This design comes from an exercise in tuning for small area on the open sky130 flow, not from production work.
The RTL was checked by simulation tests, not by an equivalence proof against the original design.
Not every run is shown, and edits may drop behaviour that the tests do not exercise.
No activity file was given, so power comes from the tool's default toggle rates.

Figure 1. Cell area per tile (run 1).
(1 px per µm) 21 x 21 tiles, from white (low) to dark blue (high), 0 to 100% covered.
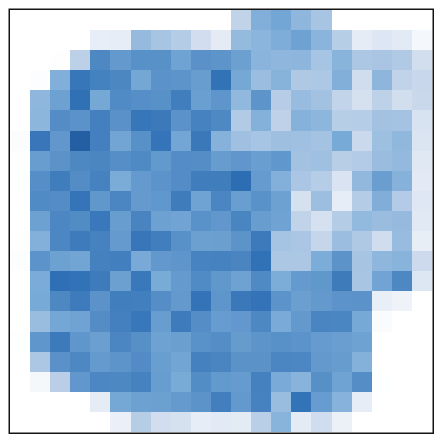
Figure 2. Sequential cells coloured by netlist name (run 1).
(1 px per µm) Other sequential cells in the stronger grey, the rest of the logic in the fainter grey.
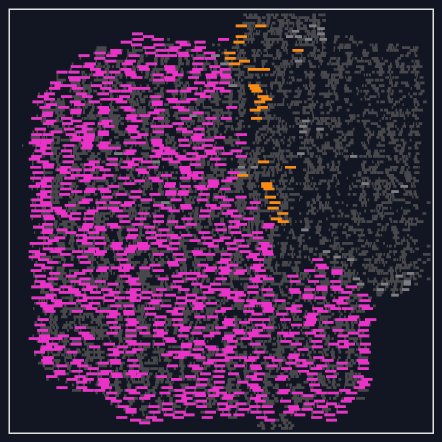
Figure 3. Wires after detailed routing (run 1).
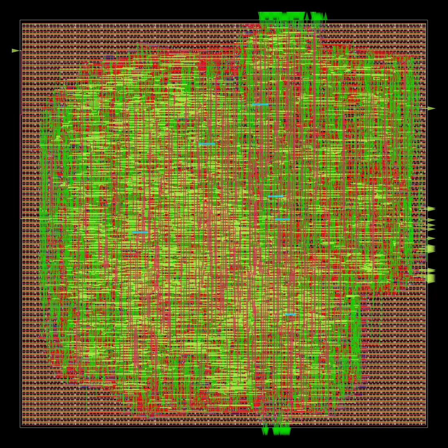
==> design.v <==
package rv32i_pkg;
    typedef enum logic [6:0] {
        LUI     = 7'b0110111,
        AUIPC   = 7'b0010111,
        JAL     = 7'b1101111,
        B       = 7'b1100011,
        LW      = 7'b0000011,
        JALR    = 7'b1100111,
        I       = 7'b0010011,
        SW      = 7'b0100011,
        R       = 7'b0110011,
        SYSTEM  = 7'b1110011
    } rv32i_opcode;
    typedef enum logic [5:0] {
        ADD,
        SUB,
        SLL,
        SLT,
        SLTU,
        XOR,
        SRL,
        SRA,
        OR,
        AND,
        ADDI,
        SLTI,
        SLTIU,
        XORI,
        ORI,
        ANDI,
        BYPASS,
        ALU_JALR,
        NOP,
        INVALID
    } alu_ops;
endpackage
module morv_top (
    input logic clk,
    input logic rst_n,
    output logic [31:0] address,
    output logic [31:0] wdata,
    output logic write,
    output logic [3:0] wstrb,
    input logic [31:0] rdata,
    input logic ready,
    output logic exception
);
    parameter [31:0] RESET_VECTOR = 32'b0;
    logic [31:0] pc;
    logic [31:0] ir;
    logic mem_access_en;
    logic [31:0] alu_result;
    assign address = mem_access_en ? alu_result : pc;
    logic [31:0] next_pc;
    always_ff @(posedge clk) begin
        if (!rst_n)
            pc <= RESET_VECTOR;
        else
            pc <= next_pc;
    end
    always_ff @(posedge clk) begin
        ir <= ready ? rdata : ir;
    end
    wire [6:0] opcode = ir[6:0];
    wire [4:0] rd = ir[11:7];
    wire [2:0] funct3 = ir[14:12];
    wire [4:0] rs1 = ir[19:15];
    wire [4:0] rs2 = ir[24:20];
    wire [6:0] funct7 = ir[31:25];
    logic [31:0] imm;
    always_comb begin
        imm = 0;
        case (opcode)
            rv32i_pkg::LUI,
            rv32i_pkg::AUIPC:
                imm = {ir[31:12], 12'b0};
            rv32i_pkg::JAL: begin
                imm[31:21] = {11{ir[31]}};
                imm[20] = ir[31];
                imm[19:12] = ir[19:12];
                imm[11] = ir[20];
                imm[10:1] = ir[30:21];
                imm[0] = 1'b0;
            end
            rv32i_pkg::JALR,
            rv32i_pkg::LW,
            rv32i_pkg::I:
                imm = {{20{ir[31]}}, ir[31:20]};
            rv32i_pkg::B: begin
                imm[31:13] = {20{ir[31]}};
                imm[12] = ir[31];
                imm[11] = ir[7];
                imm[10:5] = ir[30:25];
                imm[4:1] = ir[11:8];
                imm[0] = 1'b0;
            end
            rv32i_pkg::SW: begin
                imm[31:12] = {20{ir[31]}};
                imm[11:5] = ir[31:25];
                imm[4:0] = ir[11:7];
            end
            default: imm = 0;
        endcase
    end
    logic [31:0] xreg [0:31];
    wire [31:0] rs1_data;
    assign rs1_data = rs1 == 5'b0 ? 32'b0 : xreg[rs1];
    wire [31:0] rs2_data;
    assign rs2_data = rs2 == 5'b0 ? 32'b0 : xreg[rs2];
    logic [31:0] xreg_wdata;
    logic [4:0] xreg_rd;
    logic xreg_wren;
    always_ff @(posedge clk) begin
        if (!rst_n)
            for (int i = 0; i < 32; i++) begin
                xreg[i] <= 32'b0;
            end
        else if (rst_n && xreg_wren && (xreg_rd != 5'b0))
            xreg[xreg_rd] <= xreg_wdata;
    end
    wire [31:0] alu_a;
    logic alu_a_sel;
    assign alu_a = alu_a_sel ? rs1_data : pc;
    wire [31:0] alu_b;
    logic alu_b_sel;
    assign alu_b = alu_b_sel ? rs2_data : imm;
    rv32i_pkg::alu_ops alu_op;
    always_comb begin
        alu_a_sel = 0;
        alu_b_sel = 0;
        alu_op = rv32i_pkg::INVALID;
        case (opcode)
            rv32i_pkg::R: begin
                alu_a_sel = 1;
                alu_b_sel = 1;
                case (funct3)
                    3'b000: begin
                        case (funct7)
                            7'b0: alu_op = rv32i_pkg::ADD;
                            7'b0100000: alu_op = rv32i_pkg::SUB;
                            default: alu_op = rv32i_pkg::INVALID;
                        endcase
                    end
                    3'b001: alu_op = rv32i_pkg::SLL;
                    3'b010: alu_op = rv32i_pkg::SLT;
                    3'b011: alu_op = rv32i_pkg::SLTU;
                    3'b100: alu_op = rv32i_pkg::XOR;
                    3'b101: begin
                        case (funct7)
                            7'b0: alu_op = rv32i_pkg::SRL;
                            7'b0100000: alu_op = rv32i_pkg::SRA;
                            default: alu_op = rv32i_pkg::INVALID;
                        endcase
                    end
                    3'b110: alu_op = rv32i_pkg::OR;
                    3'b111: alu_op = rv32i_pkg::AND;
                    default: alu_op = rv32i_pkg::INVALID;
                endcase
            end
            rv32i_pkg::I: begin
                alu_a_sel = 1;
                alu_b_sel = 0;
                case (funct3)
                    3'b000: alu_op = rv32i_pkg::ADDI;
                    3'b001: alu_op = rv32i_pkg::SLL;
                    3'b010: alu_op = rv32i_pkg::SLTI;
                    3'b011: alu_op = rv32i_pkg::SLTIU;
                    3'b100: alu_op = rv32i_pkg::XORI;
                    3'b101: begin
                        case (funct7)
                            7'b0: alu_op = rv32i_pkg::SRL;
                            7'b0100000: alu_op = rv32i_pkg::SRA;
                            default: alu_op = rv32i_pkg::INVALID;
                        endcase
                    end
                    3'b110: alu_op = rv32i_pkg::ORI;
                    3'b111: alu_op = rv32i_pkg::ANDI;
                    default: alu_op = rv32i_pkg::INVALID;
                endcase
            end
            rv32i_pkg::LW, rv32i_pkg::SW: begin
                alu_a_sel = 1;
                alu_b_sel = 0;
                alu_op = rv32i_pkg::ADD;
            end
            rv32i_pkg::AUIPC: begin
                alu_a_sel = 0;
                alu_b_sel = 0;
                alu_op = rv32i_pkg::ADD;
            end
            rv32i_pkg::JAL, rv32i_pkg::B: begin
                alu_a_sel = 0;
                alu_b_sel = 0;
                alu_op = rv32i_pkg::ADD;
            end
            rv32i_pkg::JALR: begin
                alu_a_sel = 1;
                alu_b_sel = 0;
                alu_op = rv32i_pkg::ALU_JALR;
            end
            rv32i_pkg::LUI: begin
                alu_a_sel = 0;
                alu_b_sel = 0;
                alu_op = rv32i_pkg::BYPASS;
            end
            rv32i_pkg::SYSTEM: begin
                alu_a_sel = 0;
                alu_b_sel = 0;
                case (funct3)
                    3'b000:  
                        case (imm[11:0])
                            12'h000: alu_op = rv32i_pkg::INVALID;  
                            12'h001: alu_op = rv32i_pkg::INVALID;  
                            default: alu_op = rv32i_pkg::INVALID;
                        endcase
                    3'b001: alu_op = rv32i_pkg::NOP;  
                    default: alu_op = rv32i_pkg::INVALID;
                endcase
            end
            default: begin
                alu_a_sel = 0;
                alu_b_sel = 0;
                alu_op = rv32i_pkg::INVALID;
            end
        endcase
    end
    always_comb begin
        alu_result = 0;
        case (alu_op)
            rv32i_pkg::ADD, rv32i_pkg::ADDI: alu_result = alu_a + alu_b;
            rv32i_pkg::SUB: alu_result = alu_a - alu_b;
            rv32i_pkg::SLL: alu_result = alu_a << alu_b;
            rv32i_pkg::SLT, rv32i_pkg::SLTI: alu_result = $signed(alu_a) < $signed(alu_b);
            rv32i_pkg::SLTU, rv32i_pkg::SLTIU: alu_result = alu_a < alu_b;
            rv32i_pkg::XOR, rv32i_pkg::XORI: alu_result = alu_a ^ alu_b;
            rv32i_pkg::SRL: alu_result = alu_a >> alu_b;
            rv32i_pkg::SRA: alu_result = alu_a >>> alu_b;
            rv32i_pkg::OR, rv32i_pkg::ORI: alu_result = alu_a | alu_b;
            rv32i_pkg::AND, rv32i_pkg::ANDI: alu_result = alu_a & alu_b;
            rv32i_pkg::ALU_JALR: alu_result = (alu_a + alu_b) & ~(32'b1);
            rv32i_pkg::BYPASS: alu_result = alu_b;
            rv32i_pkg::NOP: alu_result = 0;
            default: alu_result = 0;  
        endcase
    end
    assign exception = alu_op == rv32i_pkg::INVALID;
    always_comb begin
        xreg_wren = 0;
        xreg_rd = rd;
        xreg_wdata = 0;
        case (opcode)
            rv32i_pkg::R, rv32i_pkg::I: begin
                xreg_wren = 1;
                xreg_wdata = alu_result;
            end
            rv32i_pkg::LW: begin
                xreg_wren = 1;
                case (funct3)
                    3'b000: begin  
                        case (alu_result[1:0])
                            2'b00: xreg_wdata = {{24{rdata[7]}}, rdata[7:0]};
                            2'b01: xreg_wdata = {{24{rdata[15]}}, rdata[15:8]};
                            2'b10: xreg_wdata = {{24{rdata[23]}}, rdata[23:16]};
                            2'b11: xreg_wdata = {{24{rdata[31]}}, rdata[31:24]};
                        endcase
                    end
                    3'b001: begin  
                        case (alu_result[1:0])
                            2'b00: xreg_wdata = {{16{rdata[15]}}, rdata[15:0]};
                            2'b10: xreg_wdata = {{16{rdata[31]}}, rdata[31:16]};
                            default: xreg_wdata = 0;  
                        endcase
                    end
                    3'b010: xreg_wdata = rdata;  
                    3'b100: begin  
                        case (alu_result[1:0])
                            2'b00: xreg_wdata = {24'b0, rdata[7:0]};
                            2'b01: xreg_wdata = {24'b0, rdata[15:8]};
                            2'b10: xreg_wdata = {24'b0, rdata[23:16]};
                            2'b11: xreg_wdata = {24'b0, rdata[31:24]};
                        endcase
                    end
                    3'b101: begin  
                        case (alu_result[1:0])
                            2'b00: xreg_wdata = {16'b0, rdata[15:0]};
                            2'b10: xreg_wdata = {16'b0, rdata[31:16]};
                            default: xreg_wdata = 0;  
                        endcase
                    end
                    default: xreg_wdata = 0;
                endcase
            end
            rv32i_pkg::LUI: begin
                xreg_wren = 1;
                xreg_wdata = alu_result;
            end
            rv32i_pkg::AUIPC: begin
                xreg_wren = 1;
                xreg_wdata = alu_result;
            end
            rv32i_pkg::JAL, rv32i_pkg::JALR: begin
                xreg_wren = 1;
                xreg_wdata = pc + 4;
            end
            rv32i_pkg::B, rv32i_pkg::SW, rv32i_pkg::SYSTEM: xreg_wren = 0;
            default: xreg_wren = 0;
        endcase
    end
    always_comb begin
        mem_access_en = 0;
        write = 0;
        wdata = 0;
        wstrb = 0;
        case (opcode)
            rv32i_pkg::LW: begin
                mem_access_en = 1;
                write = 0;
                wdata = 0;  
                wstrb = 0;  
            end
            rv32i_pkg::SW: begin
                mem_access_en = 1;
                write = 1;
                wdata = rs2_data;
                case (funct3)
                    3'b000: wstrb = 4'b0001 << alu_result[1:0];  
                    3'b001: wstrb = 4'b0011 << alu_result[1:0];  
                    3'b010: wstrb = 4'b1111 << alu_result[1:0];  
                    default: wstrb = 4'b0000;
                endcase
            end
            default: begin
                mem_access_en = 0;
                write = 0;
                wdata = 0;  
                wstrb = 0;  
            end
        endcase
    end
    always_comb begin
        next_pc = pc + 4;
        case (opcode)
            rv32i_pkg::JAL, rv32i_pkg::JALR: next_pc = alu_result;
            rv32i_pkg::B: begin
                case (funct3)
                    3'b000: begin  
                        if (rs1_data == rs2_data)
                            next_pc = alu_result;
                        else
                            next_pc = pc + 4;
                    end
                    3'b001: begin  
                        if (rs1_data != rs2_data)
                            next_pc = alu_result;
                        else
                            next_pc = pc + 4;
                    end
                    3'b100: begin  
                        if ($signed(rs1_data) < $signed(rs2_data))
                            next_pc = alu_result;
                        else
                            next_pc = pc + 4;
                    end
                    3'b101: begin  
                        if ($signed(rs1_data) >= $signed(rs2_data))
                            next_pc = alu_result;
                        else
                            next_pc = pc + 4;
                    end
                    3'b110: begin  
                        if (rs1_data < rs2_data)
                            next_pc = alu_result;
                        else
                            next_pc = pc + 4;
                    end
                    3'b111: begin  
                        if (rs1_data >= rs2_data)
                            next_pc = alu_result;
                        else
                            next_pc = pc + 4;
                    end
                endcase
            end
            default: next_pc = pc + 4;
        endcase
    end
endmodule
==> run.sh <==
#!/bin/bash
# synth_recipe.tcl (not shown) runs the flow's synth.tcl, then flattens the netlist and writes it again
# the make line also repeats each setting of config.mk as NAME=value (left out here)
make -C /OpenROAD-flow-scripts/flow DESIGN_CONFIG=/design/flow/config.mk WORK_HOME=/design/flow/orfs CLKGATE_MAP_FILE= SYNTH_SCRIPT=/design/flow/synth_recipe.tcl finish
==> config.mk <==
export PLATFORM = sky130hd
export DESIGN_NAME = morv_top
export DESIGN_NICKNAME = morv_top
export VERILOG_FILES = /design/flow/design.v
export SDC_FILE = /design/flow/constraint.sdc
export NUM_CORES = 4
export LEC_CHECK = 0
export CAP_MARGIN = 20
export CORE_MARGIN = 2
export CORE_UTILIZATION = 40
export SLEW_MARGIN = 20
==> constraint.sdc <==
create_clock -name core_clock -period 14.0 [get_ports {clk}]
set_input_delay 2.8000 -clock core_clock [delete_from_list [all_inputs] [get_ports {clk}]]
set_output_delay 2.8000 -clock core_clock [all_outputs]
set_load 0.01 [all_outputs]
==> impl_metrics.py, run 1 <==
metrics = {
    "worst_setup_path": {
        "endpoint": "address[0]",
        "crit_family": "compound AO/OA/AOI/OAI gates",
        "critPathRequiredTime_ns": 11.20,
        "reg2reg_depth": 21,
        "critical_path_buf_inv_count": 2,
        "arrival_ns": 9.29,
        "rr_endpoint": "xreg[7][13]",
        "crit_path_max_incr_delay_ns": 0.98,
        "crit_type": "flip-flop to primary output",
        "reg2reg_setup_slack_ns": 3.96,
        "crit_chain": "buf_4, mux4_2, mux2_2, a221o_1, nand3_1, o21ai_4, ha_1, nor2b_1, o21ai_0, a21boi_0, o221ai_1, a21oi_1, o211ai_1, a21oi_1, o41ai_2, a221oi_1, and3_1, o21ai_0, clkdlybuf4s50_1",
        "critPathCaptureType": "primary output",
        "cp-start-kind": "flip-flop",
        "cp_max_fo": 47,
        "critPathSlowestCell": "dfxtp_4",
        "crit_cells": 19,
    },
    "floorplan": {
        "die_y_um": 422,
        "dieArea_um2": 178000,
        "placementRows": 153,
        "dieWidth_um": 422,
        "nWellTaps": 2325,
        "ios": 105,
    },
    "power": {
        "p_clk_share_pct": 36.2,
        "p_comb_share_pct": 20.9,
        "powerDensity_nw_per_um2": 116,
        "p_sw_share_pct": 31.3,
        "p_comb_mw": 1.87,
        "internal_power_mw": 6.15,
        "switchingPower_mw": 2.81,
        "ir_worst_vdd_v": 0.000118,
        "power_clock_mw": 3.24,
        "total_power_mw": 8.96,
        "power-top-group": "registers",
        "p_leak_nw": 27.3,
        "seqPwrFrac_pct": 42.9,
    },
    "global_routing": {
        "top_usage_layer": "met2",
        "overflow": 0,
        "grt_pass1_wl_um": 459000,
        "use_met2_pct": 54.6,
        "met3_usage_pct": 9.78,
        "grtUsageMet1_pct": 45.2,
        "grt_max_degree": 126,
        "grt_pass1_vias": 57800,
        "antenna_found_initial": 20,
    },
    "final_layout": {
        "top_register": "xreg",
        "nNetsFinal": 6472,
        "fillCellCount": 16200,
        "multi_input_area_um2": 34900,
        "clock_area_share_pct": 5.02,
        "design.seq.count": 1098,
        "antenna_cells": 8,
        "final_cells": 8739,
        "fin_area_um2": 77400,
        "reg_top3": "xreg (1024), ir (32), pc (32)",
        "final_cell_mix": "1056 x edfxtp_1, 886 x mux2i_1, 722 x nor2_1",
        "n_all_buffers": 315,
        "largest_reg_flops": 1024,
        "largest_class": "multi-input combinational cells",
        "multi_input_area_share_pct": 45.0,
        "syn_to_final_growth_pct": 10.5,
        "num-multi-input-gates": 4656,
        "drive_gt1_share_pct": 14.4,
        "nonClkBufAreaFrac_pct": 3.50,
        "layout_commonest_cell": "edfxtp_1",
        "num-clock-buffers": 140,
        "inv_count": 116,
    },
    "sta": {
        "fin_crit_ns": 12.09,
        "rsz0062_at_grt": "false",
        "fin_tns_setup_ns": 0,
        "setup_viol": 0,
        "finalHoldViolCount": 0,
        "whs_ns": 0.569,
        "setup_ws_ns": 1.91,
        "slew_headroom_pct": 9.78,
        "worst_slew_pin_slew_ns": 1.35,
        "finalClockSkew_ns": 0.0614,
        "max_freq_ghz": 0.0827,
        "drv_slew": 0,
        "fin_crit_sh_pct": 86.4,
    },
    "hold_path": {
        "whs_endpoint": "pc[0]",
        "min_path_type": "flip-flop to flip-flop",
        "hp-start": "pc[0]",
        "hold_depth": 2,
    },
    "routing": {
        "wl_per_cell_um": 38.4,
        "ant_nets": 0,
        "drt-total-wl_um": 336000,
        "drt_iter0_markers": 9584,
        "drt_first_pass_iters": 6,
        "viasPerCell": 6.95,
        "drc": 0,
        "vias": 60800,
    },
    "yosys": {
        "synth_top_area_cell": "edfxtp_1",
        "syn-instance-count": 6450,
        "synthTopCellsByArea": "edfxtp_1 45%, mux2i_1 13%, mux4_2 5.7%",
        "ys_ff_latch": 1098,
        "synth_area_um2": 70000,
        "synth_ff_type": "edfxtp_1",
        "yosysWarnings": 1,
        "ys_seq_area_share_pct": 46.5,
        "async_reset_ff_share_pct": 0,
        "synth_top_area_share_pct": 45.3,
        "ys_types": 104,
        "synth_area_per_cell_um2": 10.9,
        "synth-edff-count": 1056,
    },
    "clock_tree": {
        "cts.clk_slew.worst_paths_ns": 0.06,
        "post_cts_buffers": 0,
        "htreeDepth": 3,
        "clk_latency_ns": 0.80,
        "cts_buffer_depth": 3,
        "cts_tree": "done",
        "holdBufCountCts": 0,
        "cts_sinks": 1098,
        "cts-buffers-inserted": 119,
        "cts_root_buf": "clkbuf_16",
        "ctsResizeCount": 0,
    },
    "placement": {
        "dp.cells": 8509,
        "gp_congestion": 1.02,
        "place_area_um2": 73400,
        "io_buffers": 104,
        "dp_slack_ns": 2.95,
        "dp_hpwl_um": 215000,
    },
    "job": {
        "drv_cap": 0,
    },
    "run_status": {
        "status": "finished clean",
    },
}
-- Figure 1 (at the start) --
The mean over all tiles is 42%. The densest ninth of the die: centre. The fullest tile reaches 81%. 15% of the tiles are nearly empty. 0.50% of the tiles are over 75% full.
final core utilization: 44.5%
core footprint: 174000 µm²
Starting Density: 40.2%

-- Figure 2 (at the start) --
Orange marks `ir`, flops 32. Magenta marks `xreg`, flops 1024.
Another 42 sequential cells are not coloured.
FF/Latch Area: 32600 µm²
Seq power: 3.84 mW
fraction of area in registers: 42.1%

-- Figure 3 (at the start) --
routed wl met2: 145000 µm
Max Used Layer: met5
M1 WL: 119000 µm
met3 routed WL: 43200 µm
gr usage total: 36.3%

run 1: worst min-delay path: cells and delay by family, from the launching register on:
family	cells	cell delay [ns]
buf+inv	1	0.10
compound gates	1	0.08
flops	1	0.34
run 1: cell usage after synthesis (all sizes together) (14+ instances only):
cell	number
a31oi	22
o21bai	23
nor3	53
o21a	15
o21ai	150
xor2	24
nor4	41
dfxtp	42
mux4	178
and2	45
mux2	63
o31ai	15
o22ai	51
edfxtp	1056
nor2b	62
mux2i	886
a21oi	672
a21o	41
o211ai	26
nor2	825
a221o	25
nand4	28
a22oi	318
nand2	367
a31o	16
xnor2	14
inv	116
and3	27
ha	129
or3	14
nand3	94
clkbuf	315
o22a	14
a211oi	72
or2	20
buf	296
o221ai	31
a221oi	42
a2111oi	17
a22o	43
nand2b	30
run 1: cells by family after synthesis:
family	synth area share, %
AO/OA/AOI/OAI	15.9
XOR/XNOR	0.475
adder cells (fa/ha/maj)	2.36
buffers and inverters	4.78
flip-flops	46.5
multiplexers	19.4
other	0.00535
AND/OR/NAND/NOR	10.6
Figure 4. Cells by drive strength (run 1).
(1.5 px per µm)
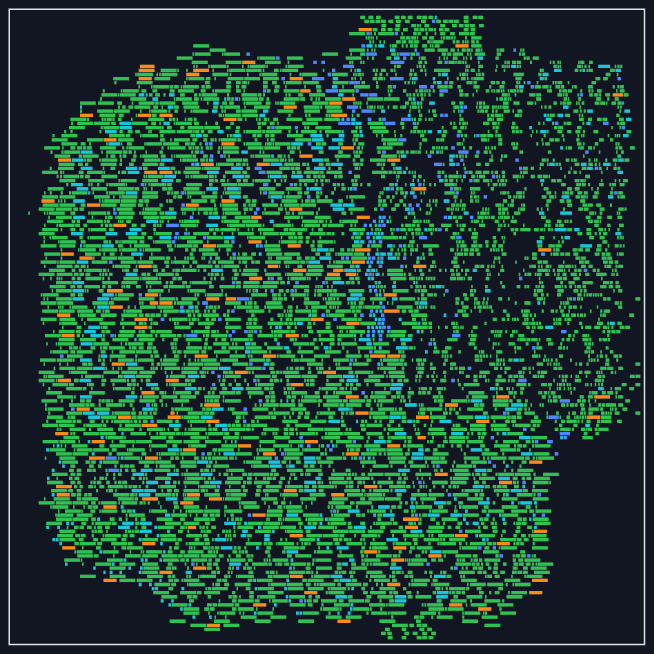

## Run 2: files that changed since run 1, shown whole
==> design.v <==
package rv32i_pkg;
    typedef enum logic [6:0] {
        LUI     = 7'b0110111,
        AUIPC   = 7'b0010111,
        JAL     = 7'b1101111,
        B       = 7'b1100011,
        LW      = 7'b0000011,
        JALR    = 7'b1100111,
        I       = 7'b0010011,
        SW      = 7'b0100011,
        R       = 7'b0110011,
        SYSTEM  = 7'b1110011
    } rv32i_opcode;
    typedef enum logic [5:0] {
        ADD,
        SUB,
        SLL,
        SLT,
        SLTU,
        XOR,
        SRL,
        SRA,
        OR,
        AND,
        ADDI,
        SLTI,
        SLTIU,
        XORI,
        ORI,
        ANDI,
        BYPASS,
        ALU_JALR,
        NOP,
        INVALID
    } alu_ops;
endpackage
module morv_aoi222 (
    input  logic a1, a2, b1, b2, c1, c2,
    output logic y
);
    assign y = ~((a1 & a2) | (b1 & b2) | (c1 & c2));
endmodule
module morv_mux2i (
    input  logic a, b, s,
    output logic y
);
    assign y = ~(s ? b : a);
endmodule
module morv_rdbit (
    input  logic [31:1] s,
    input  logic [31:1] d,
    output logic        y
);
    logic [10:0] t;
    genvar k;
    generate
        for (k = 0; k < 10; k++) begin : g_aoi
            morv_aoi222 u_aoi (
                .a1(s[3*k+1]), .a2(d[3*k+1]),
                .b1(s[3*k+2]), .b2(d[3*k+2]),
                .c1(s[3*k+3]), .c2(d[3*k+3]),
                .y(t[k])
            );
        end
    endgenerate
    assign t[10] = ~(s[31] & d[31]);
    assign y = ~&t;
endmodule
module morv_add #(parameter int N = 32) (
    input  logic [N-1:0] a,
    input  logic [N-1:0] b,
    input  logic         ci,
    output logic [N-1:0] s,
    output logic         co,
    output logic [N-1:0] p,
    output logic [N-1:0] g
);
    localparam int L0 = (N > 16) ? 16 : (N > 8) ? 8 : (N > 4) ? 4 : (N > 2) ? 2 : 1;
    logic [N-1:0] pp, gg;
    always_comb begin
        p = a ^ b;
        g = a & b;
        gg = g;
        pp = p;
        gg[0] = g[0] | (p[0] & ci);
        for (int l = 1; l < N; l = l * 2)
            for (int i = 0; i < N; i++)
                if (((i + 1) % (2 * l)) == 0) begin
                    gg[i] = gg[i] | (pp[i] & gg[i - l]);
                    pp[i] = pp[i] & pp[i - l];
                end
        for (int l = L0; l >= 1; l = l / 2)
            for (int i = 0; i < N; i++)
                if ((((i + 1) % (2 * l)) == l) && (i >= 2 * l)) begin
                    gg[i] = gg[i] | (pp[i] & gg[i - l]);
                    pp[i] = pp[i] & pp[i - l];
                end
        s[0] = p[0] ^ ci;
        for (int i = 1; i < N; i++) s[i] = p[i] ^ gg[i - 1];
        co = gg[N - 1];
    end
endmodule
module morv_rca #(parameter int N = 31, parameter int H = 8) (
    input  logic [N-1:0] a,
    input  logic [N-1:0] b,
    output logic [N-1:0] s
);
    logic [H-1:0] s0;
    logic         cl;
    always_comb begin
        logic c;
        c = 1'b0;
        for (int i = 0; i < N - H; i++) begin
            s[i] = a[i] ^ b[i] ^ c;
            c = (a[i] & b[i]) | (a[i] & c) | (b[i] & c);
        end
        cl = c;
        c = 1'b0;
        for (int i = 0; i < H; i++) begin
            s0[i] = a[N-H+i] ^ b[N-H+i] ^ c;
            c = (a[N-H+i] & b[N-H+i]) | (a[N-H+i] & c) | (b[N-H+i] & c);
        end
        s[N-1:N-H] = cl ? s0 + 1'b1 : s0;
    end
endmodule
module morv_shr (
    input  logic [31:0] a,
    input  logic        rev,
    input  logic [4:0]  n,
    output logic [31:0] y
);
    logic [31:0] x [0:5];
    genvar i, k;
    generate
        for (i = 0; i < 32; i++) begin : g_rev
            morv_mux2i u_m (.a(a[i]), .b(a[31-i]), .s(rev), .y(x[0][i]));
        end
        for (k = 0; k < 5; k++) begin : g_st
            for (i = 0; i < 32; i++) begin : g_b
                if (i + (1 << k) < 32) begin : g_m
                    morv_mux2i u_m (.a(x[k][i]), .b(x[k][i + (1 << k)]), .s(n[k]), .y(x[k+1][i]));
                end else if (k % 2 == 0) begin : g_z0
                    assign x[k+1][i] = ~(n[k] | x[k][i]);
                end else begin : g_z1
                    assign x[k+1][i] = ~(~n[k] & x[k][i]);
                end
            end
        end
    endgenerate
    assign y = x[5];
endmodule
module morv_top (
    input logic clk,
    input logic rst_n,
    output logic [31:0] address,
    output logic [31:0] wdata,
    output logic write,
    output logic [3:0] wstrb,
    input logic [31:0] rdata,
    input logic ready,
    output logic exception
);
    logic [31:1] pc_q;
    logic [31:0] ir;
    wire  [31:0] pc = {pc_q, 1'b0};
    always_ff @(posedge clk)
        if (ready) ir <= rdata;
    wire [6:0] opcode = ir[6:0];
    wire [4:0] rd     = ir[11:7];
    wire [2:0] funct3 = ir[14:12];
    wire [4:0] rs1    = ir[19:15];
    wire [4:0] rs2    = ir[24:20];
    wire [6:0] funct7 = ir[31:25];
    wire op_lui    = opcode == rv32i_pkg::LUI;
    wire op_auipc  = opcode == rv32i_pkg::AUIPC;
    wire op_jal    = opcode == rv32i_pkg::JAL;
    wire op_jalr   = opcode == rv32i_pkg::JALR;
    wire op_branch = opcode == rv32i_pkg::B;
    wire op_load   = opcode == rv32i_pkg::LW;
    wire op_store  = opcode == rv32i_pkg::SW;
    wire op_imm    = opcode == rv32i_pkg::I;
    wire op_reg    = opcode == rv32i_pkg::R;
    wire op_system = opcode == rv32i_pkg::SYSTEM;
    wire op_alu    = op_reg | op_imm;
    wire f7_zero = funct7 == 7'b0000000;
    wire f7_alt  = funct7 == 7'b0100000;
    wire f7_ok   = f7_zero | f7_alt;
    wire r_bad = op_reg & (funct3 == 3'b000 || funct3 == 3'b101) & ~f7_ok;
    wire i_bad = op_imm & (funct3 == 3'b101) & ~f7_ok;
    wire known = op_lui | op_auipc | op_jal | op_jalr | op_branch | op_load |
                 op_store | op_imm | op_reg | op_system;
    assign exception = ~known | r_bad | i_bad | (op_system & (funct3 != 3'b001));
    logic [31:0] xreg [1:31];
    logic [31:0] rf_wdata;
    wire rf_wen = op_alu | op_load | op_lui | op_auipc | op_jal | op_jalr;
    genvar g, b;
    generate
        for (g = 1; g < 32; g++) begin : g_rf
            wire en = ~rst_n | (rf_wen & (rd == g));
            always_ff @(posedge clk)
                if (en) xreg[g] <= rf_wdata;
        end
    endgenerate
    logic [31:1] sel1, sel2;
    always_comb
        for (int i = 1; i < 32; i++) begin
            sel1[i] = (rs1 == i) & ~op_lui;
            sel2[i] = (rs2 == i);
        end
    logic [31:0] rs1_data, rs2_data;
    generate
        for (b = 0; b < 32; b++) begin : g_rd
            logic [31:1] col;
            for (g = 1; g < 32; g++) begin : g_col
                assign col[g] = xreg[g][b];
            end
            morv_rdbit u_rd1 (.s(sel1), .d(col), .y(rs1_data[b]));
            morv_rdbit u_rd2 (.s(sel2), .d(col), .y(rs2_data[b]));
        end
    endgenerate
    wire [31:0] imm_i = {{20{ir[31]}}, ir[31:20]};
    wire [31:0] imm_s = {{20{ir[31]}}, ir[31:25], ir[11:7]};
    wire [31:0] imm_u = {ir[31:12], 12'b0};
    logic [31:0] op_b;
    always_comb begin
        if (op_reg | op_branch) op_b = rs2_data;
        else if (op_store)      op_b = imm_s;
        else if (op_lui)        op_b = imm_u;
        else                    op_b = imm_i;
    end
    wire f3_slt = funct3 == 3'b010 || funct3 == 3'b011;
    wire is_sub = (op_reg & (funct3 == 3'b000) & f7_alt) | (op_alu & f3_slt) | op_branch;
    wire [31:0] add_r, add_p, add_g;
    wire        add_co;
    morv_add #(.N(32)) u_add (
        .a(rs1_data), .b(op_b ^ {32{is_sub}}), .ci(is_sub), .s(add_r), .co(add_co),
        .p(add_p), .g(add_g)
    );
    wire ltu = ~add_co;
    wire lt  = (rs1_data[31] ^ op_b[31]) ? rs1_data[31] : ltu;
    wire eq  = ~|add_r;
    logic [31:1] imm_pc;
    always_comb begin
        if (op_auipc)     imm_pc = {ir[31:12], 11'b0};
        else if (op_jal)  imm_pc = {{12{ir[31]}}, ir[19:12], ir[20], ir[30:21]};
        else              imm_pc = {{20{ir[31]}}, ir[7], ir[30:25], ir[11:8]};
    end
    wire [31:1] pc_t;
    morv_rca #(.N(31)) u_pcadd (.a(pc_q), .b(imm_pc), .s(pc_t));
    wire [31:1] pc4 = {pc_q[31:2] + 30'd1, pc_q[1]};
    wire shl = funct3 == 3'b001;
    wire [31:0] sh_out;
    morv_shr u_shr (.a(rs1_data), .rev(shl), .n(op_b[4:0]), .y(sh_out));
    wire sh_ok = ~|op_b[31:5];
    wire [1:0] la = add_r[1:0];
    logic [31:0] ld_r;
    always_comb begin
        logic [7:0]  lb;
        logic [15:0] lh;
        case (la)
            2'b00: lb = rdata[7:0];
            2'b01: lb = rdata[15:8];
            2'b10: lb = rdata[23:16];
            default: lb = rdata[31:24];
        endcase
        lh = la[1] ? rdata[31:16] : rdata[15:0];
        case (funct3)
            3'b000: ld_r = {{24{lb[7]}}, lb};
            3'b100: ld_r = {24'b0, lb};
            3'b001: ld_r = la[0] ? 32'b0 : {{16{lh[15]}}, lh};
            3'b101: ld_r = la[0] ? 32'b0 : {16'b0, lh};
            3'b010: ld_r = rdata;
            default: ld_r = 32'b0;
        endcase
    end
    wire alu_ok = op_alu & ~r_bad & ~i_bad & rst_n;
    wire w_add  = (alu_ok & (funct3 == 3'b000)) | (op_lui & rst_n);
    wire w_sh   = alu_ok & (funct3 == 3'b001 || funct3 == 3'b101) & sh_ok;
    wire w_srl  = w_sh & ~shl;
    wire w_sll  = w_sh & shl;
    wire w_slt  = alu_ok & (funct3 == 3'b010);
    wire w_sltu = alu_ok & (funct3 == 3'b011);
    wire w_p    = alu_ok & (funct3 == 3'b100 || funct3 == 3'b110);
    wire w_g    = alu_ok & (funct3 == 3'b110 || funct3 == 3'b111);
    wire w_ld   = op_load & rst_n;
    wire w_pct  = op_auipc & rst_n;
    wire w_pc4  = (op_jal | op_jalr) & rst_n;
    always_comb
        for (int i = 0; i < 32; i++)
            rf_wdata[i] = (w_add & add_r[i]) | (w_srl & sh_out[i]) | (w_sll & sh_out[31 - i]) |
                          (w_p & add_p[i]) | (w_g & add_g[i]) | (w_ld & ld_r[i]) |
                          (w_pct & ((i == 0) ? 1'b0 : pc_t[i])) |
                          (w_pc4 & ((i == 0) ? 1'b0 : pc4[i])) |
                          ((i == 0) & ((w_slt & lt) | (w_sltu & ltu)));
    wire mem = op_load | op_store;
    assign address = mem ? add_r : pc;
    assign write   = op_store;
    assign wdata   = op_store ? rs2_data : 32'b0;
    always_comb begin
        wstrb = 4'b0000;
        if (op_store)
            case (funct3)
                3'b000: wstrb = 4'b0001 << add_r[1:0];
                3'b001: wstrb = 4'b0011 << add_r[1:0];
                3'b010: wstrb = 4'b1111 << add_r[1:0];
                default: wstrb = 4'b0000;
            endcase
    end
    logic taken;
    always_comb begin
        case (funct3)
            3'b000: taken = eq;
            3'b001: taken = ~eq;
            3'b100: taken = lt;
            3'b101: taken = ~lt;
            3'b110: taken = ltu;
            3'b111: taken = ~ltu;
            default: taken = 1'b0;
        endcase
    end
    wire n_jalr = op_jalr & rst_n;
    wire n_tgt  = (op_jal | (op_branch & taken)) & rst_n;
    wire n_seq  = ~(op_jalr | op_jal | (op_branch & taken)) & rst_n;
    always_ff @(posedge clk)
        pc_q <= ({31{n_jalr}} & add_r[31:1]) | ({31{n_tgt}} & pc_t) | ({31{n_seq}} & pc4);
endmodule
==> config.mk <==
export PLATFORM = sky130hd
export DESIGN_NAME = morv_top
export DESIGN_NICKNAME = morv_top
export VERILOG_FILES = /design/flow/design.v
export SDC_FILE = /design/flow/constraint.sdc
export NUM_CORES = 4
export LEC_CHECK = 0
export CAP_MARGIN = 25
export CORE_MARGIN = 2
export CORE_UTILIZATION = 55
export CTS_BUF_LIST = sky130_fd_sc_hd__clkbuf_16
export CTS_CLUSTER_DIAMETER = 80
export CTS_CLUSTER_SIZE = 25
export SLEW_MARGIN = 25
export SYNTH_HIERARCHICAL = 1
Figure 5. Cells by drive strength (run 2).
(2 px per µm)
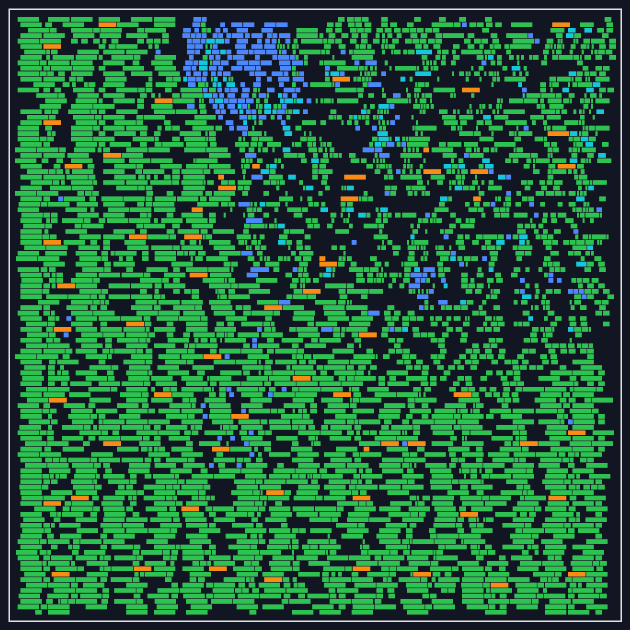
Cyan marks drive 2, cells 99. Green marks drive 1 or less, cells 3172. Blue marks drive 3 to 4, cells 243. Orange marks drive 6 and up, cells 62.
Final Worst Setup Slack: 1.54 ns
synthesis-to-layout area growth: 11.4%
non-clock buffer count: 257
final instance area: 55600 µm²

Figure 6. Port wiring (run 2).
(1.5 px per µm)
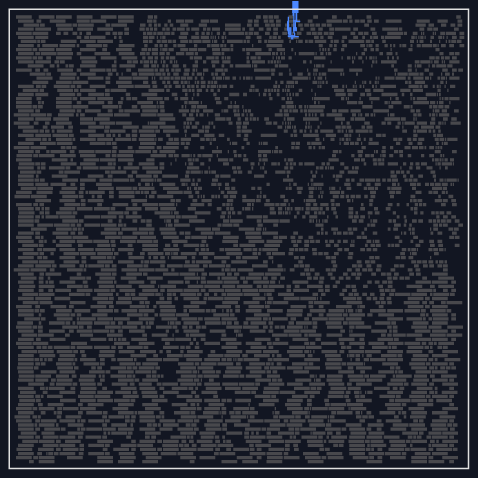
Blue marks `wstrb`, bits 4, direction output, edge north, end cells 4, buffers 4, wire 76.2 µm.

==> run 2 against run 1 <==
Compared with the run above: power shrank 23%; clock-buffer cell count shrank 87; maximum frequency shrank 3.0%; first-iteration DRC count grew 13%; cell count shrank 46%; clock skew grew 0.033 ns; highest routed layer unchanged.
==> impl_metrics.py, run 2 <==
metrics = {
    "global_routing": {
        "grt_max_degree": 69,
        "use_met2_pct": 64.5,
        "antenna_found_initial": 12,
        "grtUsageTotal_pct": 44.9,
        "grt_pass1_wl_um": 295000,
        "grtUsageMet1_pct": 58.1,
        "met3_usage_pct": 18.8,
        "grt_pass1_vias": 39000,
        "overflow": 0,
        "top_usage_layer": "met2",
    },
    "routing": {
        "drt-total-wl_um": 216000,
        "dr.max_layer_used": "met5",
        "wl_per_cell_um": 45.3,
        "ant_nets": 0,
        "drt_iter0_markers": 10800,
        "drt_first_pass_iters": 13,
        "vias": 41000,
        "viasPerCell": 8.61,
        "met1_length_um": 71900,
        "drc": 0,
        "route.met2.wl_um": 89400,
    },
    "clock_tree": {
        "clk_latency_ns": 0.71,
        "ctsResizeCount": 0,
        "cts.clk_slew.worst_paths_ns": 0.10,
        "holdBufCountCts": 0,
        "cts_buffer_depth": 3,
        "htreeDepth": 2,
        "cts-buffers-inserted": 53,
        "cts_tree": "done",
        "cts_root_buf": "clkbuf_16",
    },
    "worst_setup_path": {
        "cp_max_fo": 31,
        "arrival_ns": 12.75,
        "crit_path_max_incr_delay_ns": 0.52,
        "cp-start-kind": "flip-flop",
        "crit_family": "adder cells",
        "critPathSlowestCell": "edfxtp_1",
        "critPathRequiredTime_ns": 14.29,
        "critical_path_buf_inv_count": 1,
        "critPathCaptureType": "flip-flop",
        "crit_type": "flip-flop to flip-flop",
    },
    "yosys": {
        "synth_area_per_cell_um2": 14.9,
        "ys_ff_latch": 1055,
        "ys_seq_area_share_pct": 62.9,
        "ys_types": 85,
        "synth_ff_type": "edfxtp_1",
        "syn-instance-count": 3353,
        "synth-edff-count": 1024,
        "synth_top_area_cell": "edfxtp_1",
        "synthTopCellsByArea": "edfxtp_1 62%, a222oi_1 13%, mux2i_1 4.3%",
        "yosysWarnings": 13,
        "yosysMostFrequentCell": "edfxtp_1",
        "synth_common_cells": "1024 x edfxtp_1, 668 x a222oi_1, 213 x mux2i_1",
        "synth_top_area_share_pct": 61.6,
    },
    "sta": {
        "rsz0062_at_grt": "false",
        "fin_tns_setup_ns": 0,
        "setup_viol": 0,
        "max_freq_ghz": 0.0802,
        "fin_crit_ns": 12.46,
        "whs_ns": 0.649,
        "finalClockSkew_ns": 0.0941,
        "drv_slew": 0,
        "worst_slew_pin_slew_ns": 1.09,
        "finalHoldViolCount": 0,
    },
    "floorplan": {
        "initial_core_util_pct": 55.4,
        "dieWidth_um": 305,
        "dieArea_um2": 93200,
        "nWellTaps": 1176,
        "ios": 105,
    },
    "power": {
        "p_comb_mw": 1.43,
        "switchingPower_mw": 2.12,
        "ir_worst_vdd_v": 0.000116,
        "power-top-group": "registers",
        "internal_power_mw": 4.74,
        "seqPwrFrac_pct": 54.2,
        "pg_seq_mw": 3.72,
        "power_clock_mw": 1.71,
        "p_sw_share_pct": 31.0,
        "p_clk_share_pct": 24.9,
    },
    "placement": {
        "dp_hpwl_um": 138000,
        "io_buffers": 104,
        "dp.cells": 4681,
        "place_area_um2": 54000,
    },
    "final_layout": {
        "seq_area_share_pct": 56.4,
        "drive_gt1_share_pct": 11.3,
        "antenna_cells": 5,
        "inv_count": 46,
        "num-clock-buffers": 53,
        "num-multi-input-gates": 2148,
        "multi_input_area_share_pct": 34.0,
        "layout_commonest_cell": "edfxtp_1",
        "largest_class": "registers",
        "top_register": "xreg",
        "fillCellCount": 6837,
        "largest_reg_flops": 992,
        "nNetsFinal": 3677,
        "design.seq.count": 1055,
        "regArea_um2": 31400,
        "reg_top3": "xreg (992), ir (32), pc_q (31)",
    },
    "run_status": {
        "status": "finished clean",
    },
    "hold_path": {
        "min_path_type": "flip-flop to flip-flop",
    },
}
-- run 2: cell types whose count changed after synthesis, sizes merged, moves of 69 or more --
cell	change
a211oi	-69
clkbuf	-236
nand3	-73
ha	-93
a22oi	-270
nand2	-181
mux4	-176
mux2i	-673
nand4	+115
inv	-70
a222oi	+658
nor2	-707
a21oi	-608
buf	-271
-- run 2: kinds of logic (layout without fill, tap and decap cells) --
| family | after synthesis | after routing | share of synthesized area [%] |
|---|---|---|---|
| AO/OA/AOI/OAI | 1101 | 1101 | 20.0 |
| other | 0 | 5 | 0 |
| XOR/XNOR | 86 | 86 | 1.51 |
| adder cells (fa/ha/maj) | 81 | 81 | 2.71 |
| buffers and inverters | 150 | 373 | 1.20 |
| multiplexers | 245 | 245 | 5.05 |
| AND/OR/NAND/NOR | 635 | 635 | 6.63 |
| flip-flops | 1055 | 1055 | 62.9 |
-- run 2: final timing paths --
path / from / to / slack [ns] / depth (start not counted)
worst max-delay path: ir[6] / xreg[31][31] / 1.54 / 33
worst min-delay path: pc_q[1] / pc_q[1] / 0.65 / 1
worst max register to register: ir[6] / xreg[31][31] / 1.54 / 33
worst min register to register: pc_q[1] / pc_q[1] / 0.65 / 1
Figure 7. Wires after detailed routing (run 2).
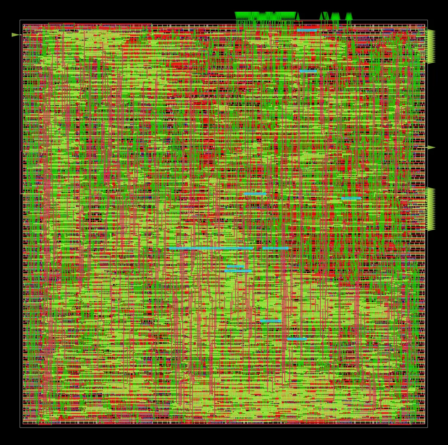

==> run 3: changes to the inputs <==
--- a/design.v
+++ b/design.v
@@ -41,4 +41,36 @@
     assign y = ~((a1 & a2) | (b1 & b2) | (c1 & c2));
 endmodule
+module morv_aoi22 (
+    input  logic a1, a2, b1, b2,
+    output logic y
+);
+    assign y = ~((a1 & a2) | (b1 & b2));
+endmodule
+module morv_ao #(parameter int N = 3, parameter bit O = 1'b0) (
+    input  logic [N-1:0] s,
+    input  logic [N-1:0] d,
+    input  logic         o,
+    output logic         y
+);
+    localparam int G = N / 3;
+    localparam int R = N % 3;
+    localparam int T = G + ((R > 0) ? 1 : 0);
+    logic [T-1:0] t;
+    genvar k;
+    generate
+        for (k = 0; k < G; k++) begin : g_aoi
+            morv_aoi222 u_aoi (
+                .a1(s[3*k]), .a2(d[3*k]), .b1(s[3*k+1]), .b2(d[3*k+1]),
+                .c1(s[3*k+2]), .c2(d[3*k+2]), .y(t[k])
+            );
+        end
+        if (R == 2) begin : g_r2
+            morv_aoi22 u_aoi (.a1(s[N-2]), .a2(d[N-2]), .b1(s[N-1]), .b2(d[N-1]), .y(t[G]));
+        end else if (R == 1) begin : g_r1
+            assign t[G] = ~(s[N-1] & d[N-1]);
+        end
+    endgenerate
+    assign y = O ? (o | ~&t) : ~&t;
+endmodule
 module morv_mux2i (
     input  logic a, b, s,
@@ -253,25 +285,4 @@
     morv_shr u_shr (.a(rs1_data), .rev(shl), .n(op_b[4:0]), .y(sh_out));
     wire sh_ok = ~|op_b[31:5];
-    wire [1:0] la = add_r[1:0];
-    logic [31:0] ld_r;
-    always_comb begin
-        logic [7:0]  lb;
-        logic [15:0] lh;
-        case (la)
-            2'b00: lb = rdata[7:0];
-            2'b01: lb = rdata[15:8];
-            2'b10: lb = rdata[23:16];
-            default: lb = rdata[31:24];
-        endcase
-        lh = la[1] ? rdata[31:16] : rdata[15:0];
-        case (funct3)
-            3'b000: ld_r = {{24{lb[7]}}, lb};
-            3'b100: ld_r = {24'b0, lb};
-            3'b001: ld_r = la[0] ? 32'b0 : {{16{lh[15]}}, lh};
-            3'b101: ld_r = la[0] ? 32'b0 : {16'b0, lh};
-            3'b010: ld_r = rdata;
-            default: ld_r = 32'b0;
-        endcase
-    end
     wire alu_ok = op_alu & ~r_bad & ~i_bad & rst_n;
     wire w_add  = (alu_ok & (funct3 == 3'b000)) | (op_lui & rst_n);
@@ -286,11 +297,56 @@
     wire w_pct  = op_auipc & rst_n;
     wire w_pc4  = (op_jal | op_jalr) & rst_n;
+    wire [1:0] la = add_r[1:0];
+    wire ld_b = funct3[1:0] == 2'b00;            
+    wire ld_h = funct3[1:0] == 2'b01;            
+    wire ld_w = funct3 == 3'b010;                
+    wire ld_s = ~funct3[2];                      
+    logic bsign;
     always_comb
-        for (int i = 0; i < 32; i++)
-            rf_wdata[i] = (w_add & add_r[i]) | (w_srl & sh_out[i]) | (w_sll & sh_out[31 - i]) |
-                          (w_p & add_p[i]) | (w_g & add_g[i]) | (w_ld & ld_r[i]) |
-                          (w_pct & ((i == 0) ? 1'b0 : pc_t[i])) |
-                          (w_pc4 & ((i == 0) ? 1'b0 : pc4[i])) |
-                          ((i == 0) & ((w_slt & lt) | (w_sltu & ltu)));
+        case (la)
+            2'b00: bsign = rdata[7];
+            2'b01: bsign = rdata[15];
+            2'b10: bsign = rdata[23];
+            default: bsign = rdata[31];
+        endcase
+    wire hsign = la[1] ? rdata[31] : rdata[15];
+    wire l0 = w_ld & (ld_w | ((ld_b | ld_h) & (la == 2'd0)));
+    wire l1 = w_ld & ld_b & (la == 2'd1);
+    wire l2 = w_ld & (ld_b | ld_h) & (la == 2'd2);
+    wire l3 = w_ld & ld_b & (la == 2'd3);
+    wire h0 = w_ld & (ld_w | (ld_h & (la == 2'd0)));
+    wire h1 = w_ld & ld_h & (la == 2'd2);
+    wire u0 = w_ld & ld_w;
+    wire sgn8  = w_ld & ld_s & ld_b & bsign;
+    wire sgn16 = w_ld & ld_s & ((ld_b & bsign) | (ld_h & ~la[0] & hsign));
+    generate
+        for (b = 0; b < 32; b++) begin : g_wb
+            if (b == 0) begin : g_b0
+                morv_ao #(.N(11)) u_ao (
+                    .s({w_add, w_srl, w_sll, w_p, w_g, l0, l1, l2, l3, w_slt, w_sltu}),
+                    .d({add_r[b], sh_out[b], sh_out[31-b], add_p[b], add_g[b],
+                        rdata[b], rdata[b+8], rdata[b+16], rdata[b+24], lt, ltu}),
+                    .o(1'b0), .y(rf_wdata[b]));
+            end else if (b < 8) begin : g_lo
+                morv_ao #(.N(11)) u_ao (
+                    .s({w_add, w_srl, w_sll, w_p, w_g, l0, l1, l2, l3, w_pct, w_pc4}),
+                    .d({add_r[b], sh_out[b], sh_out[31-b], add_p[b], add_g[b],
+                        rdata[b], rdata[b+8], rdata[b+16], rdata[b+24], pc_t[b], pc4[b]}),
+                    .o(1'b0), .y(rf_wdata[b]));
+            end else if (b < 16) begin : g_mid
+                morv_ao #(.N(9), .O(1'b1)) u_ao (
+                    .s({w_add, w_srl, w_sll, w_p, w_g, h0, h1, w_pct, w_pc4}),
+                    .d({add_r[b], sh_out[b], sh_out[31-b], add_p[b], add_g[b],
+                        rdata[b], rdata[b+16], pc_t[b], pc4[b]}),
+                    .o(sgn8), .y(rf_wdata[b]));
+            end else begin : g_hi
+                morv_ao #(.N(8), .O(1'b1)) u_ao (
+                    .s({w_add, w_srl, w_sll, w_p, w_g, u0, w_pct, w_pc4}),
+                    .d({add_r[b], sh_out[b], sh_out[31-b], add_p[b], add_g[b],
+                        rdata[b], pc_t[b], pc4[b]}),
+                    .o(sgn16), .y(rf_wdata[b]));
+            end
+        end
+    endgenerate
     wire mem = op_load | op_store;
     assign address = mem ? add_r : pc;
==> flow/run.sh (new file) <==
#!/bin/bash
# The standard layout (standard.sh), with three changes made through ORFS's
# own environment variables:
#  - port buffers use the smallest buffer cell instead of clkdlybuf4s50_1;
#  - clock tree synthesis inserts no dummy loads;
#  - timing repair after global routing recovers power (downsizes cells
#    off the critical paths).
set -euo pipefail
export BUFFER_PORTS_ARGS="-buffer_cell sky130_fd_sc_hd__buf_1"
export CTS_ARGS="-sink_clustering_enable -repair_clock_nets -buf_list sky130_fd_sc_hd__clkbuf_16 -sink_clustering_size 25 -sink_clustering_max_diameter 80 -dont_use_dummy_load"
export RECOVER_POWER=100
bash standard.sh > standard.log 2>&1
==> standard.sh (new file) <==
#!/bin/bash
# synth_recipe.tcl (not shown) runs the flow's synth.tcl, then flattens the netlist and writes it again
# the make line also repeats each setting of config.mk as NAME=value (left out here)
make -C /OpenROAD-flow-scripts/flow DESIGN_CONFIG=/design/flow/config.mk WORK_HOME=/design/flow/orfs CLKGATE_MAP_FILE= SYNTH_SCRIPT=/design/flow/synth_recipe.tcl "${@:-finish}"
removed: run.sh
Figure 8. Wires after detailed routing (run 3).
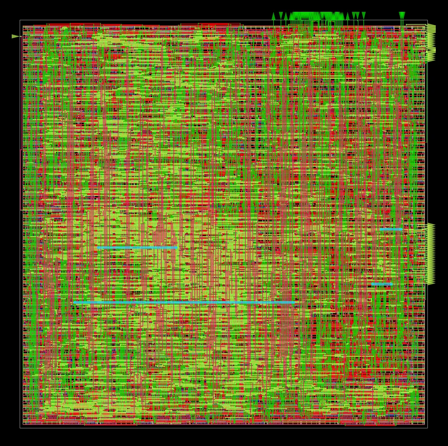
vias: 40500
gr usage total: 46.6%
WL/cell: 46.5 µm

Figure 9. Sequential cells coloured by netlist name (run 3).
(1 px per µm) Other cells in grey.
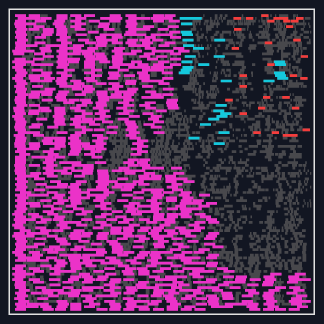
Magenta marks `xreg`, flops 992. Red marks `pc_q`, flops 31, where north-east. Cyan marks `ir`, flops 32.
FF/Latch Area: 31400 µm²
fraction of area in registers: 58.0%
final core utilization: 61.0%

==> run 3 against run 2 <==
Compared with the run above: the layout now fails its checks (max-capacitance violations, max-slew violations); core utilization fell by 0.73 points; clock skew rose by 0.0050 ns; non-clock buffer count rose by 25; critical endpoint is now address[23]; largest power group unchanged.
==> impl_metrics.py, run 3 <==
metrics = {
    "final_layout": {
        "largest_reg_flops": 992,
        "fin_area_um2": 54100,
        "fillCellCount": 6865,
        "drive_gt1_share_pct": 9.22,
        "reg_top3": "xreg (992), ir (32), pc_q (31)",
        "syn_to_final_growth_pct": 9.61,
        "final_cells": 4701,
        "nNetsFinal": 3643,
        "final_cell_mix": "1024 x edfxtp_1, 720 x a222oi_1, 166 x nand2_1",
        "multi_input_area_um2": 18000,
        "layout_commonest_cell": "edfxtp_1",
        "top_register": "xreg",
    },
    "worst_setup_path": {
        "crit_type": "flip-flop to primary output",
        "reg2reg_setup_slack_ns": 0.83,
        "rr_endpoint": "pc_q[4]",
        "arrival_ns": 10.68,
        "cp-start-kind": "flip-flop",
        "worstReg2RegStart": "ir[22]",
        "endpoint": "address[23]",
        "critPathCaptureType": "primary output",
        "reg2reg_depth": 29,
        "cp_max_fo": 35,
        "crit_start": "ir[22]",
        "critPathRequiredTime_ns": 11.20,
    },
    "power": {
        "ir_worst_vdd_v": 0.000124,
        "pg_seq_mw": 3.71,
        "p_leak_nw": 18.6,
        "power-top-group": "registers",
        "power_clock_mw": 1.65,
        "p_comb_mw": 1.33,
        "total_power_mw": 6.69,
        "internal_power_mw": 4.64,
        "switchingPower_mw": 2.06,
        "p_comb_share_pct": 19.9,
        "p_sw_share_pct": 30.7,
        "p_clk_share_pct": 24.7,
        "powerDensity_nw_per_um2": 124,
        "seqPwrFrac_pct": 55.4,
    },
    "clock_tree": {
        "post_cts_buffers": 0,
        "holdBufCountCts": 0,
        "cts_tree": "done",
        "htreeDepth": 2,
        "cts_buffer_depth": 3,
        "clk_latency_ns": 0.69,
        "cts_sinks": 1055,
        "cts_root_buf": "clkbuf_16",
        "ctsResizeCount": 0,
        "cts.clk_slew.worst_paths_ns": 0.06,
        "cts-buffers-inserted": 55,
    },
    "hold_path": {
        "hp-start": "pc_q[1]",
        "min_path_type": "flip-flop to flip-flop",
        "whs_endpoint": "pc_q[1]",
        "hold_depth": 2,
    },
    "routing": {
        "drt-total-wl_um": 219000,
        "drt_iter0_markers": 11000,
        "drc": 0,
        "ant_nets": 0,
        "wl_met3_um": 34600,
        "viasPerCell": 8.61,
        "drt_first_pass_iters": 13,
        "met1_length_um": 67700,
        "route.met2.wl_um": 94500,
        "dr.max_layer_used": "met5",
    },
    "global_routing": {
        "antenna_found_initial": 14,
        "grt_max_degree": 42,
        "grt_pass1_wl_um": 297000,
        "top_usage_layer": "met2",
        "grt_pass1_vias": 37600,
        "met3_usage_pct": 14.8,
        "use_met2_pct": 70.8,
        "grtUsageMet1_pct": 56.7,
        "overflow": 0,
    },
    "placement": {
        "place_area_um2": 53100,
        "dp_slack_ns": 1.57,
        "dp.cells": 4633,
        "dp_hpwl_um": 138000,
        "io_buffers": 104,
        "gp_congestion": 1.05,
    },
    "sta": {
        "finalClockSkew_ns": 0.0991,
        "fin_tns_setup_ns": 0,
        "setup_viol": 0,
        "max_freq_ghz": 0.0742,
        "rsz0062_at_grt": "false",
        "drv_slew": 1848,
        "setup_ws_ns": 0.524,
        "finalHoldViolCount": 0,
        "whs_ns": 0.589,
        "slew_headroom_pct": -136,
        "fin_crit_sh_pct": 96.3,
        "fin_crit_ns": 13.48,
        "worst_slew_pin_slew_ns": 3.54,
    },
    "floorplan": {
        "initial_core_util_pct": 55.7,
        "placementRows": 109,
        "dieArea_um2": 92100,
        "ios": 105,
        "core_area_um2": 88600,
        "die_y_um": 304,
        "dieWidth_um": 304,
    },
    "yosys": {
        "syn-instance-count": 3255,
        "synth_area_um2": 49300,
        "yosysWarnings": 13,
        "synth_area_per_cell_um2": 15.2,
    },
    "run_status": {
        "checkFailReasons": "max-capacitance violations, max-slew violations",
        "status": "complete, but fails checks",
    },
    "job": {
        "drv_cap": 57,
    },
}
run 3: cell count changes in the layout (fill, tap and decap cells not counted), sizes merged, moves of 23 or more:
cell	delta
clkdlybuf4s50	-103
clkbuf	+99
a222oi	+52
mux2i	-50
inv	+45
and2	+34
a21oi	-31
and3	-31
buf	+31
o21ai	-25
o221ai	+24
a221o	-23
run 3: worst max-delay path, stage by stage, from the launching register on:
cell       delay, ns
edfxtp_1        0.79
nand2b_1        0.54
nor2_4          0.20
clkbuf_1        1.79
a222oi_1        0.46
nand4_1         0.43
a2111o_1        0.32
nor2_1          0.13
nor2_4          0.12
buf_4           0.48
xnor2_1         0.22
inv_1           0.10
fa_1            0.40
inv_1           0.08
fa_1            0.27
a211oi_1        0.10
o21ai_0         0.46
o2111ai_1       0.32
o41ai_1         0.82
o21ai_0         0.25
o21ai_0         0.31
fa_1            0.25
xor2_1          0.50
nand2_1         0.10
o21ai_0         0.26
buf_1           0.23
run 3: cell type report:
class / count / share of cell area, %
flip-flops and latches: 1055 / 58.0
multi-input cells: 2033 / 33.3
repair buffers: 282 / 2.70
well taps: 1165 / 2.69
clock buffers: 55 / 2.54
inverters: 100 / 0.694
diodes: 11 / 0.0509
Figure 10. Port wiring (run 3).
(1.5 px per µm)
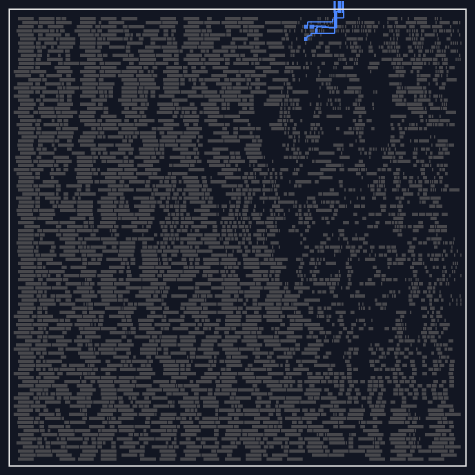

==> run 4: changes to the inputs <==
--- a/design.v
+++ b/design.v
@@ -66,5 +66,5 @@
         end
         if (R == 2) begin : g_r2
-            morv_aoi22 u_aoi (.a1(s[N-2]), .a2(d[N-2]), .b1(s[N-1]), .b2(d[N-1]), .y(t[G]));
+            assign t[G] = ~((s[N-2] & d[N-2]) | (s[N-1] & d[N-1]));
         end else if (R == 1) begin : g_r1
             assign t[G] = ~(s[N-1] & d[N-1]);
@@ -73,4 +73,10 @@
     assign y = O ? (o | ~&t) : ~&t;
 endmodule
+module morv_hold (
+    input  logic e, h, d, q,
+    output logic y
+);
+    assign y = (e & d) | (h & q);
+endmodule
 module morv_mux2i (
     input  logic a, b, s,
@@ -196,6 +202,14 @@
     logic [31:0] ir;
     wire  [31:0] pc = {pc_q, 1'b0};
+    wire ready_n = ~ready;
+    logic [31:0] ir_d;
+    genvar gi;
+    generate
+        for (gi = 0; gi < 32; gi++) begin : g_ir
+            morv_hold u_h (.e(ready), .h(ready_n), .d(rdata[gi]), .q(ir[gi]), .y(ir_d[gi]));
+        end
+    endgenerate
     always_ff @(posedge clk)
-        if (ready) ir <= rdata;
+        ir <= ir_d;
     wire [6:0] opcode = ir[6:0];
     wire [4:0] rd     = ir[11:7];
@@ -230,6 +244,11 @@
         for (g = 1; g < 32; g++) begin : g_rf
             wire en = ~rst_n | (rf_wen & (rd == g));
+            wire hold = ~en;
+            logic [31:0] xd;
+            for (b = 0; b < 32; b++) begin : g_b
+                morv_hold u_h (.e(en), .h(hold), .d(rf_wdata[b]), .q(xreg[g][b]), .y(xd[b]));
+            end
             always_ff @(posedge clk)
-                if (en) xreg[g] <= rf_wdata;
+                xreg[g] <= xd;
         end
     endgenerate
==> flow/run.sh (replaced) <==
#!/bin/bash
# The standard layout (standard.sh), with three changes made through ORFS's
# own environment variables:
#  - port buffers use the smallest buffer cell instead of clkdlybuf4s50_1;
#  - clock tree synthesis inserts no dummy loads.
set -euo pipefail
export BUFFER_PORTS_ARGS="-buffer_cell sky130_fd_sc_hd__buf_1"
export CTS_ARGS="-sink_clustering_enable -repair_clock_nets -buf_list sky130_fd_sc_hd__clkbuf_16 -sink_clustering_size 25 -sink_clustering_max_diameter 80 -dont_use_dummy_load"
bash standard.sh > standard.log 2>&1
Figure 11. Port wiring (run 4).
(1.5 px per µm)
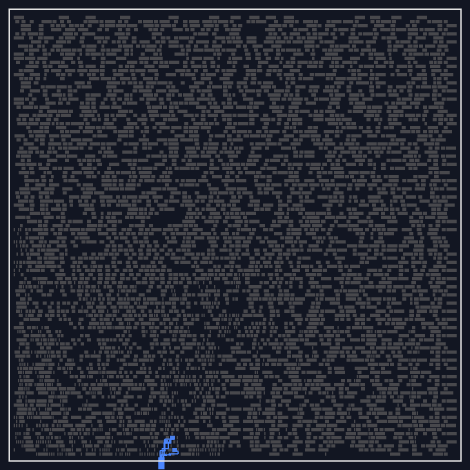
Blue marks `wstrb`, bits 4, direction output, edge south, end cells 4, buffers 4, wire 75.0 µm.
port bufs: 104
I/O pins: 105

==> run 4 against run 3 <==
Compared with the run above: now clean on timing, DRC and antenna; die area down 2.3%; highest routed layer unchanged; largest cell class is now multi-input combinational cells; cell count up 22%; core utilization up 0.35 points; first-iteration DRC count up 27%; critical endpoint is now xreg[28][27]; hold slack worse by 0.089 ns; maximum frequency up 3.4%; via count up 24%; cell area down 1.4%; synthesized area down 2.3%; synthesized cell count up 33%.
==> impl_metrics.py, run 4 <==
metrics = {
    "run_status": {
        "status": "finished clean",
    },
    "floorplan": {
        "core_area_um2": 86900,
        "dieWidth_um": 300,
        "die_y_um": 300,
        "placementRows": 108,
        "initial_core_util_pct": 55.5,
        "dieArea_um2": 90100,
    },
    "yosys": {
        "yosysWarnings": 14,
        "synth_area_per_cell_um2": 11.2,
        "synth_area_um2": 48200,
        "syn-instance-count": 4315,
    },
    "global_routing": {
        "grt_pass1_wl_um": 345000,
        "grt_pass1_vias": 45100,
        "grtUsageTotal_pct": 52.8,
        "overflow": 0,
        "grt_max_degree": 53,
        "antenna_found_initial": 40,
    },
    "routing": {
        "wl_met3_um": 46900,
        "drc": 0,
        "met1_length_um": 85200,
        "viasPerCell": 8.73,
        "ant_nets": 0,
        "wl_per_cell_um": 43.2,
        "drt_first_pass_iters": 19,
        "vias": 50200,
        "drt_iter0_markers": 13900,
        "route.met2.wl_um": 94100,
        "drt-total-wl_um": 248000,
        "dr.max_layer_used": "met5",
    },
    "worst_setup_path": {
        "arrival_ns": 13.63,
        "crit_path_max_incr_delay_ns": 0.84,
        "path_common_cell": "fa_1",
        "critPathCaptureType": "flip-flop",
        "reg2reg_depth": 35,
        "cp_max_fo": 33,
        "critical_path_buf_inv_count": 2,
        "critPathRequiredTime_ns": 14.60,
        "cp-start-kind": "flip-flop",
        "crit_cells": 35,
        "critPathSlowestCell": "nand4b_1",
        "crit_family": "adder cells",
        "crit_type": "flip-flop to flip-flop",
    },
    "clock_tree": {
        "cts-buffers-inserted": 52,
        "cts.clk_slew.worst_paths_ns": 0.09,
        "post_cts_buffers": 0,
        "cts_buffer_depth": 3,
        "htreeDepth": 2,
        "ctsResizeCount": 0,
        "holdBufCountCts": 0,
        "clk_latency_ns": 0.73,
        "cts_tree": "done",
        "cts_root_buf": "clkbuf_16",
        "cts_sinks": 1055,
    },
    "sta": {
        "finalClockSkew_ns": 0.0885,
        "fin_crit_sh_pct": 93.1,
        "fin_crit_ns": 13.03,
        "drv_slew": 0,
        "fin_tns_setup_ns": 0,
        "rsz0062_at_grt": "false",
        "max_freq_ghz": 0.0768,
        "setup_viol": 0,
        "worst_slew_pin_slew_ns": 1.21,
        "slew_headroom_pct": 19.1,
        "whs_ns": 0.501,
        "finalHoldViolCount": 0,
    },
    "final_layout": {
        "fillCellCount": 7250,
        "drive_gt1_share_pct": 9.59,
        "final_cells": 5753,
        "final_cell_mix": "1055 x dfxtp_1, 1024 x a22o_1, 720 x a222oi_1",
        "reg_top3": "xreg (992), ir (32), pc_q (31)",
        "multi_input_area_um2": 27300,
        "layout_commonest_cell": "dfxtp_1",
        "nNetsFinal": 4695,
        "regArea_um2": 21100,
        "largest_reg_flops": 992,
        "top_register": "xreg",
    },
    "hold_path": {
        "min_path_type": "flip-flop to flip-flop",
        "hold_depth": 1,
    },
    "placement": {
        "gp_congestion": 1.12,
        "dp.cells": 5678,
        "dp_hpwl_um": 150000,
    },
    "job": {
        "drv_cap": 0,
    },
    "power": {
        "p_leak_nw": 19.8,
        "ir_worst_vdd_v": 0.000111,
        "powerDensity_nw_per_um2": 102,
    },
}
Figure 12. Cells by drive strength (run 4).
(2 px per µm)
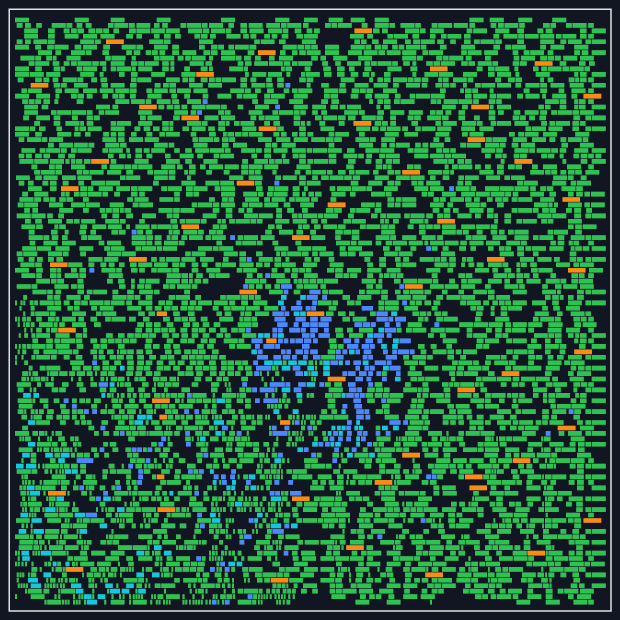
Green marks drive 1 or less, cells 4138. Orange marks drive 6 and up, cells 57. Cyan marks drive 2, cells 133. Blue marks drive 3 to 4, cells 249.
final instance area: 53300 µm²
Final Worst Setup Slack: 0.973 ns
synthesis-to-layout area growth: 10.6%

-- run 4: layout make-up --
cell class	count	area share (%)
multi-input cells	3094	51.2
flip-flops and latches	1055	39.6
repair buffers	281	3.29
well taps	1155	2.71
clock buffers	52	2.44
inverters	95	0.669
diodes	21	0.0986
-- run 4: metal layers --
layer,vias up,global-route usage (%)
met1,24000,66.6
met5,-,2.49
met3,1244,26.2
met4,54,34.0
met2,5161,70.5
li1,19800,-
-- run 4: final timing paths --
| check | from | to | slack (ns) |
|---|---|---|---|
| min reg2reg | xreg[11][14] | xreg[11][14] | 0.50 |
| max | ir[4] | xreg[28][27] | 0.97 |
| max reg2reg | ir[4] | xreg[28][27] | 0.97 |
| min | xreg[11][14] | xreg[11][14] | 0.50 |
-- run 4: stage by stage --
step	total power, mW	area, µm²	util [%]	setup WS, ns
CTS	5.39	53200	61.3	1.25
finish	5.46	53300	61.4	0.973
global placement	3.80	51900	59.7	1.41
detailed placement	3.80	51900	59.8	1.16
floorplan	3.49	48200	-	1.90
global route	5.54	53300	61.3	0.668
-- run 4: where the power goes --
group          internal, mW  switching (mW)  leakage, nW
Clock                 0.662            1.01        0.641
Sequential             3.04          0.0641         8.51
Combinational         0.163           0.521         10.6
Figure 13. Wires after detailed routing (run 4).
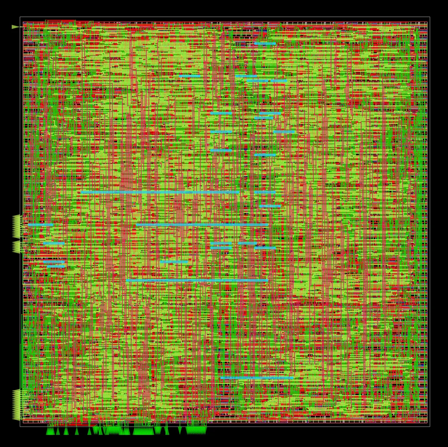

==> run 5: changes to the inputs <==
==> run.sh (new file) <==
#!/bin/bash
# synth_recipe.tcl (not shown) runs the flow's synth.tcl, then flattens the netlist and writes it again
# the make line also repeats each setting of config.mk as NAME=value (left out here)
make -C /OpenROAD-flow-scripts/flow DESIGN_CONFIG=/design/flow/config.mk WORK_HOME=/design/flow/orfs CLKGATE_MAP_FILE= SYNTH_SCRIPT=/design/flow/synth_recipe.tcl finish
removed: flow/run.sh
removed: standard.sh
Figure 14. Wires after detailed routing (run 5).
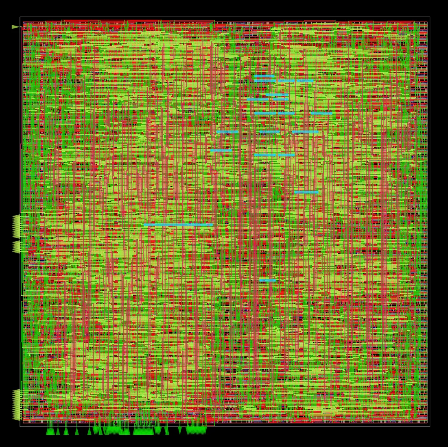
vias: 50400
met3 routed WL: 45700 µm
routed wl met2: 95600 µm

==> run 5 against run 4 <==
Compared with the run above: still clean on timing, DRC and antenna; synthesized cell count did not move; core utilization up 1.1 points; setup slack better by 0.53 ns; power up 2.6%; non-clock buffer count up 19; clock power increased by 7%; combinational power increased by 3%; die area stayed put; register-to-register slack gained 0.53 ns; cell area rose by 1.8%; hold slack improved by 0.0029 ns; critical path type unchanged; largest power group unchanged.
==> impl_metrics.py, run 5 <==
metrics = {
    "run_status": {
        "status": "finished clean",
    },
    "sta": {
        "finalHoldViolCount": 0,
        "fin_crit_ns": 12.49,
        "whs_ns": 0.503,
        "rsz0062_at_grt": "false",
        "fin_tns_setup_ns": 0,
        "setup_ws_ns": 1.51,
        "max_freq_ghz": 0.0800,
        "fin_crit_sh_pct": 89.2,
        "worst_slew_pin_slew_ns": 1.16,
    },
    "global_routing": {
        "overflow": 0,
        "grtUsageTotal_pct": 53.3,
        "grt_pass1_wl_um": 350000,
        "grt_max_degree": 51,
        "antenna_found_initial": 32,
    },
    "power": {
        "internal_power_mw": 3.94,
        "p_clk_share_pct": 32.0,
        "power_clock_mw": 1.79,
        "p_comb_uw": 702,
        "p_sw_share_pct": 29.8,
        "total_power_mw": 5.60,
        "ir_worst_vdd_v": 0.000115,
        "p_leak_nw": 20.2,
        "powerDensity_nw_per_um2": 103,
        "p_comb_share_pct": 12.5,
    },
    "floorplan": {
        "ios": 105,
        "placementRows": 108,
        "dieWidth_um": 300,
        "core_area_um2": 86900,
    },
    "clock_tree": {
        "holdBufCountCts": 0,
        "post_cts_buffers": 0,
        "cts_root_buf": "clkbuf_16",
        "cts_sinks": 1055,
        "cts.clk_slew.worst_paths_ns": 0.10,
        "cts_buffer_depth": 3,
        "cts_tree": "done",
        "cts-buffers-inserted": 52,
        "ctsResizeCount": 0,
        "clk_latency_ns": 0.71,
    },
    "yosys": {
        "synth_area_um2": 48200,
        "yosysWarnings": 14,
        "syn-instance-count": 4315,
    },
    "worst_setup_path": {
        "critPathRequiredTime_ns": 14.59,
        "reg2reg_depth": 35,
        "crit_family": "adder cells",
        "critPathCaptureType": "flip-flop",
        "critical_path_buf_inv_count": 2,
        "crit_cells": 35,
        "rr_endpoint": "xreg[15][31]",
        "reg2reg_setup_slack_ns": 1.51,
        "arrival_ns": 13.09,
        "path_common_cell": "fa_1",
        "cp-start-kind": "flip-flop",
    },
    "job": {
        "drv_cap": 0,
    },
    "final_layout": {
        "fin_area_um2": 54300,
        "syn_to_final_growth_pct": 12.5,
        "largest_reg_flops": 992,
        "final_cell_mix": "1055 x dfxtp_1, 1024 x a22o_1, 720 x a222oi_1",
        "final_cells": 5782,
        "top_register": "xreg",
        "reg_top3": "xreg (992), ir (32), pc_q (31)",
        "drive_gt1_share_pct": 9.82,
    },
    "hold_path": {
        "hp-start": "xreg[28][4]",
        "min_path_type": "flip-flop to flip-flop",
        "hold_depth": 1,
        "whs_endpoint": "xreg[28][4]",
    },
    "placement": {
        "gp_congestion": 1.09,
        "dp_slack_ns": 1.75,
        "place_area_um2": 52700,
        "io_buffers": 104,
        "dp_hpwl_um": 153000,
    },
    "routing": {
        "drt_iter0_markers": 12700,
        "drt-total-wl_um": 250000,
        "viasPerCell": 8.72,
        "wl_per_cell_um": 43.2,
        "ant_nets": 0,
        "drt_first_pass_iters": 15,
    },
}
Figure 15. Sequential cells coloured by netlist name (run 5).
(1 px per µm) Other cells in grey.
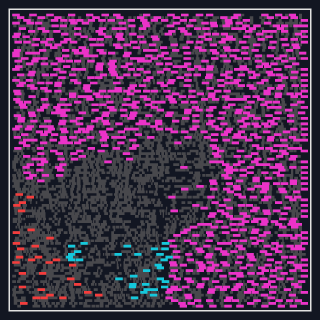
Red marks `pc_q`, flops 31, where south-west. Cyan marks `ir`, flops 32, where south. Magenta marks `xreg`, flops 992, where widely spread.
FF/Latch Area: 21100 µm²
Seq power: 3.11 mW
fraction of area in registers: 38.9%
final core utilization: 62.5%

==> run 5: cell count changes in the layout (fill, tap and decap cells not counted), moves of 3 or more <==
cell             before  now
diode_2              21   16
o21a_1               11   27
o21a_2               19    5
clkdlybuf4s50_1       0  103
buf_4               172  196
clkinv_8              0    3
buf_8                 3    0
buf_1               103    0
inv_12                0    3
inv_1                92   96
==> run 5: cell type report <==
class                   count  area, µm²
fillers                  7284      32600
clock buffers              54       1350
multi-input cells        3094      27300
inverters                  95        357
repair buffers            300       2530
clock inverters            13        175
well taps                1155       1450
diodes                     16       40.0
flip-flops and latches   1055      21100
==> run 5: how the worst max path moves through the flow <==
stage               slack, ns      endpoint  start
global placement         1.92  xreg[28][31]  ir[4]
global route             1.16  xreg[15][31]  ir[4]
CTS                      1.75  xreg[31][31]  ir[4]
detailed placement       1.75  xreg[28][31]  ir[4]
floorplan                1.90  xreg[10][29]  ir[4]
finish                   1.51  xreg[15][31]  ir[4]
==> run 5: per-layer routing <==
metal  track usage [%]  vias to the layer above  share of wire, %  wire length [µm]
met5             0.370                        -              0.11               278
met4              36.3                       38               9.1             22700
met3              26.6                     1282                18             45700
met2              72.1                     5036                38             95600
met1              65.9                    24300                34             85800
li1                  -                    19800                 -                 -
Figure 16. Cell area per tile (run 5).
(1 px per µm) 30 x 30 tiles, from white (low) to dark blue (high), 0 to 100% covered.
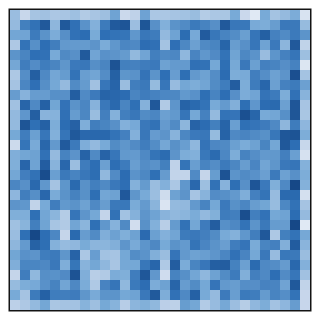

==> run 6: changes to the inputs <==
==> flow/run.sh (new file) <==
#!/bin/bash
# The standard layout (standard.sh), with two changes made through ORFS's
# own environment variables:
#  - port buffers use the smallest buffer cell instead of clkdlybuf4s50_1;
#  - clock tree synthesis inserts no dummy loads.
set -euo pipefail
export BUFFER_PORTS_ARGS="-buffer_cell sky130_fd_sc_hd__buf_1"
export CTS_ARGS="-sink_clustering_enable -repair_clock_nets -buf_list sky130_fd_sc_hd__clkbuf_16 -sink_clustering_size 30 -sink_clustering_max_diameter 80 -dont_use_dummy_load"
bash standard.sh > standard.log 2>&1
==> standard.sh (new file) <==
#!/bin/bash
# synth_recipe.tcl (not shown) runs the flow's synth.tcl, then flattens the netlist and writes it again
# the make line also repeats each setting of config.mk as NAME=value (left out here)
make -C /OpenROAD-flow-scripts/flow DESIGN_CONFIG=/design/flow/config.mk WORK_HOME=/design/flow/orfs CLKGATE_MAP_FILE= SYNTH_SCRIPT=/design/flow/synth_recipe.tcl "${@:-finish}"
--- a/config.mk
+++ b/config.mk
@@ -11,5 +11,5 @@
 export CTS_BUF_LIST = sky130_fd_sc_hd__clkbuf_16
 export CTS_CLUSTER_DIAMETER = 80
-export CTS_CLUSTER_SIZE = 25
+export CTS_CLUSTER_SIZE = 30
 export SLEW_MARGIN = 25
 export SYNTH_HIERARCHICAL = 1
removed: run.sh
Figure 17. Cell area per tile (run 6).
(1 px per µm) 30 x 30 tiles, from white (low) to dark blue (high), 0 to 100% covered.
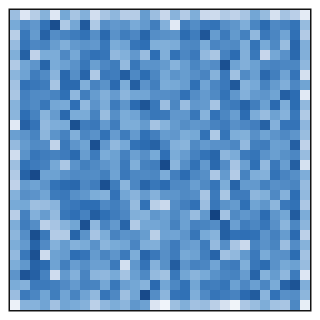
9.7% of the tiles are over 75% full. The mean over all tiles is 57%. The fullest tile reaches 93%.

Figure 18. Cells by drive strength (run 6).
(2 px per µm)
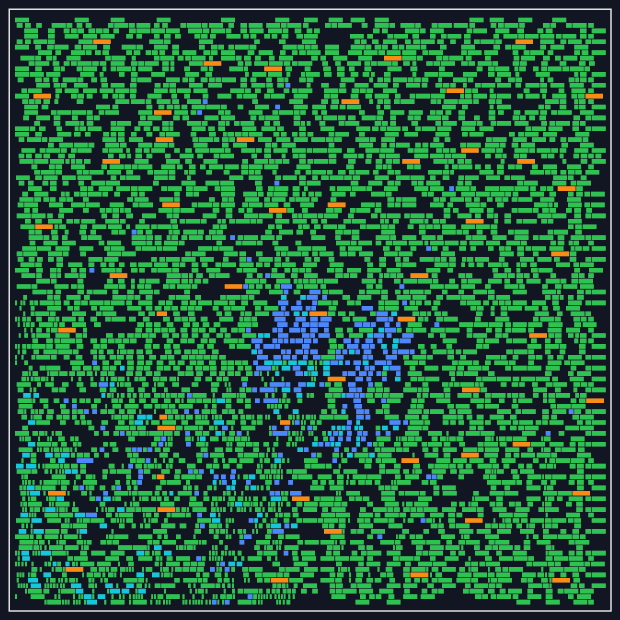
Green marks drive 1 or less, cells 4137. Blue marks drive 3 to 4, cells 251. Cyan marks drive 2, cells 132. Orange marks drive 6 and up, cells 51.

==> run 6 against run 5 <==
Compared with the run above: still clean on timing, DRC and antenna; synthesized area unchanged; clock skew increased by 0.061 ns; die area unchanged; sequential share of layout area increased by 0.80 points; global-route usage decreased by 0.49 points; core utilization decreased by 1.3 points; hold slack improved by 0.0013 ns; first-iteration DRC count increased by 6.6%; combinational power decreased by 3%; sequential cell count unchanged; largest power group unchanged.
==> impl_metrics.py, run 6 <==
metrics = {
    "floorplan": {
        "ios": 105,
        "initial_core_util_pct": 55.5,
        "placementRows": 108,
        "die_y_um": 300,
        "dieArea_um2": 90100,
        "core_area_um2": 86900,
        "dieWidth_um": 300,
    },
    "hold_path": {
        "min_path_type": "flip-flop to flip-flop",
    },
    "sta": {
        "setup_viol": 0,
        "finalHoldViolCount": 0,
        "fin_tns_setup_ns": 0,
        "max_freq_ghz": 0.0770,
        "rsz0062_at_grt": "false",
        "finalClockSkew_ns": 0.0984,
        "slew_headroom_pct": 20.4,
        "fin_crit_ns": 12.99,
        "fin_crit_sh_pct": 92.8,
        "drv_slew": 0,
        "worst_slew_pin_slew_ns": 1.19,
    },
    "placement": {
        "dp_hpwl_um": 150000,
        "io_buffers": 104,
        "place_area_um2": 51900,
        "gp_congestion": 1.12,
    },
    "yosys": {
        "synth_area_per_cell_um2": 11.2,
        "synth_area_um2": 48200,
        "syn-instance-count": 4315,
        "yosysWarnings": 14,
    },
    "final_layout": {
        "top_register": "xreg",
        "final_cell_mix": "1055 x dfxtp_1, 1024 x a22o_1, 720 x a222oi_1",
        "nNetsFinal": 4689,
        "layout_commonest_cell": "dfxtp_1",
        "fin_area_um2": 53200,
        "syn_to_final_growth_pct": 10.3,
        "largest_reg_flops": 992,
        "reg_top3": "xreg (992), ir (32), pc_q (31)",
        "drive_gt1_share_pct": 9.49,
    },
    "clock_tree": {
        "cts-buffers-inserted": 47,
        "cts_buffer_depth": 3,
        "htreeDepth": 2,
        "cts_tree": "done",
        "clk_latency_ns": 0.74,
        "cts_sinks": 1055,
        "holdBufCountCts": 0,
        "cts.clk_slew.worst_paths_ns": 0.07,
        "ctsResizeCount": 0,
        "post_cts_buffers": 0,
        "cts_root_buf": "clkbuf_16",
    },
    "global_routing": {
        "top_usage_layer": "met2",
        "grt_pass1_wl_um": 346000,
        "use_met2_pct": 70.5,
        "overflow": 0,
        "grtUsageTotal_pct": 52.8,
        "antenna_found_initial": 32,
        "grt_pass1_vias": 44900,
        "met3_usage_pct": 27.4,
        "grt_max_degree": 53,
        "grtUsageMet1_pct": 66.3,
    },
    "routing": {
        "drc": 0,
        "viasPerCell": 8.68,
        "dr.max_layer_used": "met5",
        "route.met2.wl_um": 94300,
        "wl_per_cell_um": 43.4,
        "ant_nets": 0,
        "met1_length_um": 85100,
        "drt_iter0_markers": 13500,
        "vias": 49800,
        "wl_met3_um": 47700,
        "drt_first_pass_iters": 14,
        "drt-total-wl_um": 249000,
    },
    "worst_setup_path": {
        "critPathRequiredTime_ns": 14.59,
        "critical_path_buf_inv_count": 2,
        "critPathCaptureType": "flip-flop",
        "crit_type": "flip-flop to flip-flop",
        "arrival_ns": 13.59,
        "path_common_cell": "fa_1",
        "critPathSlowestCell": "nand4b_1",
        "cp_max_fo": 33,
        "cp-start-kind": "flip-flop",
        "crit_family": "adder cells",
        "crit_path_max_incr_delay_ns": 0.82,
    },
    "power": {
        "ir_worst_vdd_v": 0.000124,
        "powerDensity_nw_per_um2": 101,
        "p_leak_nw": 19.7,
    },
    "run_status": {
        "status": "finished clean",
    },
    "job": {
        "drv_cap": 0,
    },
}
-- run 6: path summary, 6_finish.rpt --
check / from / end / slack, ns / cells after the start
max: ir[4] / xreg[11][27] / 1.01 / 35
min: xreg[15][26] / xreg[15][26] / 0.50 / 1
max reg2reg: ir[4] / xreg[11][27] / 1.01 / 35
min reg2reg: xreg[15][26] / xreg[15][26] / 0.50 / 1
-- run 6: layout make-up --
cell class,count,area [µm²]
multi-input combinational,3094,27300
tap,1155,1450
antenna,15,37.5
clock buffer,47,1180
inverter,95,357
sequential,1055,21100
timing repair buffer,280,1740
fill,7260,33700
-- run 6: per-stage QoR --
step	power, mW	setup WS [ns]	utilization [%]	hold WS (ns)	instances
after floorplan	3.49	1.90	-	0.437	4315
after global routing	5.47	0.671	61.2	0.519	5728
after global placement	3.80	1.41	59.7	0.472	5675
after detailed placement	3.80	1.16	59.8	0.477	5678
after CTS	5.32	1.27	61.1	0.500	5725
final	5.39	1.01	61.2	0.505	5741
-- run 6: where the power goes --
group          total (mW)  internal [mW]  switching, mW  leakage, nW
Sequential           3.11           3.04         0.0641         8.51
Clock                1.60          0.603           1.00        0.579
Combinational       0.684          0.162          0.521         10.6
Total                5.39           3.81           1.59         19.7

==> notes/layouts.md <==
Pictures saved along the way, in no particular order.

Port wiring.
shot_01.png
(1 px per µm)
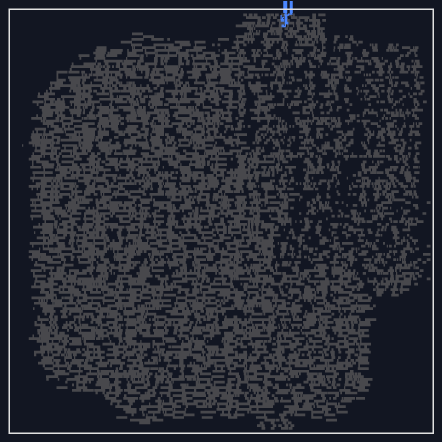
shot_02.png
(1.5 px per µm)
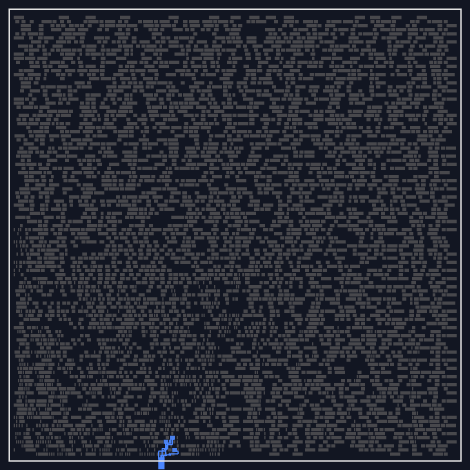
The one with the largest die is shot_01.png.
The one with the most cells is shot_01.png.
| from | picture |
|---|---|
| run 6 | shot_02.png |
| run 1 | shot_01.png |

Key to shot_01.png:
Blue marks `wstrb`, bits 4, direction output, edge north, end cells 4, buffers 4, wire 59.8 µm.


==> screenshots <==
Sequential cells coloured by netlist name.
(1 px per µm) Other cells in grey.
picture 1
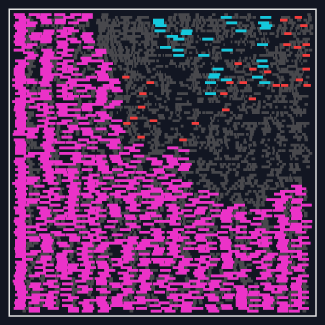
picture 2
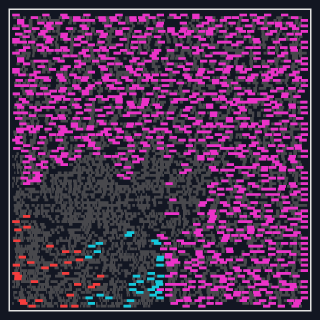
| from | picture |
|---|---|
| run 6 | picture 2 |
| run 2 | picture 1 |
The one with the most cells is picture 2.

## static timing again, ports no longer ideal
In the flow no input, the clock included, has a driving cell. The finished layouts below were timed again as built, in two steps.
Step 1: set_driving_cell puts a clkbuf_16 on clk and a buf_2 on each other input, an assumption about the parent block.
Step 2 adds t to the input delays and takes it off the output delays; t is the mean of the earliest and latest rising clock arrival at the registers after step 1. Input paths then give back, and output paths get back, about the clock's delay inside the block.
a / b / c = ideal ports / drivers / drivers and shift; a / b = the first two.
run	t (ns)	setup slack, ns	clock arrival spread, ns
run 1	0.849	1.906 / 1.826 / 2.675	0.061 / 0.061
run 2	0.728	1.536 / 1.536 / 1.536	0.095 / 0.094
run 3	0.702	0.524 / 0.459 / 0.830	0.099 / 0.099
run 4	0.768	0.973 / 0.973 / 0.973	0.088 / 0.088
run 5	0.764	1.505 / 1.505 / 1.505	0.038 / 0.038
run 6	0.765	1.007 / 1.007 / 1.007	0.099 / 0.099
